From an optimization exercise on the open Yosys and OpenROAD flow, aimed at small area; shortcuts taken in it are not production practice.
RTL that was checked went through simulation tests only; none was proved equivalent to the original.
The series may have gaps, and a smaller design here may also do less where the tests do not look.
No functional check of the RTL was part of runs 2 to 6.
Power and IR drop assume default switching activity.

## flow/run.sh

```bash
#!/bin/bash
# synth_recipe.tcl (not shown) runs the flow's synth.tcl, then flattens the netlist and writes it again
# the make line also repeats each setting of config.mk as NAME=value (left out here)
make -C /OpenROAD-flow-scripts/flow DESIGN_CONFIG=/design/flow/config.mk WORK_HOME=/design/flow/orfs CLKGATE_MAP_FILE= SYNTH_SCRIPT=/design/flow/synth_recipe.tcl finish
```

## flow/constraint.sdc

```tcl
create_clock -name core_clock -period 10.0 [get_ports {clk}]
set_input_delay 2.0000 -clock core_clock [delete_from_list [all_inputs] [get_ports {clk}]]
set_output_delay 2.0000 -clock core_clock [all_outputs]
set_load 0.01 [all_outputs]
```

## flow/design.v

```verilog
`timescale 1ns / 1ps
module bin_to_seg(
    input [3:0] bin,  
    output reg [6:0] disp  
);
    always @(*) begin
        case(bin)
            4'b0000: begin disp = 7'b1000000; end  
            4'b0001: begin disp = 7'b1111001; end  
            4'b0010: begin disp = 7'b0100100; end  
            4'b0011: begin disp = 7'b0110000; end  
            4'b0100: begin disp = 7'b0011001; end  
				4'b0101: begin disp = 7'b0010010; end  
				4'b0110: begin disp = 7'b0000010; end  
				4'b0111: begin disp = 7'b1111000; end  
				4'b1000: begin disp = 7'b0000000; end  
				4'b1001: begin disp = 7'b0011000; end  
            default: begin disp = 7'b0000110; end  
        endcase
    end
endmodule
`timescale 1ns / 1ps
module vga_controller (clk,chip_rst,rst,pixel_en,HS,VS,hcounter,vcounter,blank);
	input clk, chip_rst;	 
	input rst, pixel_en;	 
	output reg HS, VS, blank;	 
	output reg [10:0] hcounter, vcounter;	 
	parameter HMAX = 800; 	 
	parameter VMAX = 525; 	 
	parameter HLINES = 640;	 
	parameter HFP = 648; 	 
	parameter HSP = 744; 	 
	parameter VLINES = 480;	 
	parameter VFP = 482; 	 
	parameter VSP = 484; 	 
	parameter SPP = 0;		 
	wire video_enable;	 
	always@(posedge clk)begin
		if(chip_rst) blank <= 0;
		else if(pixel_en) blank <= ~video_enable; 
	end
	always@(posedge clk)begin
		if(chip_rst == 1) hcounter <= 0;
		else if(!pixel_en) hcounter <= hcounter;
		else if(rst == 1) hcounter <= 0;
		else if (hcounter == HMAX) hcounter <= 0;
		else hcounter <= hcounter + 1'b1;
	end
	always@(posedge clk)begin
		if(chip_rst == 1) vcounter <= 0;
		else if(!pixel_en) vcounter <= vcounter;
		else if(rst == 1) vcounter <=0;
		else if(hcounter == HMAX) begin
			if(vcounter == VMAX) vcounter <= 0;
			else vcounter <= vcounter + 1'b1; 
		end
	end
	always@(posedge clk)begin
		if(chip_rst == 1) HS <= 0;
		else if(!pixel_en) HS <= HS;
		else if(hcounter >= HFP && hcounter < HSP) HS <= SPP;
		else HS <= ~SPP; 
	end
	always@(posedge clk)begin
		if(chip_rst == 1) VS <= 0;
		else if(!pixel_en) VS <= VS;
		else if(vcounter >= VFP && vcounter < VSP) VS <= SPP;
		else VS <= ~SPP; 
	end
	assign video_enable = (hcounter < HLINES && vcounter < VLINES) ? 1'b1 : 1'b0;
endmodule
`timescale 1ns / 1ps
module VGA_display(chip_rst, rst, clk, R, G, B, HS, VS, big_bin);
	input chip_rst;	 
	input rst;	 
	input clk;	 
	input [15:0] big_bin;
	output reg [2:0] R, G;
	output reg [1:0] B;
	output HS;
	output VS;
	wire [10:0] hcount, vcount;	 
	wire blank;	 
	wire [13:0] min_1, min_0, sec_1, sec_0;	 
	wire [1:0] dot; 
	wire [6:0] num_0, num_1, num_2, num_3;
	bin_to_seg bts0 (big_bin[3:0], num_0);
	bin_to_seg bts1 (big_bin[7:4], num_1);
	bin_to_seg bts2 (big_bin[11:8], num_2);
	bin_to_seg bts3 (big_bin[15:12], num_3);
	parameter N = 2;	 
	reg clk_25Mhz;
	reg clk_25Mhz_q;	 
	reg [N-1:0] count;
	always @ (posedge clk) begin
		if (chip_rst) begin
			count <= 0;
			clk_25Mhz <= 0;
			clk_25Mhz_q <= 0;
		end
		else begin
			count <= count + 1'b1;
			clk_25Mhz <= count[N-1];
			clk_25Mhz_q <= clk_25Mhz;
		end
	end
	wire pixel_en = clk_25Mhz & ~clk_25Mhz_q;	 
	vga_controller vc(
		.clk(clk),
		.chip_rst(chip_rst),
		.rst(rst), 
		.pixel_en(pixel_en), 
		.HS(HS), 
		.VS(VS), 
		.hcounter(hcount), 
		.vcounter(vcount), 
		.blank(blank));
	assign min_1[0] = ~blank & (hcount >= 200 & hcount <= 250 & vcount >= 100 & vcount <= 110);
	assign min_1[1] = ~blank & (hcount >= 240 & hcount <= 250 & vcount >= 115 & vcount <= 155);
	assign min_1[2] = ~blank & (hcount >= 240 & hcount <= 250 & vcount >= 160 & vcount <= 200);
	assign min_1[3] = ~blank & (hcount >= 200 & hcount <= 250 & vcount >= 205 & vcount <= 215);
	assign min_1[4] = ~blank & (hcount >= 200 & hcount <= 210 & vcount >= 160 & vcount <= 200);
	assign min_1[5] = ~blank & (hcount >= 200 & hcount <= 210 & vcount >= 115 & vcount <= 155);
	assign min_1[6] = ~blank & (hcount >= 215 & hcount <= 235 & vcount >= 153 & vcount <= 163);
	assign min_0[0] = ~blank & (hcount >= 260 & hcount <= 310 & vcount >= 100 & vcount <= 110);
	assign min_0[1] = ~blank & (hcount >= 300 & hcount <= 310 & vcount >= 115 & vcount <= 155);
	assign min_0[2] = ~blank & (hcount >= 300 & hcount <= 310 & vcount >= 160 & vcount <= 200);
	assign min_0[3] = ~blank & (hcount >= 260 & hcount <= 310 & vcount >= 205 & vcount <= 215);
	assign min_0[4] = ~blank & (hcount >= 260 & hcount <= 270 & vcount >= 160 & vcount <= 200);
	assign min_0[5] = ~blank & (hcount >= 260 & hcount <= 270 & vcount >= 115 & vcount <= 155);
	assign min_0[6] = ~blank & (hcount >= 275 & hcount <= 295 & vcount >= 153 & vcount <= 163);
	assign sec_1[0] = ~blank & (hcount >= 340 & hcount <= 390 & vcount >= 100 & vcount <= 110);
	assign sec_1[1] = ~blank & (hcount >= 380 & hcount <= 390 & vcount >= 115 & vcount <= 155);
	assign sec_1[2] = ~blank & (hcount >= 380 & hcount <= 390 & vcount >= 160 & vcount <= 200);
	assign sec_1[3] = ~blank & (hcount >= 340 & hcount <= 390 & vcount >= 205 & vcount <= 215);
	assign sec_1[4] = ~blank & (hcount >= 340 & hcount <= 350 & vcount >= 160 & vcount <= 200);
	assign sec_1[5] = ~blank & (hcount >= 340 & hcount <= 350 & vcount >= 115 & vcount <= 155);
	assign sec_1[6] = ~blank & (hcount >= 355 & hcount <= 375 & vcount >= 153 & vcount <= 163);
	assign sec_0[0] = ~blank & (hcount >= 400 & hcount <= 450 & vcount >= 100 & vcount <= 110);
	assign sec_0[1] = ~blank & (hcount >= 440 & hcount <= 450 & vcount >= 115 & vcount <= 155);
	assign sec_0[2] = ~blank & (hcount >= 440 & hcount <= 450 & vcount >= 160 & vcount <= 200);
	assign sec_0[3] = ~blank & (hcount >= 400 & hcount <= 450 & vcount >= 205 & vcount <= 215);
	assign sec_0[4] = ~blank & (hcount >= 400 & hcount <= 410 & vcount >= 160 & vcount <= 200);
	assign sec_0[5] = ~blank & (hcount >= 400 & hcount <= 410 & vcount >= 115 & vcount <= 155);
	assign sec_0[6] = ~blank & (hcount >= 415 & hcount <= 435 & vcount >= 153 & vcount <= 163);
	assign dot[0] = ~blank & (hcount >= 320 & hcount <= 330 & vcount >= 125 & vcount <= 145);
	assign dot[1] = ~blank & (hcount >= 320 & hcount <= 330 & vcount >= 170 & vcount <= 190);
	always @ (posedge clk) begin
		if (chip_rst) begin
			R <= 0;
			G <= 0;
			B <= 0;
		end
		else if ( (min_1[0] && !num_3[0]) || (min_1[1] && !num_3[1]) || (min_1[2] && !num_3[2]) || (min_1[3] && !num_3[3]) || (min_1[4] && !num_3[4]) || (min_1[5] && !num_3[5]) || (min_1[6] && !num_3[6]) ||
			  (min_0[0] && !num_2[0]) || (min_0[1] && !num_2[1]) || (min_0[2] && !num_2[2]) || (min_0[3] && !num_2[3]) || (min_0[4] && !num_2[4]) || (min_0[5] && !num_2[5]) || (min_0[6] && !num_2[6]) ||
			  (sec_1[0] && !num_1[0]) || (sec_1[1] && !num_1[1]) || (sec_1[2] && !num_1[2]) || (sec_1[3] && !num_1[3]) || (sec_1[4] && !num_1[4]) || (sec_1[5] && !num_1[5]) || (sec_1[6] && !num_1[6]) ||
			  (sec_0[0] && !num_0[0]) || (sec_0[1] && !num_0[1]) || (sec_0[2] && !num_0[2]) || (sec_0[3] && !num_0[3]) || (sec_0[4] && !num_0[4]) || (sec_0[5] && !num_0[5]) || (sec_0[6] && !num_0[6]) ||
			  (|dot)
			 ) begin	 
			R <= 1;
			G <= 0;
			B <= 0;
		end
		else begin
			R <= 0;
			G <= 0;
			B <= 0;
		end
	end
endmodule
`timescale 1ns / 1ps
module k_clock_delay(
    input clk, rst,
    output reg k_clk
);
reg [6:0] count;
always @(posedge clk) begin
	if (rst) begin
		count <= 0;
		k_clk <= 0;
	end
	else begin
    count <= count + 1;
    if (count == 100) begin
        k_clk <= ~k_clk;
        count <= 1;
    end 
	end
end
endmodule
`timescale 1ns / 1ps
module fakecounter(
	input clk, rst,  
	input clock,  
	input [3:0] min_1, min_0, sec_1, sec_0,  
	output reg [15:0] big_bin  
    );
reg clock_q;  
always @(posedge clk) begin
	if (rst) begin
		clock_q <= 0;
		big_bin <= 0;
	end
	else begin
		clock_q <= clock;
		if (clock && !clock_q)
			big_bin <= {min_1, min_0, sec_1, sec_0};
	end
end
endmodule
`timescale 1ns / 1ps
module debugger(
	input clk, rst, clock, up, reset, pause, start, get_min, get_sec,  
	input [5:0] num,  
	output reg led,  
	output reg [3:0] min_1, min_0, sec_1, sec_0  
);
reg move, strt, tick;
reg [5:0] min, sec;
always @(posedge clk) begin
	if (rst) begin  
		min_1 <= 0;
		min_0 <= 0;
		sec_1 <= 0;
		sec_0 <= 0;
		move <= 1;
		led <= 0;
		tick <= 1;
		strt <= 0;
		min <= 0;
		sec <= 0;
	end
	else begin
	if (reset) begin  
		min <= 0;
		sec <= 0;
		move <= 1;
		strt <= 0;
		led <= 0;
	end
	else if (start) begin  
		strt <= 1;
	end
	else if (pause) begin  
		move <= ~move;
	end
	else if (clock && up && tick && move && strt) begin  
		tick <= 0;
		led <= 0;
		if (sec < 59) begin
			sec <= sec + 1;
		end
		else if (sec == 59 && min < 59) begin
			sec <= 0;
			min <= min + 1;
		end
		else if (sec == 59 && min == 59) begin
			sec <= 0;
			min <= 0;
		end
	end
	else if (clock && !up && tick && move && strt) begin  
		tick <= 0;
		led <= 0;
		if (sec > 0) begin
			sec <= sec - 1;
		end
		else if (sec == 0 && min > 0) begin
			sec <= 59;
			min <= min - 1;
		end
		else if (min == 0 && sec == 0) begin
			led <= 1;
		end
	end
	else if (get_min && !strt) begin  
		if (num <= 59) begin
			min <= num;
		end
		else begin
			min <= 59;
		end
	end
	else if (get_sec && !strt) begin  
		if (num <= 59) begin
			sec <= num;
		end
		else begin
			sec <= 59;
		end
	end
	sec_0 <= sec%10;
	sec_1 <= sec/10;
	min_0 <= min%10;
	min_1 <= min/10;
	if (!clock) begin
		tick <= 1;
	end
	end
end
endmodule
`timescale 1ns / 1ps
module debouncer(
    input clk,
    input rst,
    input PB,   
    output PB_up
);
reg PB_state;   
reg PB_sync_0;  always @(posedge clk) if (rst) PB_sync_0 <= 0; else PB_sync_0 <= ~PB;   
reg PB_sync_1;  always @(posedge clk) if (rst) PB_sync_1 <= 0; else PB_sync_1 <= PB_sync_0;
reg [7:0] PB_cnt;
wire PB_idle = (PB_state==PB_sync_1);
wire PB_cnt_max = &PB_cnt;   
always @(posedge clk)
if (rst) begin
    PB_state <= 0;
    PB_cnt <= 0;
end
else if(PB_idle)
    PB_cnt <= 0;   
else
begin
    PB_cnt <= PB_cnt + 1;   
    if(PB_cnt_max) PB_state <= ~PB_state;   
end
assign PB_up = ~PB_idle & PB_cnt_max & PB_state;
endmodule
`timescale 1ns / 1ps
module clock_delay(
    input clk, rst, fast,  
    output reg clock  
);
reg [9:0] count;
always @(posedge clk) begin
	if (rst) begin
		count <= 0;
		clock <= 0;
	end
	else if(fast) begin
		count <= count +1;
		if(count == 200)begin
			clock <= ~clock;
			count <= 1;
		end
	end
	else begin
    count <= count + 1;
    if (count == 1000) begin
        clock <= ~clock;
        count <= 1;
    end 
	end
end
endmodule
`timescale 1ns / 1ps
module alternate(
    input clk, rst,  
    input k_clk,  
    input [15:0] big_bin,  
    output reg[3:0] small_bin, AN  
);
    reg [1:0] count;
    reg k_clk_q;  
    always @(posedge clk) begin
        if (rst) begin
            count <= 0;
            AN <= 0;
            small_bin <= 0;
            k_clk_q <= 0;
        end
        else begin
            k_clk_q <= k_clk;
            if (k_clk && !k_clk_q) begin
            count <= count + 1;
            case(count)
                2'b00: begin
                    AN <= 4'b1110;
                    small_bin <= big_bin[3:0];
                end
                2'b01: begin
                    AN <= 4'b1101;
                    small_bin <= big_bin[7:4];
                end
                2'b10: begin
                    AN <= 4'b1011;
                    small_bin <= big_bin[11:8];
                end
                2'b11: begin
                    AN <= 4'b0111;
                    small_bin <= big_bin[15:12];
                    count <= 0;
                end
            endcase
            end
        end
    end
endmodule
`timescale 1ns / 1ps
module Kitchen_Timer(
	input [5:0] num,  
	input un_start, un_pause, un_reset, un_get_min, un_get_sec,  
	input fast, up, clk,  
	input rst,  
	output led,  
	output [3:0] AN,  
	output [6:0] disp,  
	output HS, VS,
	output [2:0] R, G,
	output [1:0] B
);
wire clock, k_clk; 
wire reset, start, pause, get_min, get_sec;  
wire [3:0] small_bin, min_1, min_0, sec_1, sec_0;  
wire [15:0] big_bin;  
clock_delay cd0 (clk, rst, fast, clock);  
k_clock_delay cd1 (clk, rst, k_clk);  
debouncer s (clk, rst, un_start, start); 
debouncer p (clk, rst, un_pause, pause); 
debouncer r (clk, rst, un_reset, reset); 
debouncer gm (clk, rst, un_get_min, get_min); 
debouncer gs (clk, rst, un_get_sec, get_sec); 
debugger d (clk, rst, clock, up, reset, pause, start, get_min, get_sec, num, led, min_1, min_0, sec_1, sec_0); 
fakecounter fc (clk, rst, clock, min_1, min_0, sec_1, sec_0, big_bin); 
alternate alt (clk, rst, k_clk, big_bin, small_bin, AN); 
bin_to_seg bts (small_bin, disp); 
VGA_display vdisplay (rst, reset, clk, R, G, B, HS, VS, big_bin);
endmodule
```

## flow/config.mk

```make
export PLATFORM = sky130hd
export DESIGN_NAME = Kitchen_Timer
export DESIGN_NICKNAME = Kitchen_Timer
export VERILOG_FILES = /design/flow/design.v
export SDC_FILE = /design/flow/constraint.sdc
export NUM_CORES = 4
export LEC_CHECK = 0
export CAP_MARGIN = 20
export CORE_MARGIN = 2
export CORE_UTILIZATION = 40
export PLACE_DENSITY = 0.6
export SLEW_MARGIN = 20
```

==> results by group, run 1 <==
GRT
  – GR Overflow Total: 0
  – Met1 capacity usage during global routing: 0.251

Timing
  – Final Hold Vio Count: 0
  – Layout Skew: 0.0188 ns
  – Slew margin rel.: 0.376
  – Min Tclk post-route: 3.93 ns

Critical path
  – Most used cell, CP: nor2_1
  – Crit path DAT: ~4.3 ns
  – Crit path cell chain: clkdlybuf4s50_1 > nor2_1 > nand2b_1 > nor2_1 > nor4_4 > o21ai_0 > a22oi_1 > nor2_1
  – Crit start category: input port
  – Kind of critical path: input port to flop
  – CP peak stage delay: 0.81 ns

Final layout
  – Final nets: 1,270

Pwr
  – Combinational Power Share: 0.026
  – Clock power share: 0.463
  – VDD IR-drop max: 0.000119 V

Place
  – Detailed Place HPWL: ~16 mm
  – Gpl congestion: 0.848
  – Port bufs: 29

Floorplan
  – Core Area: 25,000 um^2
  – Well Taps: 330
  – Chip width: 163 um

Route
  – DRC Markers: 0

Worst hold path
  – Hold depth: 1

Clock tree
  – Post-CTS Setup Bufs: 0
  – TritonCTS Buffers: 17
  – CTS tree: built
  – Clock sinks: 195
  – H-tree depth: 4
  – Worst-Skew Late Latency: approximately 0.43 ns
  – Clk root buf: clkbuf_16

Logic synthesis
  – Main synth FF type: dfxtp_1
  – Ranking of synthesized cells by area: dfxtp_1 38%, ha_1 7.3%, nor2_1 6.5%
  – Mean post-synth cell area: roughly 8.4 um^2
  – Synth area leader: dfxtp_1
  – Cells after Synth: 1,208

Run status
  – Status: finished clean
run 1: sequential cells by signal, summed over array words and instances (netlist names), 6 cells and up:
register	count
cd0.count	10
vdisplay.num_0	7
vdisplay.vc.hcounter	11
s.PB_cnt	8
fc.big_bin	14
cd1.count	7
p.PB_cnt	8
d.sec	6
r.PB_cnt	8
d.min	6
vdisplay.num_1	7
gm.PB_cnt	8
vdisplay.num_2	7
vdisplay.num_3	7
disp	7
vdisplay.vc.vcounter	11
gs.PB_cnt	8
run 1: through the flow:
| step | utilization | std cells | total power, mW | instance area, um^2 |
|---|---|---|---|---|
| after floorplan | - | 1214 | 0.835 | 10200 |
| after global placement | 0.421 | 1507 | 0.847 | 10500 |
| after detailed placement | 0.421 | 1507 | 0.848 | 10500 |
| after CTS | 0.446 | 1539 | 1.56 | 11200 |
| after global routing | 0.446 | 1539 | 1.60 | 11200 |
| final | 0.446 | 1539 | 1.54 | 11200 |
run 1: layout by cell type, fill, tap and decap left out, types with 28 or more instances in the layout:
cell	n
a21oi_1	59
dfxtp_1	195
nand2_1	97
inv_1	46
clkdlybuf4s50_1	28
o21ai_0	61
xor2_1	36
ha_1	59
xnor2_1	40
nor2_1	175
nand3_1	58
run 1: power by group through the flow:
stage | Clock, mW | Combinational, mW | Sequential (mW)
after floorplan | 0 | 0.0299 | 0.805
after global placement | 0 | 0.0406 | 0.807
after detailed placement | 0 | 0.0411 | 0.807
after global routing | 0.766 | 0.0462 | 0.790
after CTS | 0.732 | 0.0413 | 0.789
final | 0.714 | 0.0404 | 0.789
run 1: worst paths after layout:
check / start / endpoint / slack [ns]
max reg2reg: d.sec[4] / d.sec_0[2] / 6.55
min: vdisplay.count[0] / vdisplay.count[0] / 0.44
min reg2reg: vdisplay.count[0] / vdisplay.count[0] / 0.44
max: up / d.sec[3] / 6.07
run 1: kinds of logic after synthesis:
family          after synthesis  synth area share
compound gates              230             0.148
xor+xnor                     76            0.0655
fa+ha+maj                    60            0.0738
buf+inv                     117            0.0537
flops                       195             0.384
mux                          31            0.0315
other cells                   1          0.000369
simple gates                498             0.242
run 1: metal layers:
layer	vias to the layer above	part of all wire
met5	-	0
met4	0	0.013
met3	18	0.041
met2	164	0.44
met1	3818	0.51
li1	4165	-
### Metal 1, run 1

Cells faint in the background.
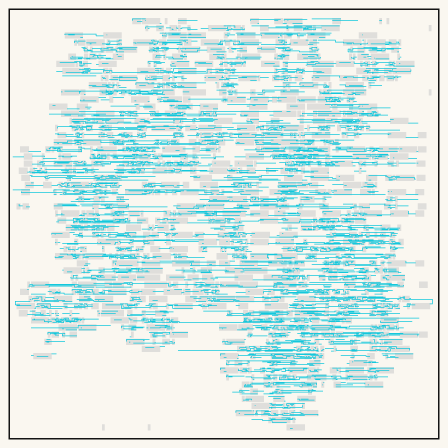
longest straight run: 39.1 um
nets with wire on the layer: 1,167
wire length on this layer: 11,400 um

### M2 wires, run 1

Cells faint in the background.
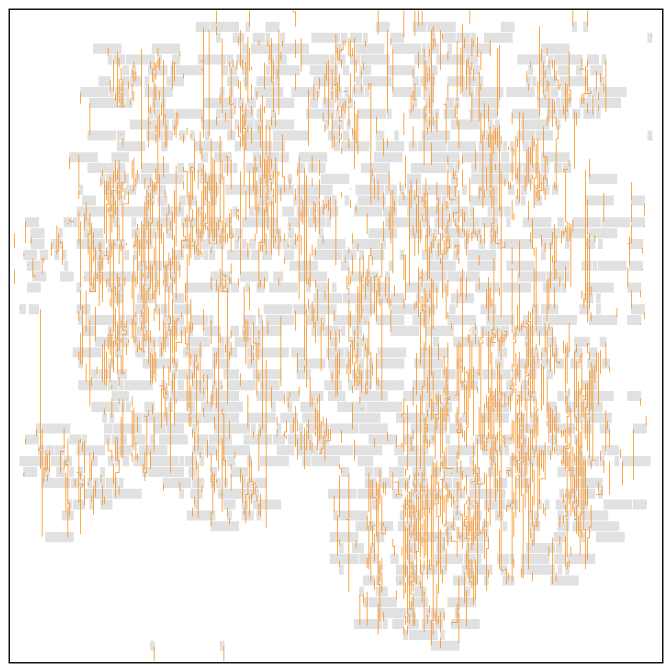
share of all routed wire: 44%
wire length on this layer: 9,840 um
longest straight run: 47.9 um
main direction: vertical

### Signal wires on met3, run 1

Bar = 50 um.
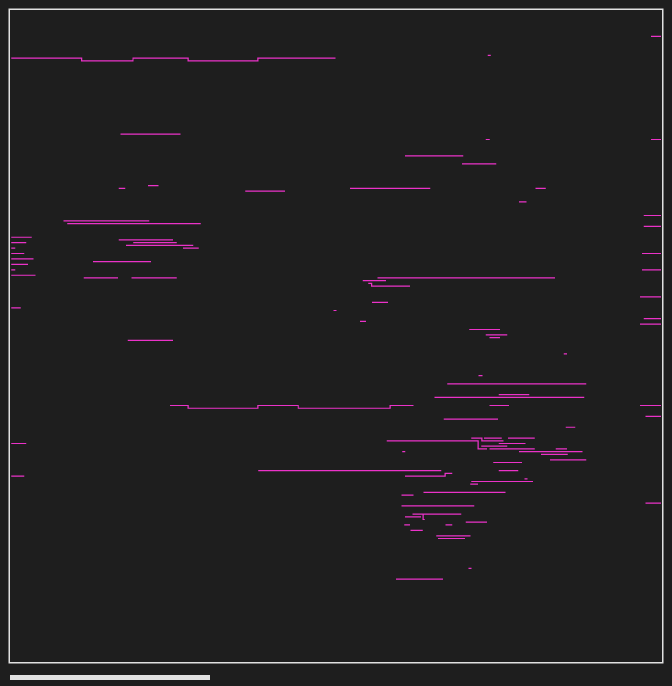
longest straight run: 45.5 um
main direction: horizontal
routed via count: 8,165
DRT Wirelength: 22.5 mm
met3 GRT Util: 0.0302

### Wires after detailed routing, run 1

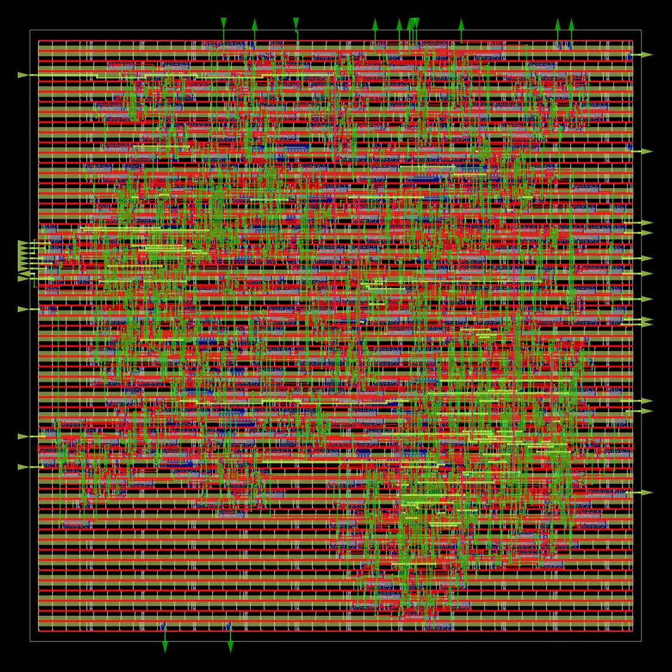

## Run 2: files that changed since run 1, shown whole
==> flow/design.v <==
`timescale 1ns / 1ps
module bin_to_seg(
    input [3:0] bin,
    output [6:0] disp
);
    wire x3 = bin[3], x2 = bin[2], x1 = bin[1], x0 = bin[0];
    assign disp[0] = (~x3 & ~x2 & ~x1 & x0) | (x2 & ~x1 & ~x0);
    assign disp[1] = x2 & (x1 ^ x0);
    assign disp[2] = ~x2 & x1 & ~x0;
    assign disp[3] = (~x2 & ~x1 & x0) | (x2 & ~(x1 ^ x0));
    assign disp[4] = x0 | (x2 & ~x1);
    assign disp[5] = (x1 & x0) | (~x2 & x1) | (~x3 & ~x2 & x0);
    assign disp[6] = (~x3 & ~x2 & ~x1) | (x2 & x1 & x0);
endmodule
`timescale 1ns / 1ps
module vga_controller (clk, chip_rst, rst, pixel_en, HS, VS, hcounter, vcounter);
	input clk, chip_rst;
	input rst, pixel_en;
	output reg HS, VS;
	output reg [9:0] hcounter, vcounter;
	wire hmax = hcounter[9] & hcounter[8] & hcounter[5];                
	wire vmax = vcounter[9] & vcounter[3] & vcounter[2] & vcounter[0];  
	always @(posedge clk) begin
		if (chip_rst) begin
			hcounter <= 0;
			vcounter <= 0;
			HS <= 0;
			VS <= 0;
		end else if (pixel_en) begin
			if (rst || hmax) hcounter <= 0;
			else hcounter <= hcounter + 1'b1;
			if (rst) vcounter <= 0;
			else if (hmax) vcounter <= vmax ? 10'd0 : vcounter + 1'b1;
			HS <= ~(hcounter >= 648 && hcounter < 744);
			VS <= ~(vcounter >= 482 && vcounter < 484);
		end
	end
endmodule
`timescale 1ns / 1ps
module VGA_display(chip_rst, rst, clk, ph, R, HS, VS, big_bin);
	input chip_rst, rst, clk;
	input [1:0] ph;
	input [13:0] big_bin;
	output reg R;
	output HS, VS;
	wire [9:0] h, v;
	vga_controller vc(.clk(clk), .chip_rst(chip_rst), .rst(rst), .pixel_en(ph == 2'b11),
		.HS(HS), .VS(VS), .hcounter(h), .vcounter(v));
	wire c3 = h >= 200 && h <= 250;
	wire c2 = h >= 260 && h <= 310;
	wire c1 = h >= 340 && h <= 390;
	wire c0 = h >= 400 && h <= 450;
	wire colL = (h >= 200 && h <= 210) || (h >= 260 && h <= 270) || (h >= 340 && h <= 350) || (h >= 400 && h <= 410);
	wire colM = (h >= 215 && h <= 235) || (h >= 275 && h <= 295) || (h >= 355 && h <= 375) || (h >= 415 && h <= 435);
	wire colR = (h >= 240 && h <= 250) || (h >= 300 && h <= 310) || (h >= 380 && h <= 390) || (h >= 440 && h <= 450);
	wire rA  = v >= 100 && v <= 110;
	wire rBF = v >= 115 && v <= 155;
	wire rCE = v >= 160 && v <= 200;
	wire rD  = v >= 205 && v <= 215;
	wire rG  = v >= 153 && v <= 163;
	wire dot = h >= 320 && h <= 330 && ((v >= 125 && v <= 145) || (v >= 170 && v <= 190));
	wire [3:0] dg = ({4{c0}} & big_bin[3:0]) | ({4{c1}} & {1'b0, big_bin[6:4]}) |
	                ({4{c2}} & big_bin[10:7]) | ({4{c3}} & {1'b0, big_bin[13:11]});
	wire [6:0] seg;
	bin_to_seg bts (dg, seg);
	wire lit = (rA & ~seg[0] | rD & ~seg[3]) |
	           colR & (rBF & ~seg[1] | rCE & ~seg[2]) |
	           colL & (rBF & ~seg[5] | rCE & ~seg[4]) |
	           colM & rG & ~seg[6];
	wire any = c0 | c1 | c2 | c3;
	always @(posedge clk) begin
		if (chip_rst) R <= 0;
		else R <= (any & lit) | dot;
	end
endmodule
`timescale 1ns / 1ps
module k_clock_delay(
    input clk, rst,
    output reg [7:0] tb
);
always @(posedge clk) begin
	if (rst || tb == 8'd199) tb <= 0;
	else tb <= tb + 1'b1;
end
endmodule
`timescale 1ns / 1ps
module debugger(
	input clk, rst, clock, clock_rise, up, reset, pause, start, get_min, get_sec,
	input [5:0] num,
	output reg led,
	output reg [13:0] big_bin
);
reg move, strt, tick;
reg [2:0] m1, s1;
reg [3:0] m0, s0;
reg [13:0] prev;  
wire [5:0] nc = (num > 6'd59) ? 6'd59 : num;
wire [2:0] n1 = nc / 10;
wire [3:0] n0 = nc % 10;
wire s0_z = (s0 == 0), s1_z = (s1 == 0), m0_z = (m0 == 0), m1_z = (m1 == 0);
wire s0_9 = (s0 == 9), s1_5 = (s1 == 5), m0_9 = (m0 == 9), m1_5 = (m1 == 5);
wire zero = s0_z & s1_z & m0_z & m1_z;
wire count = clock & tick & move & strt;
always @(posedge clk) begin
	if (rst) begin
		m1 <= 0; m0 <= 0; s1 <= 0; s0 <= 0;
		move <= 1; led <= 0; tick <= 1; strt <= 0;
		prev <= 0; big_bin <= 0;
	end else begin
		prev <= {m1, m0, s1, s0};
		if (clock_rise) big_bin <= prev;
		if (reset) begin
			m1 <= 0; m0 <= 0; s1 <= 0; s0 <= 0;
			move <= 1; strt <= 0; led <= 0;
		end else if (start) strt <= 1;
		else if (pause) move <= ~move;
		else if (count) begin
			tick <= 0;
			if (up) begin
				led <= 0;
				s0 <= s0_9 ? 4'd0 : s0 + 1'b1;
				if (s0_9) begin
					s1 <= s1_5 ? 3'd0 : s1 + 1'b1;
					if (s1_5) begin
						m0 <= m0_9 ? 4'd0 : m0 + 1'b1;
						if (m0_9) m1 <= m1_5 ? 3'd0 : m1 + 1'b1;
					end
				end
			end else if (zero) led <= 1;
			else begin
				led <= 0;
				s0 <= s0_z ? 4'd9 : s0 - 1'b1;
				if (s0_z) begin
					s1 <= s1_z ? 3'd5 : s1 - 1'b1;
					if (s1_z) begin
						m0 <= m0_z ? 4'd9 : m0 - 1'b1;
						if (m0_z) m1 <= m1 - 1'b1;
					end
				end
			end
		end else if (get_min && !strt) begin
			m1 <= n1; m0 <= n0;
		end else if (get_sec && !strt) begin
			s1 <= n1; s0 <= n0;
		end
		if (!clock) tick <= 1;
	end
end
endmodule
`timescale 1ns / 1ps
module debouncer(
    input clk,
    input rst,
    input PB,
    output PB_up
);
reg PB_state, PB_sync_0, PB_sync_1;
reg [7:0] PB_cnt;
wire PB_idle = (PB_state == PB_sync_1);
wire PB_cnt_max = &PB_cnt;
always @(posedge clk) begin
	if (rst) begin
		PB_sync_0 <= 0;
		PB_sync_1 <= 0;
		PB_state <= 0;
		PB_cnt <= 0;
	end else begin
		PB_sync_0 <= ~PB;
		PB_sync_1 <= PB_sync_0;
		if (PB_idle) PB_cnt <= 0;
		else begin
			PB_cnt <= PB_cnt + 1'b1;
			if (PB_cnt_max) PB_state <= ~PB_state;
		end
	end
end
assign PB_up = ~PB_idle & PB_cnt_max & PB_state;
endmodule
`timescale 1ns / 1ps
module clock_delay(
    input clk, rst, fast,
    output reg clock,
    output clock_rise
);
reg [9:0] count;
reg clock_q;
wire hit = fast ? (count == 10'd200) : (count == 10'd1000);
always @(posedge clk) begin
	if (rst) begin
		count <= 0;
		clock <= 0;
		clock_q <= 0;
	end else begin
		clock_q <= clock;
		if (hit) begin
			clock <= ~clock;
			count <= 1;
		end else
			count <= count + 1'b1;
	end
end
assign clock_rise = clock & ~clock_q;
endmodule
`timescale 1ns / 1ps
module alternate(
    input clk, rst,
    input [7:0] tb,
    input [13:0] big_bin,
    output reg [3:0] small_bin,
    output [3:0] AN
);
reg [1:0] cnt;
reg on;
always @(posedge clk) begin
	if (rst) begin
		cnt <= 0;
		on <= 0;
		small_bin <= 0;
	end else if (tb == 8'd101) begin
		cnt <= cnt + 1'b1;
		on <= 1;
		case (cnt)
			2'd0: small_bin <= big_bin[3:0];
			2'd1: small_bin <= {1'b0, big_bin[6:4]};
			2'd2: small_bin <= big_bin[10:7];
			2'd3: small_bin <= {1'b0, big_bin[13:11]};
		endcase
	end
end
assign AN[0] = on & ~(cnt == 2'd1);
assign AN[1] = on & ~(cnt == 2'd2);
assign AN[2] = on & ~(cnt == 2'd3);
assign AN[3] = on & ~(cnt == 2'd0);
endmodule
`timescale 1ns / 1ps
module Kitchen_Timer(
	input [5:0] num,
	input un_start, un_pause, un_reset, un_get_min, un_get_sec,
	input fast, up, clk,
	input rst,
	output led,
	output [3:0] AN,
	output [6:0] disp,
	output HS, VS,
	output [2:0] R, G,
	output [1:0] B
);
wire clock, clock_rise;
wire [7:0] tb;    
wire reset, start, pause, get_min, get_sec;
wire [13:0] big_bin;  
wire [3:0] small_bin;
clock_delay cd0 (clk, rst, fast, clock, clock_rise);
k_clock_delay cd1 (clk, rst, tb);
debouncer s  (clk, rst, un_start, start);
debouncer p  (clk, rst, un_pause, pause);
debouncer r  (clk, rst, un_reset, reset);
debouncer gm (clk, rst, un_get_min, get_min);
debouncer gs (clk, rst, un_get_sec, get_sec);
debugger d (clk, rst, clock, clock_rise, up, reset, pause, start, get_min, get_sec, num, led, big_bin);
alternate alt (clk, rst, tb, big_bin, small_bin, AN);
bin_to_seg bts (small_bin, disp);
VGA_display vdisplay (rst, reset, clk, tb[1:0], R[0], HS, VS, big_bin);
assign R[2:1] = 2'b00;
assign G = 3'b000;
assign B = 2'b00;
endmodule
### Wires after detailed routing, run 2

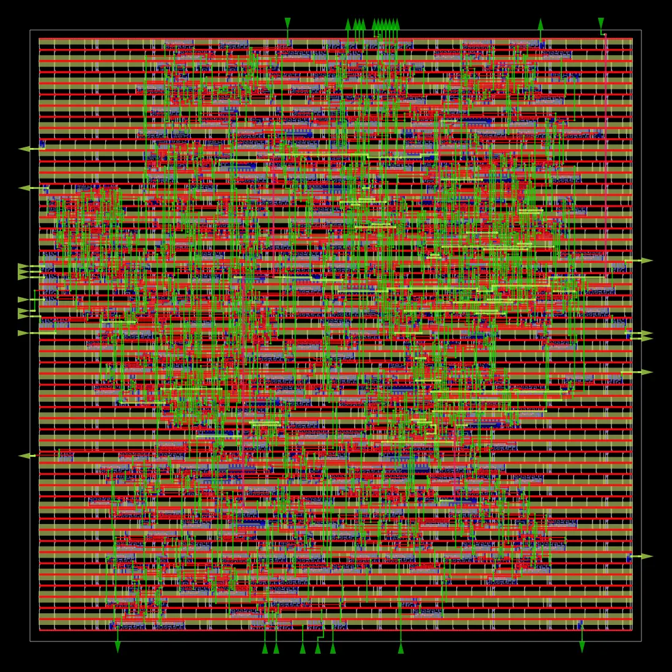
routed via count: 6,993
wire per inst: 13.1 um
metal1 wirelength: 8.69 mm
DRT Wirelength: 17.4 mm

### Metal 1, run 2

Cells faint in the background.
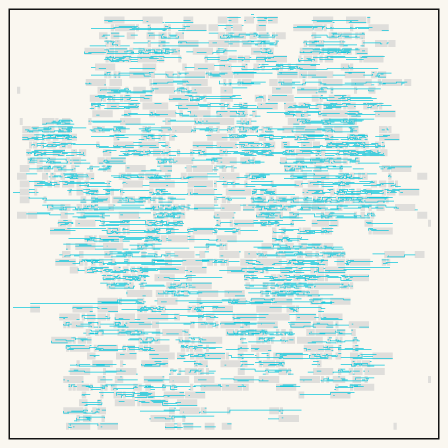
share of all routed wire: 50%
longest straight run: 36.8 um
wire length on this layer: 8,690 um
nets with wire on the layer: 1,016
main direction: horizontal
met1 capacity usage during global routing: 0.223

### M2 wires, run 2

Cells faint in the background.
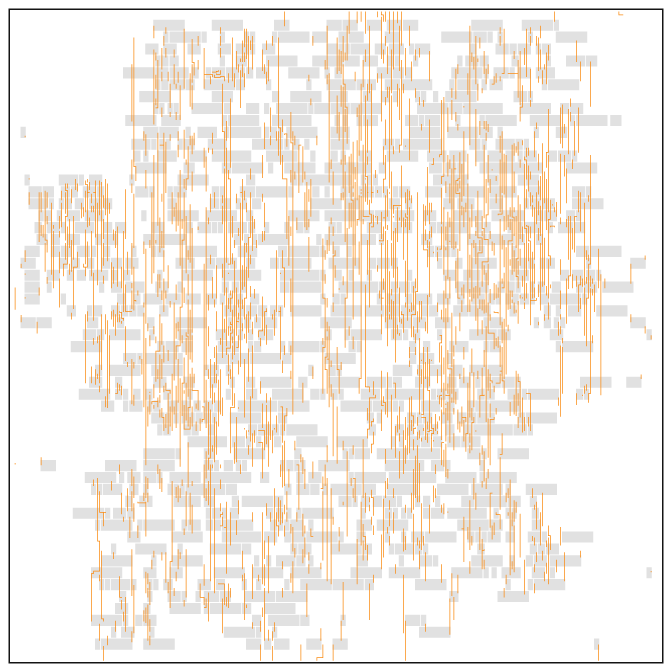
wire length on this layer: 8,000 um
longest straight run: 62.0 um
main direction: vertical

==> results by group, run 2 <==
Critical path
  – R2R setup slack: 6.47 ns
  – Crit start category: input port
  – Kind of critical path: input port to flop
  – FF-to-FF End: vdisplay.R

Final layout
  – Final nets: 1,093
  – Design area: around 9400 um^2
  – Final Util: 0.450
  – Most common cell after layout, fill and taps aside: nor2_1

Worst hold path
  – WHS Endpoint: d.big_bin[1]

GRT
  – Met3 GRT Util: 0.0352
  – GR Overflow Total: 0

Clock tree
  – Clock sinks: 151
  – Worst-Skew Late Latency: 0.42 ns
  – TritonCTS Buffers: 17
  – Post-CTS Setup Bufs: 0

Timing
  – Layout Skew: roughly 0.01 ns
  – Min Tclk post-route: 5.15 ns
  – Final Hold Vio Count: 0

Floorplan
  – Chip width: 149 um

Place
  – Placed instance area: 8760 um^2
  – Placed insts: 1,300
  – Gpl congestion: 0.806
  – Detailed Place HPWL: 12.1 mm

Logic synthesis
  – Main synth FF type: dfxtp_1

Pwr
  – Total power draw: 1.34 mW
  – VDD IR-drop max: 0.000102 V

Run status
  – Status: finished clean
## run 2: cell types whose count changed in the layout (fill, tap and decap cells not counted), moves of 6 or more
cell / delta
dfxtp_1: -44
ha_1: -25
o21ai_0: -18
inv_1: -13
nand2_1: +13
nor2_1: -13
mux2i_1: -10
nor2b_1: +10
a31oi_1: -9
or3_1: -8
nor3_1: -7
xnor2_1: -7
a311oi_1: +6
nor4_1: -6
## run 2: worst max-delay path by stage
| stage | start | endpoint | slack [ns] | cells past startpoint |
|---|---|---|---|---|
| final | num[4] | d.m0[2] | 4.85 | 14 |
| after global placement | num[4] | d.m0[2] | 4.55 | 14 |
| after CTS | num[4] | d.m0[2] | 4.89 | 14 |
| after global routing | num[4] | d.m0[2] | 4.53 | 14 |
| after detailed placement | num[4] | d.m0[2] | 4.44 | 14 |
| after floorplan | num[4] | d.m0[2] | 5.21 | 14 |
## run 2: power breakdown
part / leakage (nW) / internal [mW] / switching (mW) / total (mW)
registers: 1.22 / 0.607 / 0.00453 / 0.611
logic: 1.80 / 0.0267 / 0.0386 / 0.0653
clock network: 0.295 / 0.401 / 0.260 / 0.661
total: 3.31 / 1.03 / 0.303 / 1.34
## run 2: layout make-up
type,count,area (um^2),share of cell area
clock inverter,13,166,0.0178
timing repair buffer,35,330,0.0353
multi-input combinational,804,4920,0.525
tap,275,344,0.0367
inverter,35,145,0.0155
sequential,151,3020,0.323
clock buffer,18,439,0.0469
## run 2: cells by family after synthesis
| kind of cell | count (synthesis) | share of synthesized area |
|---|---|---|
| AO/OA/AOI/OAI | 207 | 0.170 |
| XOR/XNOR | 67 | 0.0698 |
| adder cells (fa/ha/maj) | 34 | 0.0506 |
| buffers and inverters | 104 | 0.0588 |
| flip-flops | 151 | 0.359 |
| multiplexers | 16 | 0.0195 |
| other | 1 | 0.000446 |
| AND/OR/NAND/NOR | 473 | 0.272 |
## run 2: worst max-delay path, cell delays in order
cell             delay [ns]
clkdlybuf4s50_1        0.63
inv_1                  0.10
ha_1                   0.21
or2_2                  0.27
ha_1                   0.38
nor2b_1                0.07
o2111ai_1              0.23
o21ai_0                0.17
or2_2                  0.33
xnor2_1                0.22
ha_1                   0.27
a21oi_1                0.12
nor3_1                 0.09
o41ai_1                0.37
### Finished layout with every layer on, run 2

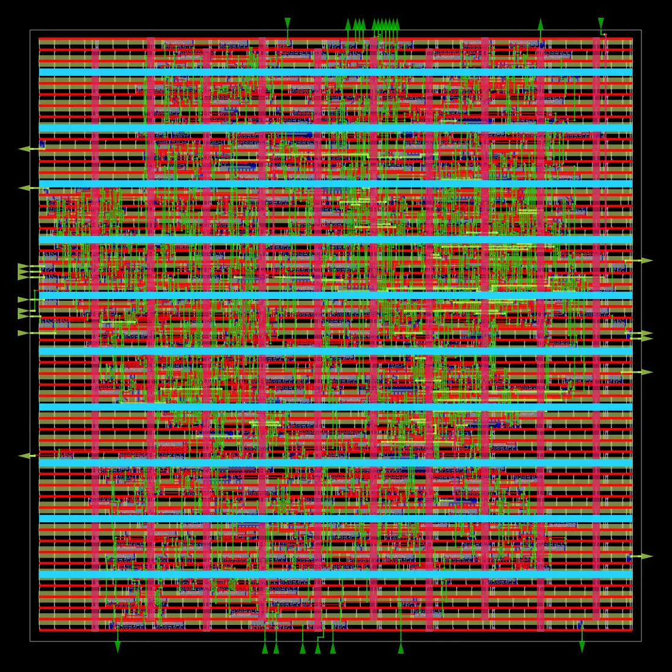

==> run 3: changes to the inputs <==
--- a/flow/design.v
+++ b/flow/design.v
@@ -157,7 +157,9 @@
 reg PB_state, PB_sync_0, PB_sync_1;
 reg [7:0] PB_cnt;
 wire PB_idle = (PB_state == PB_sync_1);
-wire PB_cnt_max = &PB_cnt;
+wire low0 = ~|PB_cnt[6:0];
+wire PB_cnt_max = PB_cnt[7] & low0;
+wire fb = PB_cnt[7] ^ PB_cnt[5] ^ PB_cnt[4] ^ PB_cnt[3] ^ low0;
 always @(posedge clk) begin
 	if (rst) begin
 		PB_sync_0 <= 0;
@@ -169,8 +171,8 @@
 		PB_sync_1 <= PB_sync_0;
 		if (PB_idle) PB_cnt <= 0;
 		else begin
-			PB_cnt <= PB_cnt + 1'b1;
-			if (PB_cnt_max) PB_state <= ~PB_state;
+			PB_cnt <= {PB_cnt[6:0], fb};
+			if (PB_cnt_max) PB_state <= PB_sync_1;
 		end
 	end
 end
--- a/flow/config.mk
+++ b/flow/config.mk
@@ -8,5 +8,6 @@
 export CAP_MARGIN = 20
 export CORE_MARGIN = 2
 export CORE_UTILIZATION = 40
+export CTS_BUF_LIST = sky130_fd_sc_hd__clkbuf_8
 export PLACE_DENSITY = 0.6
 export SLEW_MARGIN = 20
### Finished layout with every layer on, run 3

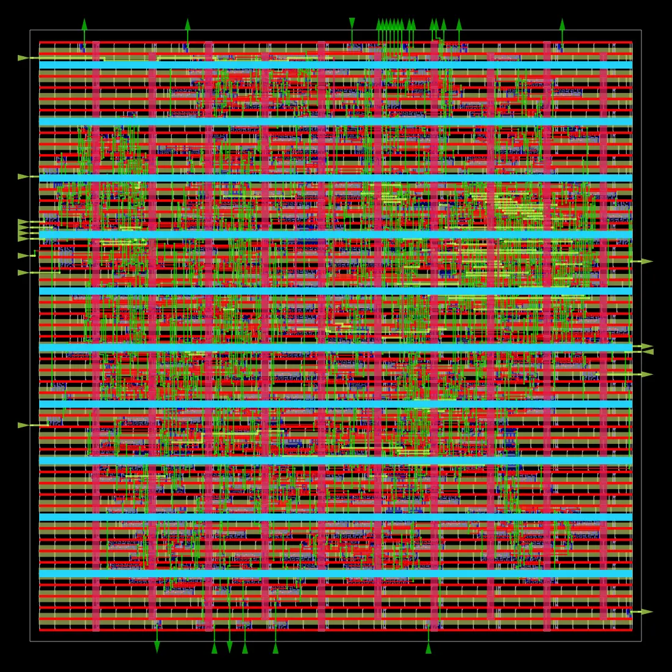
chip width: 147 um
top-level I/O count: 37

### Metal 1, run 3

Cells faint in the background.
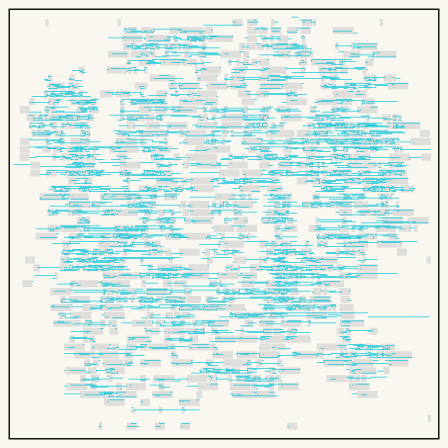
wire length on this layer: 8,420 um
share of all routed wire: 48%
nets with wire on the layer: 957
main direction: horizontal

==> results by group, run 3 <==
Run status
  – Status: finished clean

GRT
  – Initial antenna violation count: 0
  – GRT Resource Usage Total: 0.166
  – GR Overflow Total: 0
  – First-pass GRT wire length: 30.2 mm

Logic synthesis
  – Mean post-synth cell area: 8.16 um^2
  – Ranking of synthesized cells by area: dfxtp_1 37%, nor2_1 5.2%, ha_1 4.3%
  – Cells after Synth: 1,004
  – Post-synth EDFFs: 0
  – Top cells by count, synth: 151 x dfxtp_1, 114 x nor2_1, 81 x nand2_1
  – Main synth FF type: dfxtp_1
  – Synth area leader: dfxtp_1

Clock tree
  – Post-CTS Setup Bufs: 0
  – Worst-Skew Late Latency: 0.45 ns
  – Post-CTS sizing: 0
  – H-tree depth: 4
  – TritonCTS Buffers: 17
  – CTS tree: built
  – Clock sinks: between 150 and 200
  – Clk root buf: clkbuf_8

Critical path
  – Kind of critical path: input port to flop
  – Crit path DAT: 5.68 ns
  – Worst r2r src: vdisplay.vc.hcounter[5]
  – CP Launch Point: num[4]
  – Crit start category: input port
  – Crit path required time: 10.33 ns

Timing
  – Final Hold Vio Count: 0
  – Layout Skew: 0.0126 ns
  – Min Tclk post-route: 5.34 ns
  – Slew margin rel.: 0.445

Final layout
  – Leading registers by flop count: d.big_bin x14, d.prev x14
  – Final nets: between 1,000 and 1,500
  – Post-Layout Cell Count: roughly 1,300
  – Design area: 8880 um^2
  – Final Util: 0.440
  – Most common cell after layout, fill and taps aside: dfxtp_1
  – Most frequent cells in the layout: 151 x dfxtp_1, 114 x nor2_1, 81 x nand2_1

Worst hold path
  – Hold path start: d.prev[5]

Route
  – Routed via count: a little under 7,000
  – DRC Markers: 0
  – First drt pass iteration count: 6
  – DRT Wirelength: 17.5 mm
  – Drt initial violations: ~630

Place
  – Port bufs: 29
  – Gpl congestion: around 0.85
  – Placed insts: 1,241
  – Placed instance area: 8480 um^2
  – Detailed Place HPWL: 12.0 mm

Pwr
  – VDD IR-drop max: between 0.00007 and 0.00008 V

Floorplan
  – Die Footprint: 21,700 um^2
  – Core Area: just over 20,000 um^2
### Wires after detailed routing, run 3

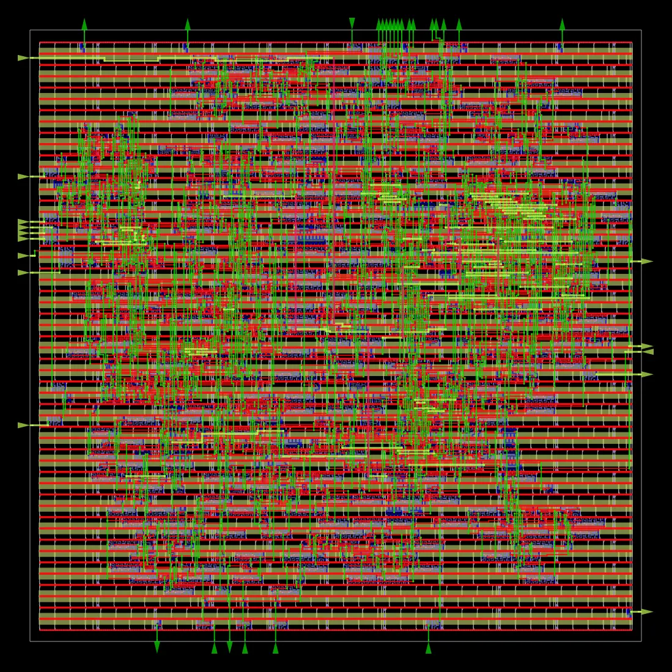
metal1 wirelength: 8.42 mm
met3 WL: 760 um
wire length on met2: 8.14 mm
wire per inst: 13.7 um

[run 3: cell type report]
cell class                      count  area (um^2)  share of cell area
Multi-Input combinational cell    756         4690               0.529
Sequential cell                   151         3020               0.340
Tap cell                          270          338              0.0380
Timing Repair Buffer               32          308              0.0347
Clock buffer                       17          234              0.0263
Clock inverter                     15          163              0.0183
Inverter                           32          120              0.0135
[run 3: power by group]
part	switching, mW	leakage (nW)	internal, mW
sequential	0.00455	1.22	0.606
combinational	0.0412	1.81	0.0277
clock	0.259	0.194	0.208
total	0.305	3.22	0.842
[run 3: stage by stage]
stage | setup WS, ns | total power, mW
2_1_floorplan | 5.10 | 0.676
3_3_place_gp | 4.37 | 0.692
3_5_place_dp | 4.26 | 0.693
4_1_cts | 4.75 | 1.16
5_1_grt | 4.34 | 1.20
6_report | 4.66 | 1.15
[run 3: logic make-up (layout without fill, tap and decap cells)]
family                   after synthesis  in the layout  synth area share
XOR/XNOR                              56             56            0.0598
other                                  1              7          0.000458
adder cells (fa/ha/maj)               28             28            0.0427
flip-flops                           151            151             0.369
multiplexers                          12             12            0.0148
AND/OR/NAND/NOR                      440            440             0.280
AO/OA/AOI/OAI                        213            213             0.172
buffers and inverters                103             96            0.0612
[run 3: layer usage]
layer | vias up | track usage | part of all wire
met3 | 16 | 0.0391 | 0.043
met2 | 151 | 0.268 | 0.46
li1 | 3479 | - | -
met1 | 3128 | 0.224 | 0.48
met4 | 0 | 0.0457 | 0.010
met5 | - | 0 | 0
[run 3: critical path: stages]
cell             delay (ns)
clkdlybuf4s50_1        0.67
inv_1                  0.11
ha_1                   0.22
or2_2                  0.30
ha_1                   0.35
nand2b_1               0.17
a21oi_1                0.25
a311oi_1               0.16
o211a_1                0.24
a211oi_1               0.51
a21oi_1                0.20
a31o_2                 0.27
o21ai_0                0.14
a21oi_1                0.08
[run 3: final timing paths]
path | endpoint | slack (ns) | cells past startpoint
worst min register to register | d.big_bin[5] | 0.44 | 2
worst max register to register | vdisplay.R | 6.02 | 12
worst max-delay path | d.s0[1] | 4.66 | 14
worst min-delay path | d.big_bin[5] | 0.44 | 2
## Run 4: files that changed since run 3, shown whole
removed: flow/run.sh
==> flow/design.v <==
`timescale 1ns / 1ps
module bin_to_seg(
    input [3:0] bin,
    output [6:0] disp
);
    wire x3 = bin[3], x2 = bin[2], x1 = bin[1], x0 = bin[0];
    assign disp[0] = (~x3 & ~x2 & ~x1 & x0) | (x2 & ~x1 & ~x0);
    assign disp[1] = x2 & (x1 ^ x0);
    assign disp[2] = ~x2 & x1 & ~x0;
    assign disp[3] = (~x2 & ~x1 & x0) | (x2 & ~(x1 ^ x0));
    assign disp[4] = x0 | (x2 & ~x1);
    assign disp[5] = (x1 & x0) | (~x2 & x1) | (~x3 & ~x2 & x0);
    assign disp[6] = (~x3 & ~x2 & ~x1) | (x2 & x1 & x0);
endmodule
`timescale 1ns / 1ps
module vga_controller (clk, chip_rst, rst, pixel_en, HS, VS, hcounter, vcounter);
	input clk, chip_rst;
	input rst, pixel_en;
	output reg HS, VS;
	output reg [9:0] hcounter, vcounter;
	wire hmax = hcounter[9] & hcounter[8] & hcounter[5];                
	wire vmax = vcounter[9] & vcounter[3] & vcounter[2] & vcounter[0];  
	always @(posedge clk) begin
		if (chip_rst) begin
			hcounter <= 0;
			vcounter <= 0;
			HS <= 0;
			VS <= 0;
		end else if (pixel_en) begin
			if (rst || hmax) hcounter <= 0;
			else hcounter <= hcounter + 1'b1;
			if (rst) vcounter <= 0;
			else if (hmax) vcounter <= vmax ? 10'd0 : vcounter + 1'b1;
			HS <= ~(hcounter >= 648 && hcounter < 744);
			VS <= ~(vcounter >= 482 && vcounter < 484);
		end
	end
endmodule
`timescale 1ns / 1ps
module VGA_display(chip_rst, rst, clk, ph, R, HS, VS, big_bin);
	input chip_rst, rst, clk;
	input [1:0] ph;
	input [13:0] big_bin;
	output reg R;
	output HS, VS;
	wire [9:0] h, v;
	vga_controller vc(.clk(clk), .chip_rst(chip_rst), .rst(rst), .pixel_en(ph == 2'b11),
		.HS(HS), .VS(VS), .hcounter(h), .vcounter(v));
	function ge(input [9:0] x, input [9:0] c);
		integer i;
		reg r;
		begin
			r = 1'b1;
			for (i = 0; i < 10; i = i + 1)
				r = c[i] ? (x[i] & r) : (x[i] | r);
			ge = r;
		end
	endfunction
	function in(input [9:0] x, input [9:0] c1, input [9:0] c2);
		in = ge(x, c1) & ~ge(x, c2 + 10'd1);
	endfunction
	wire c3 = in(h, 200, 250);
	wire c2 = in(h, 260, 310);
	wire c1 = in(h, 340, 390);
	wire c0 = in(h, 400, 450);
	wire colL = in(h, 200, 210) | in(h, 260, 270) | in(h, 340, 350) | in(h, 400, 410);
	wire colM = in(h, 215, 235) | in(h, 275, 295) | in(h, 355, 375) | in(h, 415, 435);
	wire colR = in(h, 240, 250) | in(h, 300, 310) | in(h, 380, 390) | in(h, 440, 450);
	wire rA  = in(v, 100, 110);
	wire rBF = in(v, 115, 155);
	wire rCE = in(v, 160, 200);
	wire rD  = in(v, 205, 215);
	wire rG  = in(v, 153, 163);
	wire dot = in(h, 320, 330) & (in(v, 125, 145) | in(v, 170, 190));
	wire [3:0] dg = ({4{c0}} & big_bin[3:0]) | ({4{c1}} & {1'b0, big_bin[6:4]}) |
	                ({4{c2}} & big_bin[10:7]) | ({4{c3}} & {1'b0, big_bin[13:11]});
	wire [6:0] seg;
	bin_to_seg bts (dg, seg);
	wire lit = (rA & ~seg[0] | rD & ~seg[3]) |
	           colR & (rBF & ~seg[1] | rCE & ~seg[2]) |
	           colL & (rBF & ~seg[5] | rCE & ~seg[4]) |
	           colM & rG & ~seg[6];
	wire any = c0 | c1 | c2 | c3;
	always @(posedge clk) begin
		if (chip_rst) R <= 0;
		else R <= (any & lit) | dot;
	end
endmodule
`timescale 1ns / 1ps
module k_clock_delay(
    input clk, rst,
    output reg [7:0] tb
);
always @(posedge clk) begin
	if (rst || tb == 8'd199) tb <= 0;
	else tb <= tb + 1'b1;
end
endmodule
`timescale 1ns / 1ps
module debugger(
	input clk, rst, clock, clock_rise, up, reset, pause, start, get_min, get_sec,
	input [5:0] num,
	output reg led,
	output reg [13:0] big_bin
);
reg move, strt, tick;
reg [2:0] m1, s1;
reg [3:0] m0, s0;
reg [13:0] prev;  
wire [2:0] n1;
wire [3:0] n0;
assign n1[0] = (num[5] & num[4] & num[2]) | (num[5] & ~num[4] & ~num[3]) | (num[5] & num[4] & num[1]) | (~num[5] & num[4] & ~num[3] & ~num[2]) | (~num[5] & ~num[4] & num[3] & num[2]) | (num[5] & num[4] & num[3]) | (num[4] & num[3] & num[2] & num[1]) | (~num[5] & ~num[4] & num[3] & num[1]);
assign n1[1] = (num[5] & ~num[4] & ~num[3]) | (~num[5] & num[4] & num[2]) | (~num[5] & num[4] & num[3]);
assign n1[2] = (num[5] & num[3]) | (num[5] & num[4]);
assign n0[1] = (~num[5] & ~num[3] & num[2] & num[1]) | (num[5] & ~num[4] & num[3] & num[1]) | (num[5] & ~num[4] & ~num[3] & ~num[1]) | (~num[5] & ~num[4] & ~num[3] & num[1]) | (num[5] & ~num[3] & num[2] & ~num[1]) | (num[5] & num[4] & num[3] & ~num[2] & ~num[1]) | (~num[5] & num[4] & num[3] & ~num[2] & num[1]) | (~num[5] & num[4] & ~num[3] & ~num[2] & ~num[1]) | (~num[5] & ~num[4] & num[3] & num[2] & ~num[1]);
assign n0[2] = (num[5] & ~num[4] & num[2] & ~num[1]) | (~num[5] & num[4] & num[3] & ~num[2]) | (~num[5] & ~num[4] & num[2] & num[1]) | (~num[5] & num[4] & ~num[2] & ~num[1]) | (~num[5] & ~num[4] & ~num[3] & num[2]) | (num[5] & ~num[4] & num[3] & num[2]) | (num[4] & num[3] & ~num[2] & ~num[1]) | (num[5] & ~num[4] & ~num[3] & ~num[2] & num[1]) | (num[5] & num[4] & ~num[3] & num[2] & num[1]);
assign n0[3] = (num[5] & num[4] & num[3] & num[2]) | (num[5] & num[4] & num[3] & num[1]) | (num[4] & num[3] & num[2] & ~num[1]) | (~num[5] & num[4] & ~num[3] & ~num[2] & num[1]) | (~num[5] & ~num[4] & num[3] & ~num[2] & ~num[1]) | (num[5] & num[4] & ~num[3] & ~num[2] & ~num[1]) | (num[5] & ~num[4] & ~num[3] & num[2] & num[1]);
assign n0[0] = num[0] | (num[5] & num[4] & num[3] & num[2]);
function [3:0] step9(input [3:0] d, input up);
	begin
		step9[0] = ~d[0];
		step9[1] = (up & d[1] & ~d[0]) | (~up & d[1] & d[0]) | (up & ~d[3] & ~d[1] & d[0]) | (~up & d[3] & ~d[0]) | (~up & d[2] & ~d[1] & ~d[0]);
		step9[2] = (d[2] & ~d[1] & d[0]) | (d[2] & d[1] & ~d[0]) | (up & d[2] & ~d[0]) | (~up & d[2] & d[0]) | (~up & d[3] & ~d[0]) | (up & ~d[2] & d[1] & d[0]);
		step9[3] = (~up & d[3] & d[0]) | (up & d[3] & ~d[0]) | (up & d[2] & d[1] & d[0]) | (~up & ~d[3] & ~d[2] & ~d[1] & ~d[0]);
	end
endfunction
function [2:0] step5(input [2:0] d, input up);
	begin
		step5[0] = ~d[0];
		step5[1] = (~up & d[1] & d[0]) | (up & d[1] & ~d[0]) | (~up & d[2] & ~d[0]) | (up & ~d[2] & ~d[1] & d[0]);
		step5[2] = (up & d[2] & ~d[0]) | (up & d[1] & d[0]) | (~up & d[2] & d[0]) | (~up & ~d[2] & ~d[1] & ~d[0]);
	end
endfunction
wire s0_w = up ? (s0[3] & s0[0]) : (s0 == 4'd0);
wire s1_w = up ? (s1[2] & s1[0]) : (s1 == 3'd0);
wire m0_w = up ? (m0[3] & m0[0]) : (m0 == 4'd0);
wire zero = (s0 == 4'd0) & (s1 == 3'd0) & (m0 == 4'd0) & (m1 == 3'd0);
wire clr = reset;
wire busy = reset | start | pause;
wire count = clock & tick & move & strt & ~busy;
wire e0 = count & (up | ~zero);
wire e1 = e0 & s0_w;
wire e2 = e1 & s1_w;
wire e3 = e2 & m0_w;
wire ld_m = get_min & ~strt & ~busy;
wire ld_s = get_sec & ~get_min & ~strt & ~busy;
always @(posedge clk) begin
	prev <= {m1, m0, s1, s0};
	if (rst) begin
		m1 <= 0; m0 <= 0; s1 <= 0; s0 <= 0;
		move <= 1; led <= 0; tick <= 1; strt <= 0;
		big_bin <= 0;
	end else begin
		if (clock_rise) big_bin <= prev;
		if (clr) begin
			m1 <= 0; m0 <= 0; s1 <= 0; s0 <= 0;
		end else begin
			if (ld_s) begin s1 <= n1; s0 <= n0; end
			else begin
				if (e0) s0 <= step9(s0, up);
				if (e1) s1 <= step5(s1, up);
			end
			if (ld_m) begin m1 <= n1; m0 <= n0; end
			else begin
				if (e2) m0 <= step9(m0, up);
				if (e3) m1 <= step5(m1, up);
			end
		end
		if (reset) begin
			move <= 1; strt <= 0; led <= 0;
		end else if (start) strt <= 1;
		else if (pause) move <= ~move;
		else if (count) led <= ~up & zero;
		if (!clock) tick <= 1;
		else if (count) tick <= 0;
	end
end
endmodule
`timescale 1ns / 1ps
module debouncer(
    input clk,
    input rst,
    input PB,
    output PB_up
);
reg PB_state, PB_sync_0, PB_sync_1;
reg [7:0] PB_cnt;
wire PB_idle = (PB_state == PB_sync_1);
wire low0 = ~|PB_cnt[6:0];
wire PB_cnt_max = PB_cnt[7] & low0;
wire fb = PB_cnt[7] ^ PB_cnt[5] ^ PB_cnt[4] ^ PB_cnt[3] ^ low0;
always @(posedge clk) begin
	if (rst) begin
		PB_sync_0 <= 0;
		PB_sync_1 <= 0;
		PB_state <= 0;
		PB_cnt <= 0;
	end else begin
		PB_sync_0 <= ~PB;
		PB_sync_1 <= PB_sync_0;
		if (PB_idle) PB_cnt <= 0;
		else begin
			PB_cnt <= {PB_cnt[6:0], fb};
			if (PB_cnt_max) PB_state <= PB_sync_1;
		end
	end
end
assign PB_up = ~PB_idle & PB_cnt_max & PB_state;
endmodule
`timescale 1ns / 1ps
module clock_delay(
    input clk, rst, fast,
    output reg clock,
    output clock_rise
);
reg [9:0] count;
reg clock_q;
wire low = ~|count[8:0];
wire fb = count[9] ^ count[6] ^ low;
wire hit = fast ? (count == 10'b1000001001) : (count == 10'b1111010110);
always @(posedge clk) begin
	if (rst) begin
		count <= 0;
		clock <= 0;
		clock_q <= 0;
	end else begin
		clock_q <= clock;
		if (hit) begin
			clock <= ~clock;
			count <= 10'd1;
		end else
			count <= {count[8:0], fb};
	end
end
assign clock_rise = clock & ~clock_q;
endmodule
`timescale 1ns / 1ps
module alternate(
    input clk, rst,
    input [7:0] tb,
    input [13:0] big_bin,
    output reg [3:0] small_bin,
    output [3:0] AN
);
reg [1:0] cnt;
reg on;
always @(posedge clk) begin
	if (rst) begin
		cnt <= 0;
		on <= 0;
		small_bin <= 0;
	end else if (tb == 8'd101) begin
		cnt <= cnt + 1'b1;
		on <= 1;
		case (cnt)
			2'd0: small_bin <= big_bin[3:0];
			2'd1: small_bin <= {1'b0, big_bin[6:4]};
			2'd2: small_bin <= big_bin[10:7];
			2'd3: small_bin <= {1'b0, big_bin[13:11]};
		endcase
	end
end
assign AN[0] = on & ~(cnt == 2'd1);
assign AN[1] = on & ~(cnt == 2'd2);
assign AN[2] = on & ~(cnt == 2'd3);
assign AN[3] = on & ~(cnt == 2'd0);
endmodule
`timescale 1ns / 1ps
module Kitchen_Timer(
	input [5:0] num,
	input un_start, un_pause, un_reset, un_get_min, un_get_sec,
	input fast, up, clk,
	input rst,
	output led,
	output [3:0] AN,
	output [6:0] disp,
	output HS, VS,
	output [2:0] R, G,
	output [1:0] B
);
wire clock, clock_rise;
wire [7:0] tb;    
wire reset, start, pause, get_min, get_sec;
wire [13:0] big_bin;  
wire [3:0] small_bin;
clock_delay cd0 (clk, rst, fast, clock, clock_rise);
k_clock_delay cd1 (clk, rst, tb);
debouncer s  (clk, rst, un_start, start);
debouncer p  (clk, rst, un_pause, pause);
debouncer r  (clk, rst, un_reset, reset);
debouncer gm (clk, rst, un_get_min, get_min);
debouncer gs (clk, rst, un_get_sec, get_sec);
debugger d (clk, rst, clock, clock_rise, up, reset, pause, start, get_min, get_sec, num, led, big_bin);
alternate alt (clk, rst, tb, big_bin, small_bin, AN);
bin_to_seg bts (small_bin, disp);
VGA_display vdisplay (rst, reset, clk, tb[1:0], R[0], HS, VS, big_bin);
assign R[2:1] = 2'b00;
assign G = 3'b000;
assign B = 2'b00;
endmodule
==> flow/flow/run.sh <==
#!/bin/bash
# Standard layout (standard.sh: the ORFS flow with the standard synthesis), with
# smaller port buffers and a clock tree without dummy loads.
set -euo pipefail
bash standard.sh \
  BUFFER_PORTS_ARGS="-buffer_cell sky130_fd_sc_hd__buf_1" \
  CTS_ARGS="-sink_clustering_enable -repair_clock_nets -dont_use_dummy_load -buf_list \"sky130_fd_sc_hd__clkbuf_4 sky130_fd_sc_hd__clkbuf_8\" -sink_clustering_size 30 -sink_clustering_max_diameter 100" \
  finish > flow.log 2>&1
==> flow/standard.sh <==
#!/bin/bash
# synth_recipe.tcl (not shown) runs the flow's synth.tcl, then flattens the netlist and writes it again
# the make line also repeats each setting of config.mk as NAME=value (left out here)
make -C /OpenROAD-flow-scripts/flow DESIGN_CONFIG=/design/flow/config.mk WORK_HOME=/design/flow/orfs CLKGATE_MAP_FILE= SYNTH_SCRIPT=/design/flow/synth_recipe.tcl "${@:-finish}"
==> flow/config.mk <==
export PLATFORM = sky130hd
export DESIGN_NAME = Kitchen_Timer
export DESIGN_NICKNAME = Kitchen_Timer
export VERILOG_FILES = /design/flow/design.v
export SDC_FILE = /design/flow/constraint.sdc
export NUM_CORES = 4
export LEC_CHECK = 0
export CAP_MARGIN = 20
export CORE_MARGIN = 2
export CORE_UTILIZATION = 60
export PLACE_DENSITY = 0.75
export SLEW_MARGIN = 20
==> results by group, run 4 <==
Logic synthesis
  – Ranking of synthesized cells by area: dfxtp_1 41%, nor2_1 5.4%, xnor2_1 4.5%
  – Number of synthesized register bits: ~150
  – Most frequent cell after synthesis: dfxtp_1
  – Netlist cell types: 79
  – Mean post-synth cell area: 8.43 um^2
  – Post-synth EDFFs: 0
  – Top cells by count, synth: 151 x dfxtp_1, 106 x nor2_1, 83 x nand2_1
  – Seq/Total Area, Yosys: 0.411
  – Main synth FF type: dfxtp_1
  – Top-area cell type share of the netlist area: 0.411
  – Synth area leader: dfxtp_1
  – Asr flop ratio synth: 0
  – Number of synthesis warnings: 7
  – Cells after Synth: 873
  – Post-Syn Area: 7360 um^2

Floorplan
  – Rows: 40
  – Die height: 115 um
  – Top-level I/O count: 37
  – Initial Util: 0.613
  – Chip width: 115 um

Place
  – Detailed Place HPWL: a little over 10 mm
  – Port bufs: 29
  – Placed instance area: 7440 um^2
  – Setup WS pre-CTS: 5.56 ns
  – Placed insts: 1,005
  – Gpl congestion: roughly 0.95

Run status
  – Err: [ERROR STA-0564] clock_tree_synthesis positional arguments not supported.
  – Last stage: 4_1_cts
  – Status: did not finish
run 4: metrics by stage:
| stage | power, mW | hold slack [ns] |
|---|---|---|
| floorplan | 0.658 | 0.329 |
| global placement | 0.665 | 0.383 |
| detailed placement | 0.667 | 0.389 |
run 4: power by group through the flow:
stage | combinational (mW) | clock [mW] | sequential (mW)
2_1_floorplan | 0.0341 | 0 | 0.624
3_3_place_gp | 0.0403 | 0 | 0.625
3_5_place_dp | 0.0417 | 0 | 0.625
run 4: how the worst min path moves through the flow:
stage,startpoint,end,slack [ns],cells after the start
after detailed placement,d.m1[2],d.prev[13],0.39,0
after global placement,d.m1[2],d.prev[13],0.38,0
after floorplan,d.m1[0],d.prev[11],0.33,0
run 4: cells by family after synthesis:
family / Yosys count / synth area share
simple gates: 392 / 0.276
compound gates: 166 / 0.154
flops: 151 / 0.411
buf+inv: 80 / 0.0484
xor+xnor: 53 / 0.0641
fa+ha+maj: 17 / 0.0289
mux: 13 / 0.0177
other cells: 1 / 0.000509
==> run 5: changes to the inputs <==
==> flow/flow/run.sh (replaced) <==
#!/bin/bash
# Standard layout (standard.sh: the ORFS flow with the standard synthesis), with
# smaller port buffers and a clock tree without dummy loads.
set -euo pipefail
bash standard.sh \
  BUFFER_PORTS_ARGS="-buffer_cell sky130_fd_sc_hd__buf_1" \
  CTS_ARGS="-sink_clustering_enable -repair_clock_nets -dont_use_dummy_load -buf_list sky130_fd_sc_hd__clkbuf_8" \
  finish > flow.log 2>&1
--- a/flow/config.mk
+++ b/flow/config.mk
@@ -7,6 +7,6 @@
 export LEC_CHECK = 0
 export CAP_MARGIN = 20
 export CORE_MARGIN = 2
-export CORE_UTILIZATION = 60
-export PLACE_DENSITY = 0.75
+export CORE_UTILIZATION = 40
+export PLACE_DENSITY = 0.6
 export SLEW_MARGIN = 20
### Finished layout with every layer on, run 5

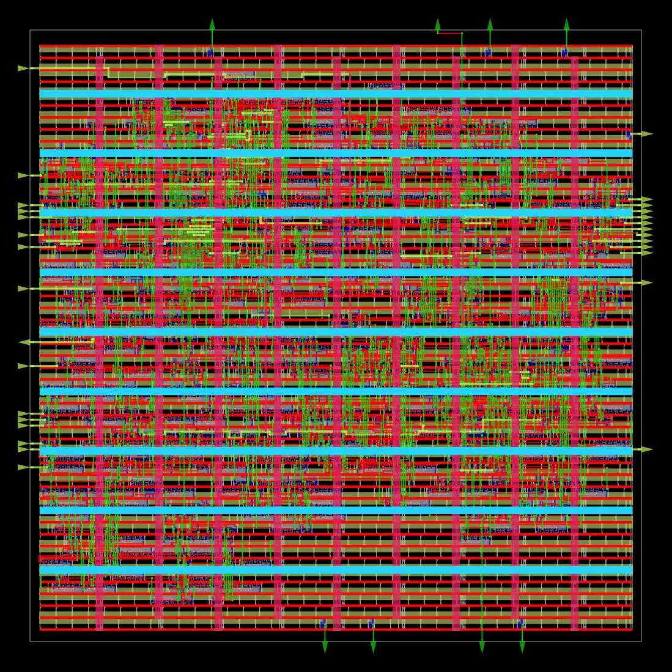
chip width: 140 um
Rows: 49

### Signal wires on met3, run 5

Bar = 50 um.
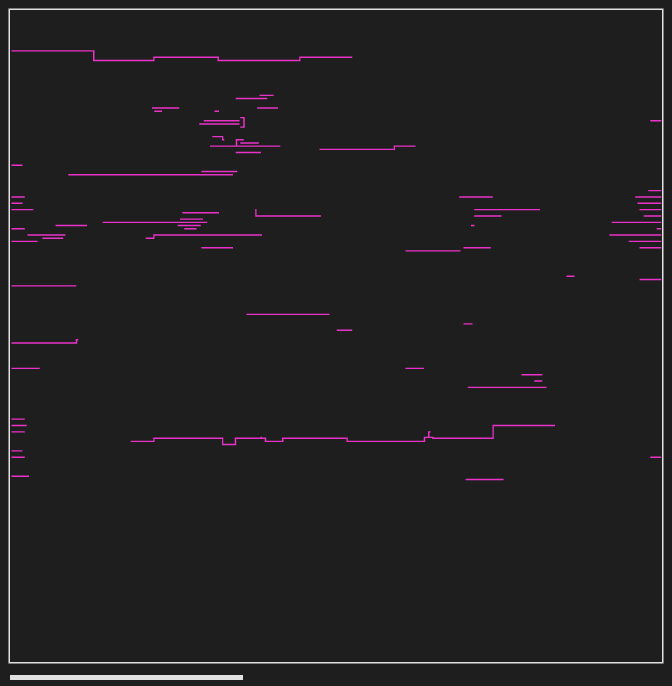
longest straight run: 35.0 um
main direction: horizontal
wire length on this layer: 648 um
nets with wire on the layer: 59
routed via count: 5,836
met3 GRT Util: 0.0420
DRT Wirelength: 14.9 mm

==> results by group, run 5 <==
Final layout
  – Leading registers by flop count: d.big_bin x14, d.prev x14
  – Final nets: about 900

Run status
  – Status: finished clean

Floorplan
  – Die Footprint: 19,500 um^2

Clock tree
  – TritonCTS Buffers: 17
  – CTS tree: built
  – Clock sinks: around 150
  – Clk root buf: clkbuf_8
  – Worst-Skew Late Latency: 0.46 ns

Place
  – Detailed Place HPWL: 10.4 mm
  – Port bufs: 29
  – Gpl congestion: approximately 0.85

Route
  – DRC Markers: 0
  – Wire per inst: between 10 and 15 um
  – First drt pass iteration count: 5

Critical path
  – CP peak stage delay: 0.63 ns
  – Delay-heaviest family, CP: simple AND/OR/NAND/NOR gates
  – Worst path bufs/invs: 2

Pwr
  – NetSw: 0.219 mW
  – Internal power: 0.771 mW
  – Net Sw Frac: 0.221

Logic synthesis
  – Asr flop ratio synth: 0
  – Top-area cell type share of the netlist area: 0.411
  – Number of synthesis warnings: 7
  – Post-synth EDFFs: 0
  – Synth area leader: dfxtp_1
  – Ranking of synthesized cells by area: dfxtp_1 41%, nor2_1 5.4%, xnor2_1 4.5%
  – Top cells by count, synth: 151 x dfxtp_1, 106 x nor2_1, 83 x nand2_1

GRT
  – GRT Resource Usage Total: 0.157
  – First-pass GRT wire length: 25.6 mm
  – GR Overflow Total: 0

Timing
  – Min Tclk post-route: 4.08 ns
  – Final Hold Vio Count: 0
  – Layout Skew: 0.0365 ns
### Wires after detailed routing, run 5

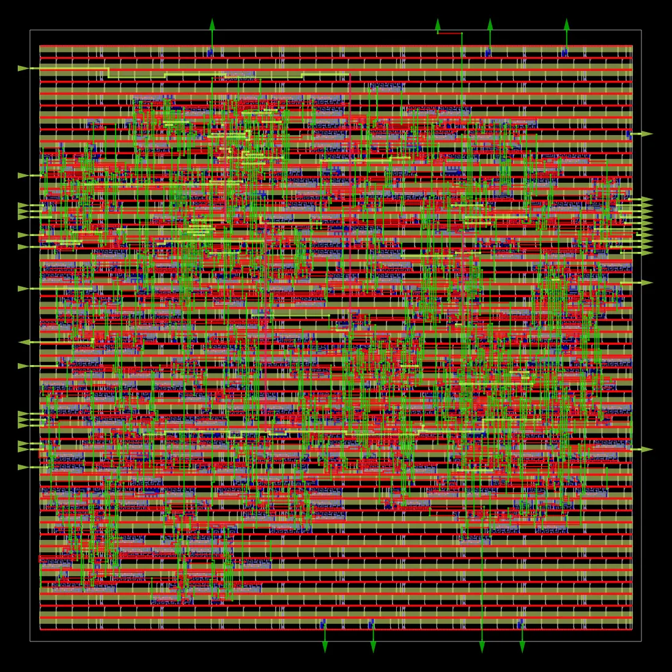
met3 WL: 648 um
metal1 wirelength: 7.59 mm

-- run 5: per-layer routing --
metal  vias up  track usage  routed length (um)
met5         -            0                   0
met4         0       0.0463                 148
met2       116        0.234                6480
li1       3026            -                   -
met3        10       0.0420                 648
met1      2684        0.223                7590
-- run 5: cell families after synthesis --
group,synth area share
other,0.000509
multiplexers,0.0177
XOR/XNOR,0.0641
buffers and inverters,0.0484
flip-flops,0.411
adder cells (fa/ha/maj),0.0289
AND/OR/NAND/NOR,0.276
AO/OA/AOI/OAI,0.154
-- run 5: final cells by class --
class	count	area, um^2	share of cell area
Clock buffer	17	234	0.0300
Inverter	28	105	0.0135
Multi-Input combinational cell	648	4010	0.514
Sequential cell	151	3020	0.388
Tap cell	229	287	0.0368
Timing Repair Buffer	32	133	0.0170
-- run 5: worst paths after layout --
check                           from         end  slack [ns]  cells after the start
max                               up     d.m0[2]        5.92                     10
min reg2reg                  d.s0[2]   d.prev[2]        0.42                      0
max reg2reg  vdisplay.vc.hcounter[5]  vdisplay.R        6.65                     10
min                          d.s0[2]   d.prev[2]        0.42                      0
-- run 5: power by group through the flow --
stage | combinational, mW | sequential (mW) | clock, mW
finish | 0.0429 | 0.611 | 0.337
global route | 0.0487 | 0.612 | 0.373
CTS | 0.0429 | 0.611 | 0.350
detailed placement | 0.0428 | 0.625 | 0
global placement | 0.0424 | 0.625 | 0
floorplan | 0.0341 | 0.624 | 0
-- run 5: through the flow --
stage / worst slack, ns / cells / area (um^2)
2_1_floorplan: 6.01 / 879 / 7380
3_5_place_dp: 5.53 / 1088 / 7550
4_1_cts: 5.99 / 1105 / 7790
3_3_place_gp: 5.61 / 1088 / 7550
6_report: 5.92 / 1105 / 7790
5_1_grt: 5.79 / 1105 / 7790
### M2 wires, run 5

Cells faint in the background.
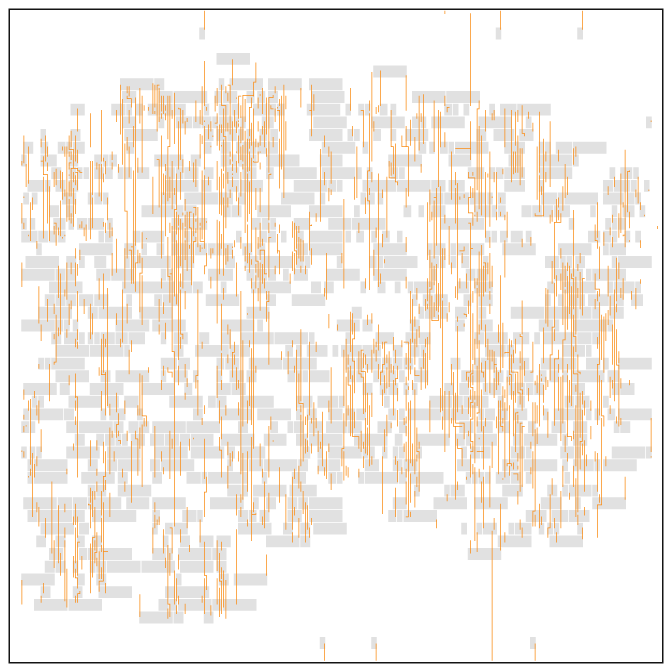

==> run 6: changes to the inputs <==
==> flow/flow/run.sh (replaced) <==
#!/bin/bash
# Standard layout (standard.sh: the ORFS flow with the standard synthesis), with
# smaller port buffers and a clock tree without dummy loads.
set -euo pipefail
bash standard.sh \
  BUFFER_PORTS_ARGS="-buffer_cell sky130_fd_sc_hd__buf_1" \
  CTS_ARGS="-sink_clustering_enable -repair_clock_nets -dont_use_dummy_load -buf_list {sky130_fd_sc_hd__clkbuf_4 sky130_fd_sc_hd__clkbuf_8} -sink_clustering_size 30 -sink_clustering_max_diameter 100" \
  finish > flow.log 2>&1
--- a/flow/config.mk
+++ b/flow/config.mk
@@ -7,6 +7,6 @@
 export LEC_CHECK = 0
 export CAP_MARGIN = 20
 export CORE_MARGIN = 2
-export CORE_UTILIZATION = 40
-export PLACE_DENSITY = 0.6
+export CORE_UTILIZATION = 60
+export PLACE_DENSITY = 0.75
 export SLEW_MARGIN = 20
### M2 wires, run 6

Cells faint in the background.
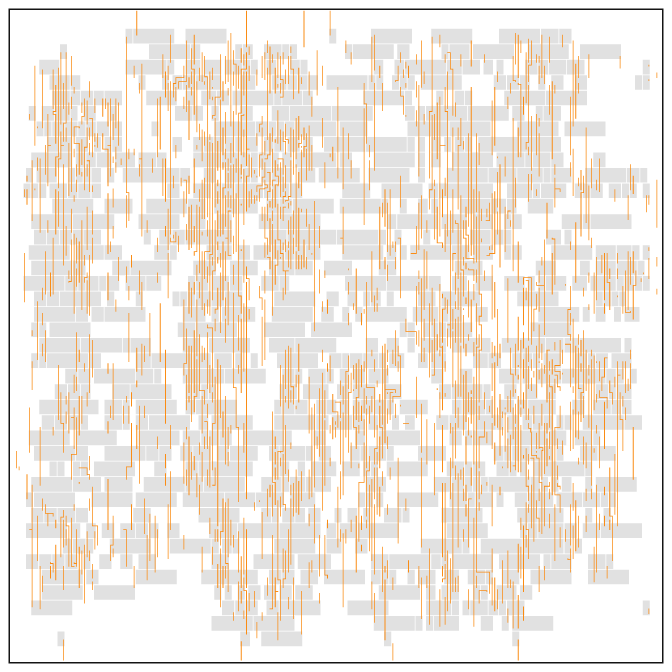
longest straight run: 39.6 um
nets with wire on the layer: 725
main direction: vertical
wire length on this layer: 6,790 um
share of all routed wire: 47%

### Finished layout with every layer on, run 6

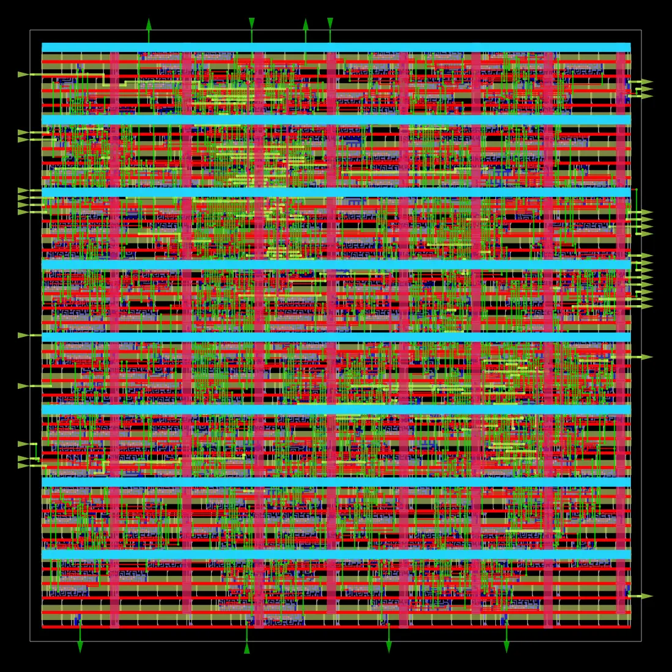
Post-Layout Cell Count: 1,022
design area: 7680 um^2
DRT Wirelength: 14.4 mm
Rows: 40

### Signal wires on met3, run 6

Bar = 20 um.
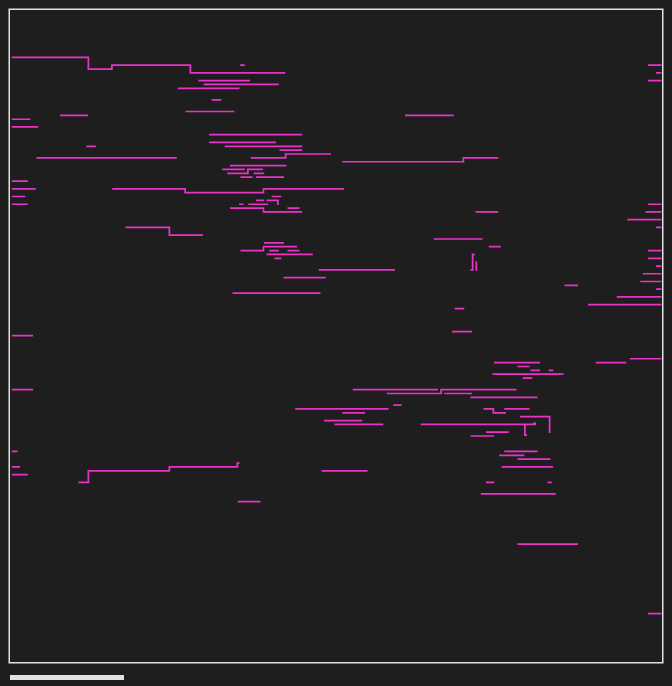
nets with wire on the layer: 90
wire length on this layer: 756 um
main direction: horizontal
longest straight run: 24.4 um
share of all routed wire: 5.3%

==> results by group, run 6 <==
Clock tree
  – Post-CTS sizing: 0
  – H-tree depth: 4
  – Worst-Skew Late Latency: 0.44 ns

Logic synthesis
  – Number of synthesis warnings: 7
  – Simple-gate area share of the yosys netlist: 0.276
  – Top cells by count, synth: 151 x dfxtp_1, 106 x nor2_1, 83 x nand2_1
  – Seq/Total Area, Yosys: 0.411
  – Synth Area in Compound Gates: 0.154
  – Cells after Synth: about 870
  – Adder-Cell Fraction of Synth Area: 0.0289
  – Top-area cell type share of the netlist area: 0.411
  – Ranking of synthesized cells by area: dfxtp_1 41%, nor2_1 5.4%, xnor2_1 4.5%
  – Post-Syn Area: 7360 um^2

GRT
  – First-pass GRT wire length: 24.9 mm
  – GR Overflow Total: 0
  – Initial antenna violation count: 0

Critical path
  – Reg2Reg Depth: 11
  – CP max-delay cell: or4_1
  – Worst path bufs/invs: 2
  – CP peak stage delay: 0.63 ns
  – Crit path cell chain: buf_1 > buf_4 > nor4_1 > nand4_1 > o2111ai_1 > or4_1 > nor3_2 > nand2_1 > a221oi_1 > a221oi_1
  – R2R setup slack: 6.66 ns
  – FF-to-FF End: vdisplay.R
  – Delay-heaviest family, CP: simple AND/OR/NAND/NOR gates
  – Most used cell, CP: a221oi_1

Floorplan
  – Initial Util: 0.613
  – Die Footprint: 13,200 um^2
  – Top-level I/O count: 37

Timing
  – Layout Skew: 0.0334 ns
  – Final Hold Vio Count: 0
  – Slew margin rel.: 0.444
  – Final setup margin: roughly 6.0 ns

Final layout
  – Register area: 3020 um^2
  – Most frequent cells in the layout: 151 x dfxtp_1, 106 x nor2_1, 83 x nand2_1
  – Final nets: 909

Place
  – Port bufs: 29
  – Setup WS pre-CTS: 5.56 ns

Route
  – DRC Markers: 0
  – Drt initial violations: 640

Run status
  – Status: finished clean

Pwr
  – VDD IR-drop max: 0.000136 V
-- run 6: cell families (layout without fill, tap and decap cells) --
group	count (synthesis)	after routing
simple gates	392	392
compound gates	166	166
flops	151	151
buf+inv	80	76
xor+xnor	53	53
fa+ha+maj	17	17
mux	13	13
other cells	1	7
-- run 6: worst max-delay path by stage --
stage / start / to / cells past startpoint
finish: up / d.m1[1] / 10
global route: up / d.m1[1] / 10
CTS: up / d.m0[2] / 10
detailed placement: up / d.m1[1] / 10
global placement: up / d.m0[2] / 10
floorplan: up / d.m1[1] / 10
-- run 6: power by group --
| part | switching (mW) | internal (mW) | leakage [nW] | total [mW] |
|---|---|---|---|---|
| Clock | 0.183 | 0.150 | 0.122 | 0.333 |
| Sequential | 0.00435 | 0.607 | 1.22 | 0.611 |
| Combinational | 0.0274 | 0.0145 | 1.45 | 0.0419 |
| Total | 0.215 | 0.771 | 2.79 | 0.986 |
-- run 6: per-stage QoR --
step                      total power, mW  utilization
after floorplan                     0.658            -
after global placement              0.665        0.620
after detailed placement            0.667        0.620
after CTS                           0.996        0.639
after global routing                 1.03        0.639
final                               0.986        0.639
-- run 6: final cells by class --
class / count / share of cell area
Multi-Input combinational cell: 648 / 0.522
Clock buffer: 17 / 0.0305
Sequential cell: 151 / 0.394
Inverter: 28 / 0.0137
Tap cell: 147 / 0.0240
Timing Repair Buffer: 31 / 0.0163
-- run 6: metal layers --
layer / track usage / vias to the layer above / wire length (um)
met5: 0 / - / 0
met4: 0.0667 / 0 / 191
met3: 0.0638 / 17 / 756
met2: 0.387 / 188 / 6790
met1: 0.293 / 2744 / 6630
li1: - / 3036 / -
### Wires after detailed routing, run 6

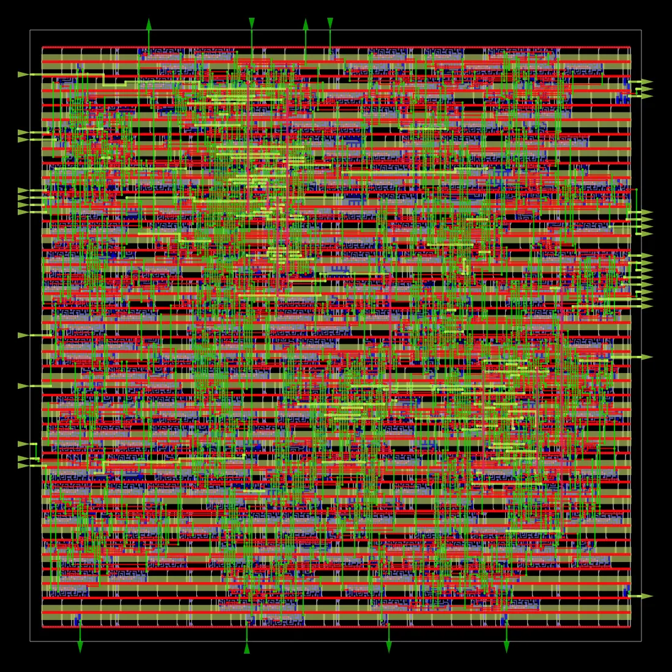

==> run 7: changes to the inputs <==
--- a/flow/design.v
+++ b/flow/design.v
@@ -13,39 +13,53 @@
     assign disp[6] = (~x3 & ~x2 & ~x1) | (x2 & x1 & x0);
 endmodule
 `timescale 1ns / 1ps
-module vga_controller (clk, chip_rst, rst, pixel_en, HS, VS, hcounter, vcounter);
+module vga_controller (clk, chip_rst, rst, pixel_en, HS, VS, hq, hr, vcounter);
 	input clk, chip_rst;
 	input rst, pixel_en;
 	output reg HS, VS;
-	output reg [9:0] hcounter, vcounter;
-	wire hmax = hcounter[9] & hcounter[8] & hcounter[5];                
+	output reg [5:0] hq;
+	output reg [4:0] hr;
+	output reg [9:0] vcounter;
+	wire r19  = hr[4] & hr[1] & hr[0];                                  
+	wire hmax = hq[5] & hq[3] & ~|hr;                                   
 	wire vmax = vcounter[9] & vcounter[3] & vcounter[2] & vcounter[0];  
+	wire hsync = (hq == 6'd32 & (hr[4] | hr[3])) | (hq >= 6'd33 & hq <= 6'd36) |
+	             (hq == 6'd37 & ~hr[4] & ~hr[3] & ~hr[2]);
 	always @(posedge clk) begin
 		if (chip_rst) begin
-			hcounter <= 0;
+			hq <= 0;
+			hr <= 0;
 			vcounter <= 0;
 			HS <= 0;
 			VS <= 0;
 		end else if (pixel_en) begin
-			if (rst || hmax) hcounter <= 0;
-			else hcounter <= hcounter + 1'b1;
+			if (rst || hmax) begin
+				hq <= 0;
+				hr <= 0;
+			end else if (r19) begin
+				hq <= hq + 1'b1;
+				hr <= 0;
+			end else
+				hr <= hr + 1'b1;
 			if (rst) vcounter <= 0;
 			else if (hmax) vcounter <= vmax ? 10'd0 : vcounter + 1'b1;
-			HS <= ~(hcounter >= 648 && hcounter < 744);
+			HS <= ~hsync;
 			VS <= ~(vcounter >= 482 && vcounter < 484);
 		end
 	end
 endmodule
 `timescale 1ns / 1ps
-module VGA_display(chip_rst, rst, clk, ph, R, HS, VS, big_bin);
+module VGA_display(chip_rst, rst, clk, pixel_en, R, HS, VS, big_bin);
 	input chip_rst, rst, clk;
-	input [1:0] ph;
+	input pixel_en;
 	input [13:0] big_bin;
 	output reg R;
 	output HS, VS;
-	wire [9:0] h, v;
-	vga_controller vc(.clk(clk), .chip_rst(chip_rst), .rst(rst), .pixel_en(ph == 2'b11),
-		.HS(HS), .VS(VS), .hcounter(h), .vcounter(v));
+	wire [5:0] hq;
+	wire [4:0] hr;
+	wire [9:0] v;
+	vga_controller vc(.clk(clk), .chip_rst(chip_rst), .rst(rst), .pixel_en(pixel_en),
+		.HS(HS), .VS(VS), .hq(hq), .hr(hr), .vcounter(v));
 	function ge(input [9:0] x, input [9:0] c);
 		integer i;
 		reg r;
@@ -59,19 +73,26 @@
 	function in(input [9:0] x, input [9:0] c1, input [9:0] c2);
 		in = ge(x, c1) & ~ge(x, c2 + 10'd1);
 	endfunction
-	wire c3 = in(h, 200, 250);
-	wire c2 = in(h, 260, 310);
-	wire c1 = in(h, 340, 390);
-	wire c0 = in(h, 400, 450);
-	wire colL = in(h, 200, 210) | in(h, 260, 270) | in(h, 340, 350) | in(h, 400, 410);
-	wire colM = in(h, 215, 235) | in(h, 275, 295) | in(h, 355, 375) | in(h, 415, 435);
-	wire colR = in(h, 240, 250) | in(h, 300, 310) | in(h, 380, 390) | in(h, 440, 450);
+	wire [4:0] q = hq[4:0];
+	wire rl = ~hr[4] & (~hr[3] | (~hr[2] & ~(hr[1] & hr[0])));  
+	wire rm = hr[4] | (hr[3] & hr[2] & hr[1] & hr[0]);          
+	wire ru = ~hr[4];                                           
+	wire qa = q == 5'd10 | q == 5'd13 | q == 5'd17 | q == 5'd20;  
+	wire qb = q == 5'd11 | q == 5'd14 | q == 5'd18 | q == 5'd21;  
+	wire qc = q == 5'd12 | q == 5'd15 | q == 5'd19 | q == 5'd22;  
+	wire c3 = (q == 5'd10 | q == 5'd11) | (q == 5'd12 & rl);
+	wire c2 = (q == 5'd13 | q == 5'd14) | (q == 5'd15 & rl);
+	wire c1 = (q == 5'd17 | q == 5'd18) | (q == 5'd19 & rl);
+	wire c0 = (q == 5'd20 | q == 5'd21) | (q == 5'd22 & rl);
+	wire colL = qa & rl;
+	wire colM = (qa & rm) | (qb & ru);
+	wire colR = qc & rl;
 	wire rA  = in(v, 100, 110);
 	wire rBF = in(v, 115, 155);
 	wire rCE = in(v, 160, 200);
 	wire rD  = in(v, 205, 215);
 	wire rG  = in(v, 153, 163);
-	wire dot = in(h, 320, 330) & (in(v, 125, 145) | in(v, 170, 190));
+	wire dot = q == 5'd16 & rl & (in(v, 125, 145) | in(v, 170, 190));
 	wire [3:0] dg = ({4{c0}} & big_bin[3:0]) | ({4{c1}} & {1'b0, big_bin[6:4]}) |
 	                ({4{c2}} & big_bin[10:7]) | ({4{c3}} & {1'b0, big_bin[13:11]});
 	wire [6:0] seg;
@@ -89,10 +110,13 @@
 `timescale 1ns / 1ps
 module k_clock_delay(
     input clk, rst,
-    output reg [7:0] tb
+    output reg [7:0] tb,
+    output wrap
 );
+assign wrap = tb[7] & tb[6] & tb[2] & tb[1] & tb[0];  
 always @(posedge clk) begin
-	if (rst || tb == 8'd199) tb <= 0;
+	if (rst) tb <= 8'd98;
+	else if (wrap) tb <= 0;
 	else tb <= tb + 1'b1;
 end
 endmodule
@@ -237,33 +261,30 @@
 `timescale 1ns / 1ps
 module alternate(
     input clk, rst,
-    input [7:0] tb,
+    input step,
     input [13:0] big_bin,
     output reg [3:0] small_bin,
     output [3:0] AN
 );
 reg [1:0] cnt;
 reg on;
+wire d0 = cnt == 2'd0, d1 = cnt == 2'd1, d2 = cnt == 2'd2, d3 = cnt == 2'd3;
 always @(posedge clk) begin
 	if (rst) begin
 		cnt <= 0;
 		on <= 0;
 		small_bin <= 0;
-	end else if (tb == 8'd101) begin
+	end else if (step) begin
 		cnt <= cnt + 1'b1;
 		on <= 1;
-		case (cnt)
-			2'd0: small_bin <= big_bin[3:0];
-			2'd1: small_bin <= {1'b0, big_bin[6:4]};
-			2'd2: small_bin <= big_bin[10:7];
-			2'd3: small_bin <= {1'b0, big_bin[13:11]};
-		endcase
+		small_bin <= ({4{d0}} & big_bin[3:0]) | ({4{d1}} & {1'b0, big_bin[6:4]}) |
+		             ({4{d2}} & big_bin[10:7]) | ({4{d3}} & {1'b0, big_bin[13:11]});
 	end
 end
-assign AN[0] = on & ~(cnt == 2'd1);
-assign AN[1] = on & ~(cnt == 2'd2);
-assign AN[2] = on & ~(cnt == 2'd3);
-assign AN[3] = on & ~(cnt == 2'd0);
+assign AN[0] = on & ~d1;
+assign AN[1] = on & ~d2;
+assign AN[2] = on & ~d3;
+assign AN[3] = on & ~d0;
 endmodule
 `timescale 1ns / 1ps
 module Kitchen_Timer(
@@ -280,20 +301,21 @@
 );
 wire clock, clock_rise;
 wire [7:0] tb;    
+wire tb_wrap;
 wire reset, start, pause, get_min, get_sec;
 wire [13:0] big_bin;  
 wire [3:0] small_bin;
 clock_delay cd0 (clk, rst, fast, clock, clock_rise);
-k_clock_delay cd1 (clk, rst, tb);
+k_clock_delay cd1 (clk, rst, tb, tb_wrap);
 debouncer s  (clk, rst, un_start, start);
 debouncer p  (clk, rst, un_pause, pause);
 debouncer r  (clk, rst, un_reset, reset);
 debouncer gm (clk, rst, un_get_min, get_min);
 debouncer gs (clk, rst, un_get_sec, get_sec);
 debugger d (clk, rst, clock, clock_rise, up, reset, pause, start, get_min, get_sec, num, led, big_bin);
-alternate alt (clk, rst, tb, big_bin, small_bin, AN);
+alternate alt (clk, rst, tb_wrap, big_bin, small_bin, AN);
 bin_to_seg bts (small_bin, disp);
-VGA_display vdisplay (rst, reset, clk, tb[1:0], R[0], HS, VS, big_bin);
+VGA_display vdisplay (rst, reset, clk, tb[1:0] == 2'b01, R[0], HS, VS, big_bin);
 assign R[2:1] = 2'b00;
 assign G = 3'b000;
 assign B = 2'b00;
==> flow/flow/run.sh (replaced) <==
#!/bin/bash
# Standard layout (standard.sh: the ORFS flow with the standard synthesis), with
# smaller port buffers and a clock tree without dummy loads.
set -euo pipefail
bash standard.sh \
  BUFFER_PORTS_ARGS="-buffer_cell sky130_fd_sc_hd__buf_1" \
  CTS_ARGS="-sink_clustering_enable -repair_clock_nets -dont_use_dummy_load -buf_list sky130_fd_sc_hd__clkbuf_8" \
  finish > flow.log 2>&1
--- a/flow/config.mk
+++ b/flow/config.mk
@@ -7,6 +7,6 @@
 export LEC_CHECK = 0
 export CAP_MARGIN = 20
 export CORE_MARGIN = 2
-export CORE_UTILIZATION = 60
-export PLACE_DENSITY = 0.75
+export CORE_UTILIZATION = 40
+export PLACE_DENSITY = 0.6
 export SLEW_MARGIN = 20
### Wires after detailed routing, run 7

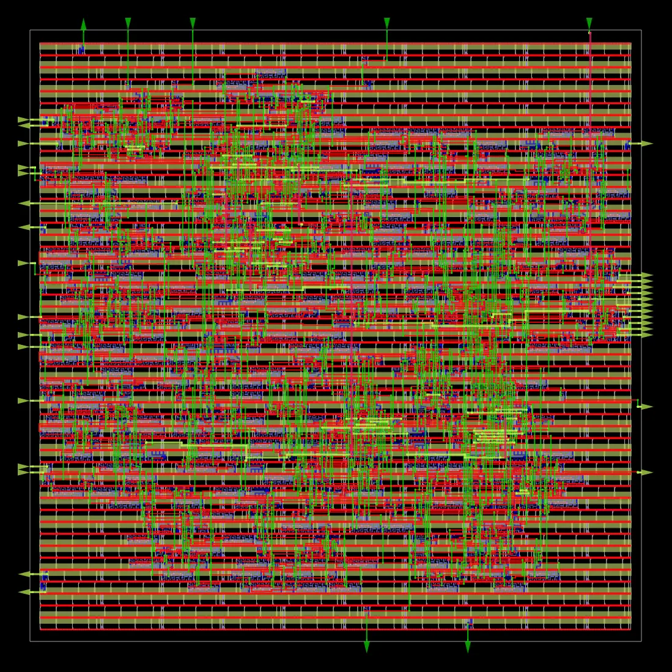
met3 WL: 612 um
GRT Resource Usage Total: 0.150
DRT Wirelength: 14.4 mm
metal1 wirelength: 7.49 mm

### M2 wires, run 7

Cells faint in the background.
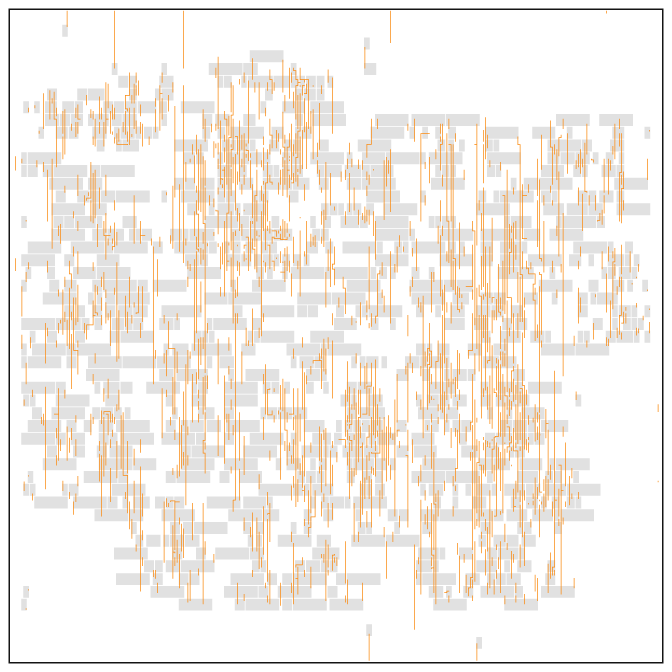
main direction: vertical
longest straight run: 41.8 um
nets with wire on the layer: 689
routed via count: 5,758
met2 usage: 0.226

==> results by group, run 7 <==
Run status
  – Status: finished clean

Floorplan
  – Rows: 49
  – Die height: 139 um
  – Top-level I/O count: 37
  – Chip width: 139 um
  – Core Area: ~18,000 um^2

Final layout
  – Register area: 3040 um^2
  – Multi-input gate area: 3920 um^2
  – Most common cell after layout, fill and taps aside: dfxtp_1

Logic synthesis
  – Mean post-synth cell area: 8.56 um^2
  – Cells after Synth: approximately 850
  – Number of synthesized register bits: 152
  – Post-synthesis mux area share: 0.0196
  – Synth area leader: dfxtp_1
  – Top cells by count, synth: 152 x dfxtp_1, 75 x nor2_1, 67 x nand2_1
  – Asr flop ratio synth: 0

Timing
  – Layout Skew: approximately 0.044 ns
  – Final Hold Vio Count: 0

Pwr
  – Internal power: 0.777 mW
  – Flop pwr share: 0.617
  – NetSw: roughly 0.22 mW

Critical path
  – Kind of critical path: input port to flop
  – CP peak stage delay: 0.42 ns
  – Delay-heaviest family, CP: simple AND/OR/NAND/NOR gates
  – FF-to-FF End: vdisplay.R

Clock tree
  – Clk root buf: clkbuf_8
  – Post-CTS Setup Bufs: 0
  – CTS tree: built

GRT
  – GR Overflow Total: 0

Worst hold path
  – WHS Endpoint: d.prev[5]
### Metal 1, run 7

Cells faint in the background.
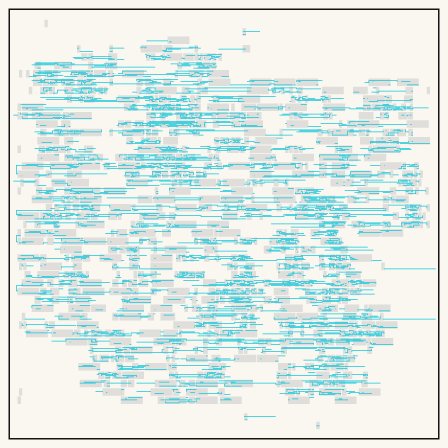
longest straight run: 31.7 um
wire length on this layer: 7,490 um

==> run 7: cell count changes in the layout (fill, tap and decap cells not counted), sizes merged, moves of 8 or more <==
cell   delta
nor2     -31
nor3     +16
nand2    -15
xnor2    -10
a22oi     +8
nand4     -8
o21ai     -8
==> run 7: worst max-delay path by stage <==
stage          startpoint  endpoint  slack [ns]  depth (start not counted)
6_report               up   d.m0[1]        6.09                         10
5_1_grt                up   d.m0[1]        5.98                         10
4_1_cts                up   d.m0[3]        6.16                          9
3_5_place_dp           up   d.m0[3]        5.68                          9
3_3_place_gp           up   d.m0[1]        5.74                         10
2_1_floorplan          up   d.m0[1]        6.14                         10
==> run 7: metal layers <==
layer  track usage  vias to the layer above  share of wire
li1              -                     2972              -
met1         0.210                     2641           0.52
met2         0.226                      127           0.43
met3        0.0411                       18          0.042
met4        0.0441                        0          0.013
met5             0                        -              0
==> run 7: cell families (layout without fill, tap and decap cells) <==
logic type | Yosys count | in the layout
AO/OA/AOI/OAI | 177 | 177
XOR/XNOR | 44 | 44
adder cells (fa/ha/maj) | 22 | 22
buffers and inverters | 83 | 78
flip-flops | 152 | 152
multiplexers | 14 | 14
other | 1 | 7
AND/OR/NAND/NOR | 359 | 359
==> run 7: layout make-up <==
cell class	count	share of cell area
inverter	29	0.0141
clock buffer	17	0.0303
timing repair buffer	32	0.0172
tap	229	0.0371
multi-input combinational	623	0.508
sequential	152	0.394
==> run 7: per-stage QoR <==
stage / util / instance area (um^2) / power (mW) / hold slack [ns] / setup WS (ns)
floorplan: - / 7320 / 0.665 / 0.329 / 6.14
global placement: 0.419 / 7490 / 0.674 / 0.417 / 5.74
detailed placement: 0.419 / 7490 / 0.674 / 0.421 / 5.68
CTS: 0.432 / 7730 / 1.01 / 0.425 / 6.16
global route: 0.432 / 7730 / 1.04 / 0.428 / 5.98
finish: 0.432 / 7730 / 0.998 / 0.423 / 6.09
==> run 7: power by group through the flow <==
stage,Clock (mW),Combinational (mW),Sequential [mW]
2_1_floorplan,0,0.0363,0.629
3_3_place_gp,0,0.0448,0.630
3_5_place_dp,0,0.0448,0.630
4_1_cts,0.353,0.0450,0.616
5_1_grt,0.375,0.0504,0.617
6_report,0.337,0.0444,0.616
==> run 8: changes to the inputs <==
==> flow/flow/run.sh (replaced) <==
#!/bin/bash
# Standard layout (standard.sh: the ORFS flow with the standard synthesis), with
# smaller port buffers, combinational cells at their smallest size after floorplan,
# and a clock tree of clkbuf_8 without dummy loads.
set -euo pipefail
here=$(pwd)
bash standard.sh \
  POST_FLOORPLAN_TCL="$here/flow/downsize.tcl" \
  BUFFER_PORTS_ARGS="-buffer_cell sky130_fd_sc_hd__buf_1" \
  CTS_ARGS="-sink_clustering_enable -repair_clock_nets -dont_use_dummy_load -buf_list sky130_fd_sc_hd__clkbuf_8" \
  finish > flow.log 2>&1
==> flow/flow/downsize.tcl (new file) <==
# Swap every combinational cell that synthesis sized up for the smallest cell of the
# same family (same function and pins); timing has ample slack at this clock period,
# and the later repair steps fix any slew or capacitance limit this breaks.
set n_swapped 0
foreach inst [[ord::get_db_block] getInsts] {
  set name [[$inst getMaster] getName]
  if {![regexp {^(sky130_fd_sc_hd__[a-z0-9]+)_([0-9]+)$} $name -> base size]} { continue }
  if {[regexp {__(df|edf|sdf|dl|tap|fill|decap|conb|diode)} $base]} { continue }
  set best $name
  set best_area [get_property [get_lib_cells $name] area]
  foreach lc [get_lib_cells ${base}_*] {
    set ln [get_name $lc]
    if {![regexp "^${base}_\[0-9\]+\$" $ln]} { continue }
    set a [get_property $lc area]
    if {$a < $best_area} { set best $ln; set best_area $a }
  }
  if {$best ne $name} {
    replace_cell $inst [get_lib_cells $best]
    incr n_swapped
  }
}
puts "downsize: swapped $n_swapped cells to their smallest size"
==> results by group, run 8 <==
Logic synthesis
  – Asr flop ratio synth: 0
  – Ranking of synthesized cells by area: dfxtp_1 42%, a21oi_1 4.0%, and2_1 4.0%
  – Number of synthesis warnings: 7
  – Main synth FF type: dfxtp_1
  – Cells after Synth: ~850
  – Synth area leader: dfxtp_1
  – Top-area cell type share of the netlist area: 0.417
  – Netlist cell types: between 70 and 80
  – Mean post-synth cell area: 8.56 um^2
  – Post-synth EDFFs: 0
  – Post-Syn Area: ~7300 um^2
  – Number of synthesized register bits: 152
  – Top cells by count, synth: 152 x dfxtp_1, 75 x nor2_1, 67 x nand2_1
  – Most frequent cell after synthesis: dfxtp_1
  – Seq/Total Area, Yosys: 0.417

Run status
  – Status: did not finish
  – Last stage: 2_1_floorplan
  – Err: [ERROR STA-0124] instance type 'odb__dbInst' is not an instance.

Floorplan
  – Chip width: 139 um
  – Die height: 139 um
  – Initial Util: 0.408
  – Rows: 49
run 8: logic make-up after synthesis:
logic type      after synthesis  share of synthesized area
xor+xnor                     44                     0.0528
mux                          14                     0.0196
simple gates                359                      0.260
buf+inv                      83                     0.0485
flops                       152                      0.417
other cells                   1                   0.000514
fa+ha+maj                    22                     0.0377
compound gates              177                      0.164
==> run 9: changes to the inputs <==
--- a/flow/flow/downsize.tcl
+++ b/flow/flow/downsize.tcl
@@ -15,7 +15,7 @@
     if {$a < $best_area} { set best $ln; set best_area $a }
   }
   if {$best ne $name} {
-    replace_cell $inst [get_lib_cells $best]
+    $inst swapMaster [[ord::get_db] findMaster $best]
     incr n_swapped
   }
 }
### Metal 1, run 9

Cells faint in the background.
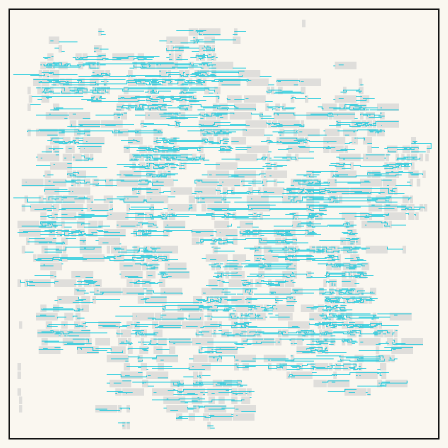
main direction: horizontal
share of all routed wire: 50%

### Signal wires on met3, run 9

Bar = 50 um.
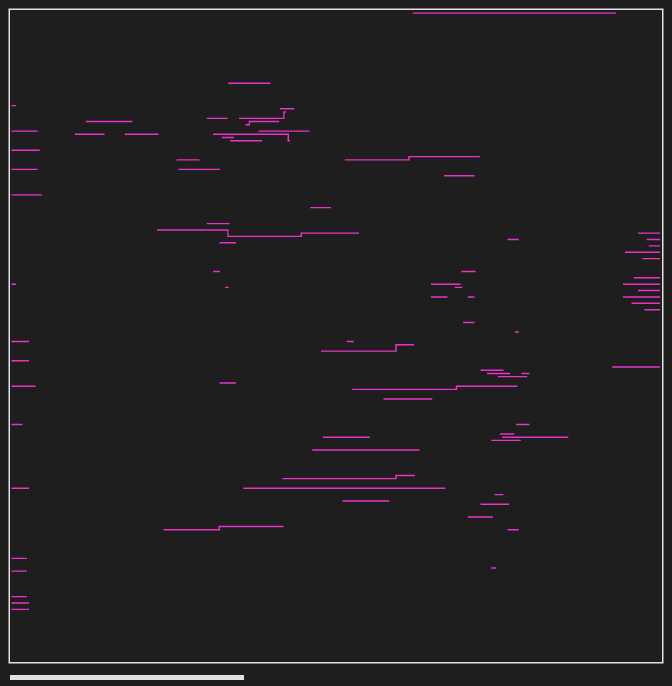
nets with wire on the layer: 67
wire length on this layer: 649 um
DRT Wirelength: 14.4 mm
met3 GRT Util: 0.0397

==> results by group, run 9 <==
Logic synthesis
  – Number of synthesis warnings: 7
  – Most frequent cell after synthesis: dfxtp_1
  – Seq/Total Area, Yosys: 0.417
  – Netlist cell types: between 70 and 80
  – Asr flop ratio synth: 0
  – Post-synth EDFFs: 0

Route
  – Drt initial violations: 398
  – Routed via count: around 5,800
  – DRC Markers: 0
  – First drt pass iteration count: 5
  – Wire per inst: 13.3 um

Clock tree
  – Worst-Skew Late Latency: 0.45 ns
  – Clock sinks: 152
  – H-tree depth: 4

Critical path
  – Crit path cell chain: buf_1 > buf_4 > or2_2 > nor4_1 > and3_1 > a211o_1 > nor2_1 > a221oi_1 > a221oi_1
  – Delay-heaviest family, CP: simple AND/OR/NAND/NOR gates
  – Most used cell, CP: a221oi_1
  – Reg2Reg Depth: 14
  – Worst path bufs/invs: 2
  – Crit path DAT: between 4 and 5 ns

Final layout
  – Leading registers by flop count: d.big_bin x14, d.prev x14
  – Most common cell after layout, fill and taps aside: dfxtp_1

Timing
  – Slew margin rel.: 0.361
  – Layout Skew: 0.0332 ns

Floorplan
  – Die Footprint: 19,300 um^2
  – Initial Util: 0.408
  – Die height: 139 um

Place
  – Gpl congestion: 0.805
  – Placed insts: 1,066
  – Detailed Place HPWL: 10.2 mm

Run status
  – Status: finished clean

Pwr
  – VDD IR-drop max: 0.000106 V
### Wires after detailed routing, run 9

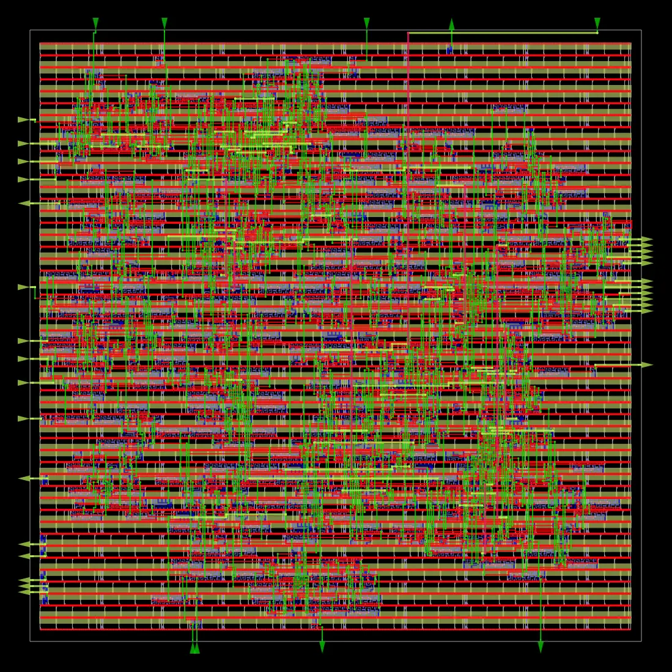
met3 WL: 649 um
GRT Resource Usage Total: 0.153

run 9: cell counts after synthesis:
Identical to the previous run, type by type.
run 9: kinds of logic after synthesis:
family / count (synthesis) / share of synthesized area
simple gates: 359 / 0.260
compound gates: 177 / 0.164
flops: 152 / 0.417
buf+inv: 83 / 0.0485
xor+xnor: 44 / 0.0528
fa+ha+maj: 22 / 0.0377
mux: 14 / 0.0196
other cells: 1 / 0.000514
run 9: worst register-to-register path, cell delays in order (launching register included):
cell and delay (ns):
dfxtp_1 0.44, ha_1 0.20, inv_1 0.04, ha_1 0.18, and2b_1 0.32, o21ai_0 0.25, a32o_1 0.31, a211oi_1 0.65
inv_1 0.19, ha_1 0.23, nor3_1 0.18, nand2_1 0.09, a211o_1 0.28, o211ai_1 0.10, o31a_1 0.16
run 9: where the power goes:
group          internal, mW  total (mW)  switching [mW]
combinational        0.0161      0.0447          0.0286
sequential            0.611       0.616         0.00430
clock                 0.149       0.337           0.188
run 9: per-layer routing:
layer / wire, um / global-route usage / vias up
li1: - / - / 2975
met1: 7150 / 0.205 / 2663
met2: 6330 / 0.234 / 128
met3: 649 / 0.0397 / 21
met4: 284 / 0.0649 / 0
met5: 0 / 0 / -
run 9: through the flow:
step | instance area (um^2) | setup slack [ns]
2_1_floorplan | 7320 | 6.14
3_3_place_gp | 7440 | 5.70
3_5_place_dp | 7440 | 5.67
4_1_cts | 7670 | 6.14
5_1_grt | 7670 | 5.90
6_report | 7670 | 6.10
run 9: worst max path at each step:
stage,startpoint,end,cells past startpoint
final,up,d.m0[3],9
after global routing,vdisplay.vc.hr[0],vdisplay.R,14
after CTS,up,d.m0[3],9
after detailed placement,up,d.m0[3],9
after global placement,up,d.m0[3],9
after floorplan,up,d.m0[1],10
run 9: area by class of cell:
class	count	area (um^2)	area share
Tap cell	229	287	0.0374
Sequential cell	152	3040	0.397
Clock buffer	17	234	0.0305
Timing Repair Buffer	33	140	0.0183
Multi-Input combinational cell	623	3860	0.503
Inverter	29	109	0.0142
### Finished layout with every layer on, run 9

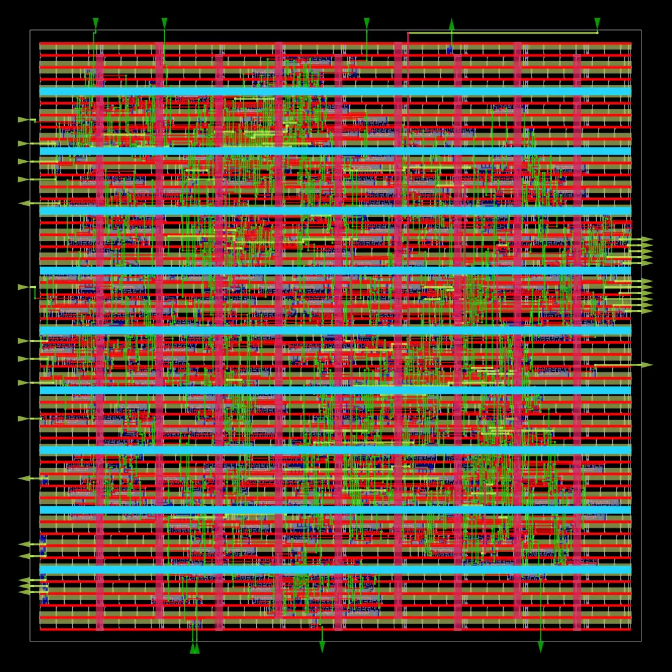

==> run 10: changes to the inputs <==
==> flow/flow/run.sh (replaced) <==
#!/bin/bash
# The standard layout (standard.sh) with these changes:
#  - synthesis: synth_recipe.tcl unchanged except that its abc call uses flow/area.abc,
#    an area-oriented script (deepsyn, then area-recovering mapping), instead of ORFS's
#    speed script; the flip-flops and their names come from the same earlier passes;
#  - after floorplan, combinational cells go to their smallest size (flow/downsize.tcl);
#  - port buffers are buf_1;
#  - the clock tree uses clkbuf_8 and no dummy loads.
set -euo pipefail
here=$(pwd)
sed "1a proc abc {args} { set i [lsearch \$args -script]; if {\$i >= 0} { lset args [expr {\$i + 1}] $here/flow/area.abc }; yosys abc {*}\$args }" \
  synth_recipe.tcl > area_synth.tcl
bash standard.sh \
  SYNTH_SCRIPT="$here/area_synth.tcl" \
  POST_FLOORPLAN_TCL="$here/flow/downsize.tcl" \
  BUFFER_PORTS_ARGS="-buffer_cell sky130_fd_sc_hd__buf_1" \
  CTS_ARGS="-sink_clustering_enable -repair_clock_nets -dont_use_dummy_load -buf_list sky130_fd_sc_hd__clkbuf_8" \
  finish > flow.log 2>&1
==> flow/flow/area.abc (new file) <==
strash
&get -n
&st
&deepsyn -T 120
&st
&dch
&nf -a -R 1000
&st
&dch
&nf -a -R 1000
&put
### Finished layout with every layer on, run 10

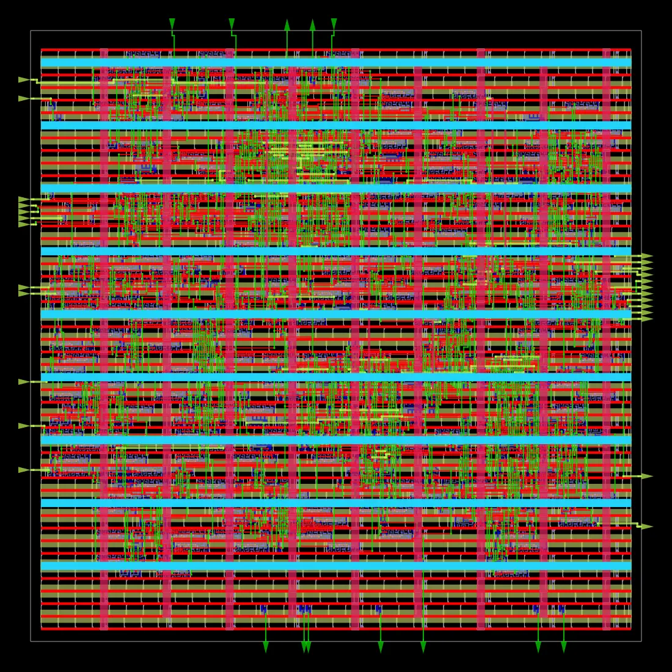
Die Footprint: 17,400 um^2
die height: 132 um
design area: 7150 um^2
Final Util: 0.449

### Wires after detailed routing, run 10

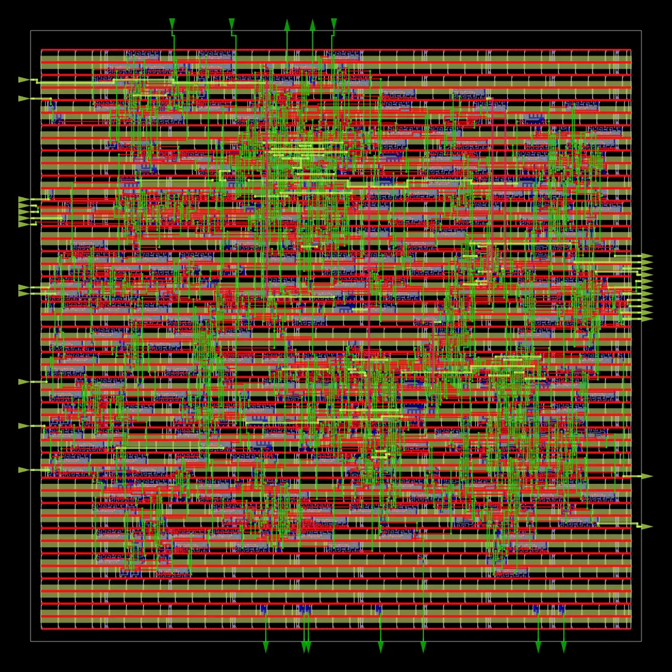
met3 WL: 553 um
metal1 wirelength: 6.58 mm
wire per inst: 13.5 um
DRT Wirelength: 13.6 mm
GRT Resource Usage Total: 0.161

### Zoomed window, run 10

Bar = 10 um. Region (51, 51) to (81, 81) um. Cells in grey, sequential cells in the stronger grey; small squares are vias.
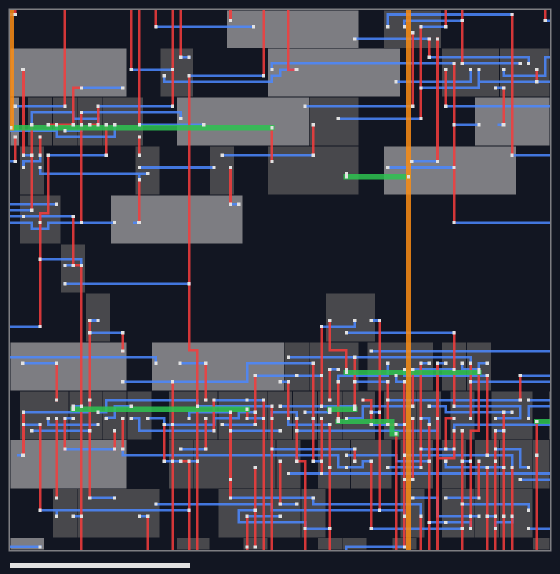
| layer | colour |
|---|---|
| met2 | red |
| met3 | green |
| met1 | blue |
| met4 | orange |
netlist names of flops here include: d.prev (3), vdisplay.vc.vcounter (3), d.big_bin (2)
sequential cells in the window: 10
most frequent: nand2_1 (12), nor2_1 (10), dfxtp_1 (10)
cells with their middle in the window: 63

==> results by group, run 10 <==
Run status
  – Status: finished clean

Logic synthesis
  – Synth area leader: dfxtp_1
  – Number of synthesis warnings: 7
  – Top cells by count, synth: 152 x dfxtp_1, 101 x nor2_1, 67 x nand2_1
  – Number of synthesized register bits: 152
  – Post-synth EDFFs: 0
  – Asr flop ratio synth: 0
  – Netlist cell types: 56
  – Cells after Synth: between 700 and 800
  – Seq/Total Area, Yosys: 0.464
  – Most frequent cell after synthesis: dfxtp_1

GRT
  – First-pass GRT wire length: roughly 23 mm
  – GR Overflow Total: 0
  – Initial antenna violation count: 0

Floorplan
  – Top-level I/O count: 37
  – Initial Util: 0.411
  – Rows: 46
  – Core Area: between 15,000 and 20,000 um^2

Place
  – Gpl congestion: 0.861
  – Detailed Place HPWL: 9.86 mm

Worst hold path
  – Hold depth: 0

Critical path
  – CP max-delay cell: o41a_1
  – CP peak stage delay: 0.45 ns
  – Crit path required time: 10.31 ns
  – Crit start category: input port
  – Crit path cell chain: buf_1 > or2_0 > nor2_1 > o22ai_1 > nand2b_1 > nor3_1 > nand3_1 > o41a_1 > o21a_1 > and3_1 > a22o_1 > nand2_1 > a21o_1 > o21ai_0 > a21boi_0 > o31a_1 > o21ai_0 > a31oi_1
  – Crit path DAT: 5.35 ns

Final layout
  – Most frequent cells in the layout: 152 x dfxtp_1, 101 x nor2_1, 67 x nand2_1

Route
  – Drt initial violations: 354
  – First drt pass iteration count: 6
  – DRC Markers: 0

Clock tree
  – Clk root buf: clkbuf_8
  – Clock sinks: 152
  – Post-CTS Setup Bufs: 0
  – TritonCTS Buffers: 17
  – Post-CTS sizing: 0

Pwr
  – Combinational Power Share: 0.040
  – Total power draw: 0.992 mW
  – Internal power: between 0.7 and 0.8 mW
  – Flop pwr share: 0.621

Timing
  – Slew margin rel.: 0.437
  – Final Hold Vio Count: 0
-- run 10: cell count changes after synthesis, moves of 19 or more --
cell / delta
a22o_1: +19
and2_0: +50
and2_1: -47
clkbuf_1: -38
clkinv_1: +25
inv_1: -29
nor2_1: +26
-- run 10: final timing paths --
| path | start | endpoint | slack, ns |
|---|---|---|---|
| min | d.m1[1] | d.prev[12] | 0.40 |
| max reg2reg | r.PB_cnt[5] | d.m1[2] | 6.20 |
| max | up | d.m1[2] | 4.96 |
| min reg2reg | d.m1[1] | d.prev[12] | 0.40 |
-- run 10: layout make-up --
class | count | area (um^2) | area share
clock buffer | 17 | 234 | 0.0327
inverter | 25 | 93.8 | 0.0131
multi-input combinational | 566 | 3380 | 0.472
sequential | 152 | 3040 | 0.425
tap | 216 | 270 | 0.0378
timing repair buffer | 32 | 133 | 0.0185
-- run 10: per-stage QoR --
step,hold slack (ns),setup WS [ns],cells,instance area (um^2)
floorplan,0.366,5.40,751,6580
global placement,0.381,4.72,991,6920
global route,0.409,4.69,1008,7150
finish,0.401,4.96,1008,7150
detailed placement,0.383,4.61,991,6920
CTS,0.398,5.08,1008,7150
-- run 10: logic make-up after synthesis --
| group | share of synthesized area |
|---|---|
| simple gates | 0.252 |
| compound gates | 0.176 |
| flops | 0.464 |
| buf+inv | 0.0235 |
| xor+xnor | 0.0347 |
| fa+ha+maj | 0.0420 |
| mux | 0.00630 |
| other cells | 0.000572 |
-- run 10: worst max-delay path: cells and delay by family --
kind | cells | cell delay, ns
and+or+nand+nor | 7 | 1.16
buffers and inverters | 1 | 0.35
AOI/OAI and AO/OA | 10 | 1.84
-- run 10: layer usage --
layer / wire, um / vias up / GRT usage
met5: 0 / - / 0
met2: 6290 / 109 / 0.262
met1: 6580 / 2455 / 0.209
met4: 190 / 0 / 0.0525
li1: - / 2739 / -
met3: 553 / 13 / 0.0415
-- run 10: power by group through the flow --
| stage | combinational (mW) | sequential [mW] | clock, mW |
|---|---|---|---|
| after floorplan | 0.0276 | 0.629 | 0 |
| after global placement | 0.0392 | 0.630 | 0 |
| after detailed placement | 0.0402 | 0.630 | 0 |
| after CTS | 0.0404 | 0.616 | 0.349 |
| after global routing | 0.0460 | 0.617 | 0.376 |
| final | 0.0402 | 0.616 | 0.336 |
### Signal wires on met3, run 10

Bar = 50 um.
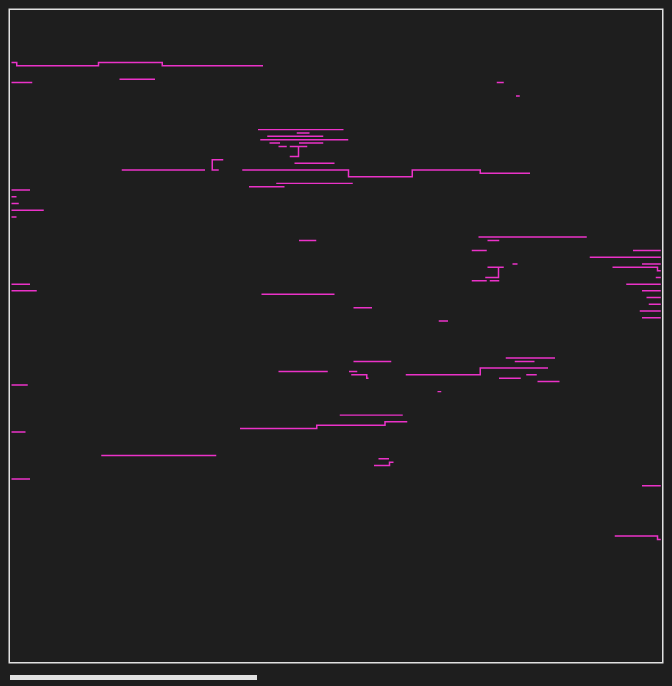

==> run 11: changes to the inputs <==
--- a/flow/design.v
+++ b/flow/design.v
@@ -172,7 +172,7 @@
 	prev <= {m1, m0, s1, s0};
 	if (rst) begin
 		m1 <= 0; m0 <= 0; s1 <= 0; s0 <= 0;
-		move <= 1; led <= 0; tick <= 1; strt <= 0;
+		move <= 1; led <= 0; strt <= 0;
 		big_bin <= 0;
 	end else begin
 		if (clock_rise) big_bin <= prev;
@@ -195,9 +195,9 @@
 		end else if (start) strt <= 1;
 		else if (pause) move <= ~move;
 		else if (count) led <= ~up & zero;
-		if (!clock) tick <= 1;
-		else if (count) tick <= 0;
 	end
+	if (!clock) tick <= 1;
+	else if (count) tick <= 0;
 end
 endmodule
 `timescale 1ns / 1ps
@@ -243,12 +243,11 @@
 wire fb = count[9] ^ count[6] ^ low;
 wire hit = fast ? (count == 10'b1000001001) : (count == 10'b1111010110);
 always @(posedge clk) begin
+	clock_q <= clock;  
 	if (rst) begin
 		count <= 0;
 		clock <= 0;
-		clock_q <= 0;
 	end else begin
-		clock_q <= clock;
 		if (hit) begin
 			clock <= ~clock;
 			count <= 10'd1;
==> flow/flow/area.abc (replaced) <==
strash
&get -n
&st
&deepsyn -T 180
&st
&dch
&nf -a -R 1000
&st
&dch
&nf -a -R 1000
&put
### Signal wires on met3, run 11

Bar = 50 um.
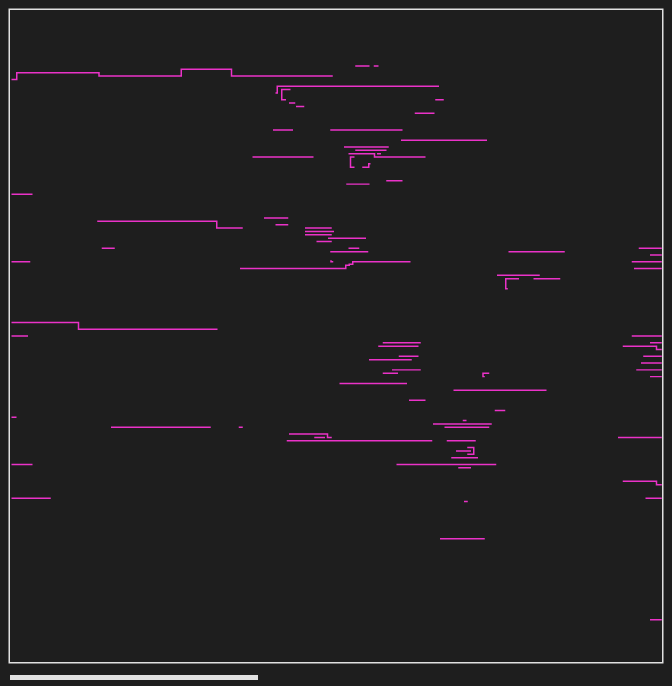
main direction: horizontal
longest straight run: 32.4 um
wire length on this layer: 685 um
share of all routed wire: 5.0%
DRT Wirelength: 13.6 mm
routed via count: 5,360
met3 GRT Util: 0.0401

### Finished layout with every layer on, run 11

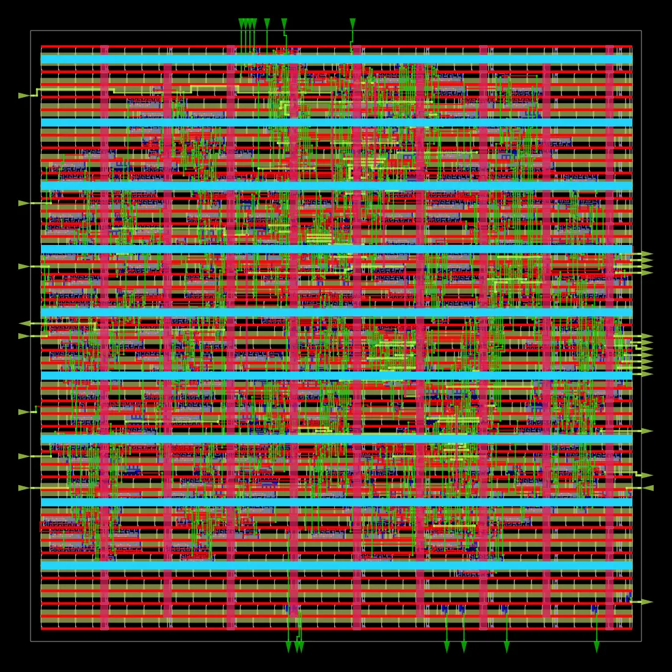
Rows: 46
Post-Layout Cell Count: 999
Die Footprint: 17,200 um^2
die height: 131 um
design area: 7070 um^2

==> results by group, run 11 <==
Final layout
  – Multi-input gate area: 3290 um^2
  – Leading registers by flop count: d.big_bin x14, d.prev x14
  – Register area: between 3000 and 4000 um^2
  – Most frequent cells in the layout: 152 x dfxtp_1, 94 x nor2_1, 75 x nand2_1
  – Most common cell after layout, fill and taps aside: dfxtp_1

Route
  – Drt initial violations: 302
  – DRC Markers: 0
  – First drt pass iteration count: 5
  – Wire per inst: approximately 14 um

Floorplan
  – Initial Util: 0.408
  – Chip width: 131 um
  – Core Area: 15,900 um^2
  – Top-level I/O count: 37

Place
  – Gpl congestion: 0.837
  – Detailed Place HPWL: 9.95 mm
  – Placed insts: about 1,000
  – Port bufs: 29

Logic synthesis
  – Synth area leader: dfxtp_1
  – Post-Syn Area: 6480 um^2
  – Top cells by count, synth: 152 x dfxtp_1, 94 x nor2_1, 75 x nand2_1
  – Number of synthesized register bits: 152
  – Asr flop ratio synth: 0
  – Ranking of synthesized cells by area: dfxtp_1 47%, nor2_1 5.4%, and2_0 4.6%
  – Netlist cell types: 53
  – Top-area cell type share of the netlist area: 0.470
  – Cells after Synth: roughly 740
  – Seq/Total Area, Yosys: 0.470
  – Main synth FF type: dfxtp_1

Timing
  – Final Hold Vio Count: 0
  – Min Tclk post-route: around 4.5 ns
  – Layout Skew: 0.0310 ns
  – Slew margin rel.: 0.331

Clock tree
  – Worst-Skew Late Latency: 0.43 ns
  – CTS tree: built
  – Post-CTS Setup Bufs: 0
  – Clk root buf: clkbuf_8
  – Post-CTS sizing: 0

Critical path
  – Crit path cell chain: buf_1 > or2_0 > or4_1 > o21ai_0 > a21oi_1 > nand2_1 > nor2_1 > nand2_1 > or2_0 > nor2_1 > nand2_1 > o21a_1 > a32oi_1 > o21ai_0
  – Crit path required time: 10.30 ns
  – CP max-delay cell: a21oi_1
  – CP peak stage delay: 0.35 ns
  – Kind of critical path: input port to flop
  – Crit path DAT: between 4 and 5 ns
  – Most used cell, CP: nand2_1
  – Crit start category: input port

GRT
  – Initial antenna violation count: 0
  – GR Overflow Total: 0
  – First-pass GRT wire length: 23.2 mm

Pwr
  – Total power draw: ~1 mW

Run status
  – Status: finished clean
### Metal 1, run 11

Cells faint in the background.
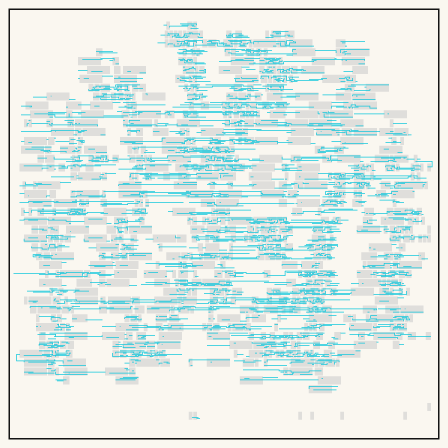
share of all routed wire: 46%
longest straight run: 28.5 um
nets with wire on the layer: 754
wire length on this layer: 6,290 um
met1 capacity usage during global routing: 0.199

[run 11: cell types whose count changed after synthesis, moves of 5 or more]
| cell | delta |
|---|---|
| a21boi_0 | -5 |
| a31oi_1 | -7 |
| nand2_1 | +8 |
| nand2b_1 | -7 |
| nor2_1 | -7 |
| nor3_1 | +7 |
| xnor2_1 | -5 |
[run 11: path summary, 6_finish.rpt]
kind                    start    endpoint  slack (ns)  cells past startpoint
hold / removal        d.m1[2]  d.prev[13]        0.40                      0
setup reg to reg  s.PB_cnt[5]     d.m1[1]        6.11                     17
hold reg to reg       d.m1[2]  d.prev[13]        0.40                      0
setup / recovery           up     d.m1[1]        5.48                     14
[run 11: cell families after synthesis]
family                   after synthesis  synth area share
adder cells (fa/ha/maj)               22            0.0425
AO/OA/AOI/OAI                        170             0.176
flip-flops                           152             0.470
buffers and inverters                 36            0.0255
multiplexers                           7            0.0110
AND/OR/NAND/NOR                      330             0.249
XOR/XNOR                              19            0.0257
other                                  1          0.000579
[run 11: worst max-delay path, delay by kind of cell]
| kind | cells | cell delay, ns |
|---|---|---|
| simple gates | 8 | 1.43 |
| buf+inv | 1 | 0.32 |
| compound gates | 5 | 1.07 |
[run 11: cell type report]
cell class	instances	area share
multi-input combinational	555	0.466
tap	216	0.0382
inverter	28	0.0149
timing repair buffer	31	0.0177
sequential	152	0.430
clock buffer	17	0.0331
[run 11: metal layers]
layer | share of wire | track usage
met5 | 0 | 0
met2 | 0.47 | 0.272
met4 | 0.013 | 0.0598
met3 | 0.050 | 0.0401
met1 | 0.46 | 0.199
[run 11: power by group]
part / total [mW] / internal, mW / switching, mW / leakage [nW]
Sequential: 0.617 / 0.612 / 0.00493 / 1.23
Clock: 0.333 / 0.150 / 0.184 / 0.122
Combinational: 0.0400 / 0.0134 / 0.0267 / 1.33
Total: 0.990 / 0.775 / 0.215 / 2.68
[run 11: metrics by stage]
step	worst slack (ns)	hold WS, ns
floorplan	5.73	0.359
global placement	5.33	0.384
detailed placement	5.12	0.382
CTS	5.57	0.393
global route	5.20	0.402
finish	5.48	0.397

-- what the ideal ports hide --
How much do the figures lean on ideal ports? The routed layouts below were timed once more, with nothing changed but the port constraints. Step 1, drivers: a clkbuf_16 drives clk and a buf_2 each remaining input, both assumed. Step 2 adds t to the input delays and takes it off the output delays; t is the mean of the earliest and latest rising clock arrival at the registers after step 1. Input paths then give back, and output paths get back, about the clock's delay inside the block. Slacks: no drivers / after step 1 / after step 2; pairs: no drivers / after step 1.
run	shift t [ns]	setup slack, ns	latest minus earliest clock arrival (ns)	worst slew at a driven data input, ns	cell pins on the clock port's net
run 1	0.470	6.070 / 6.089 / 5.619	0.020 / 0.020	0.03	1
run 2	0.462	4.853 / 4.875 / 4.413	0.011 / 0.012	0.03	1
run 3	0.485	4.657 / 4.676 / 4.190	0.014 / 0.015	0.04	1
run 5	0.473	5.917 / 5.923 / 5.450	0.045 / 0.046	0.03	1
run 6	0.461	5.950 / 5.957 / 5.497	0.034 / 0.033	0.03	1
run 7	0.468	6.095 / 6.112 / 5.644	0.044 / 0.044	0.03	1
run 9	0.473	6.098 / 6.116 / 5.643	0.034 / 0.034	0.03	1
run 10	0.464	4.958 / 4.970 / 4.506	0.043 / 0.044	0.03	1
run 11	0.451	5.475 / 5.484 / 5.034	0.032 / 0.031	0.03	1
After both steps setup and hold are still met in every run listed.
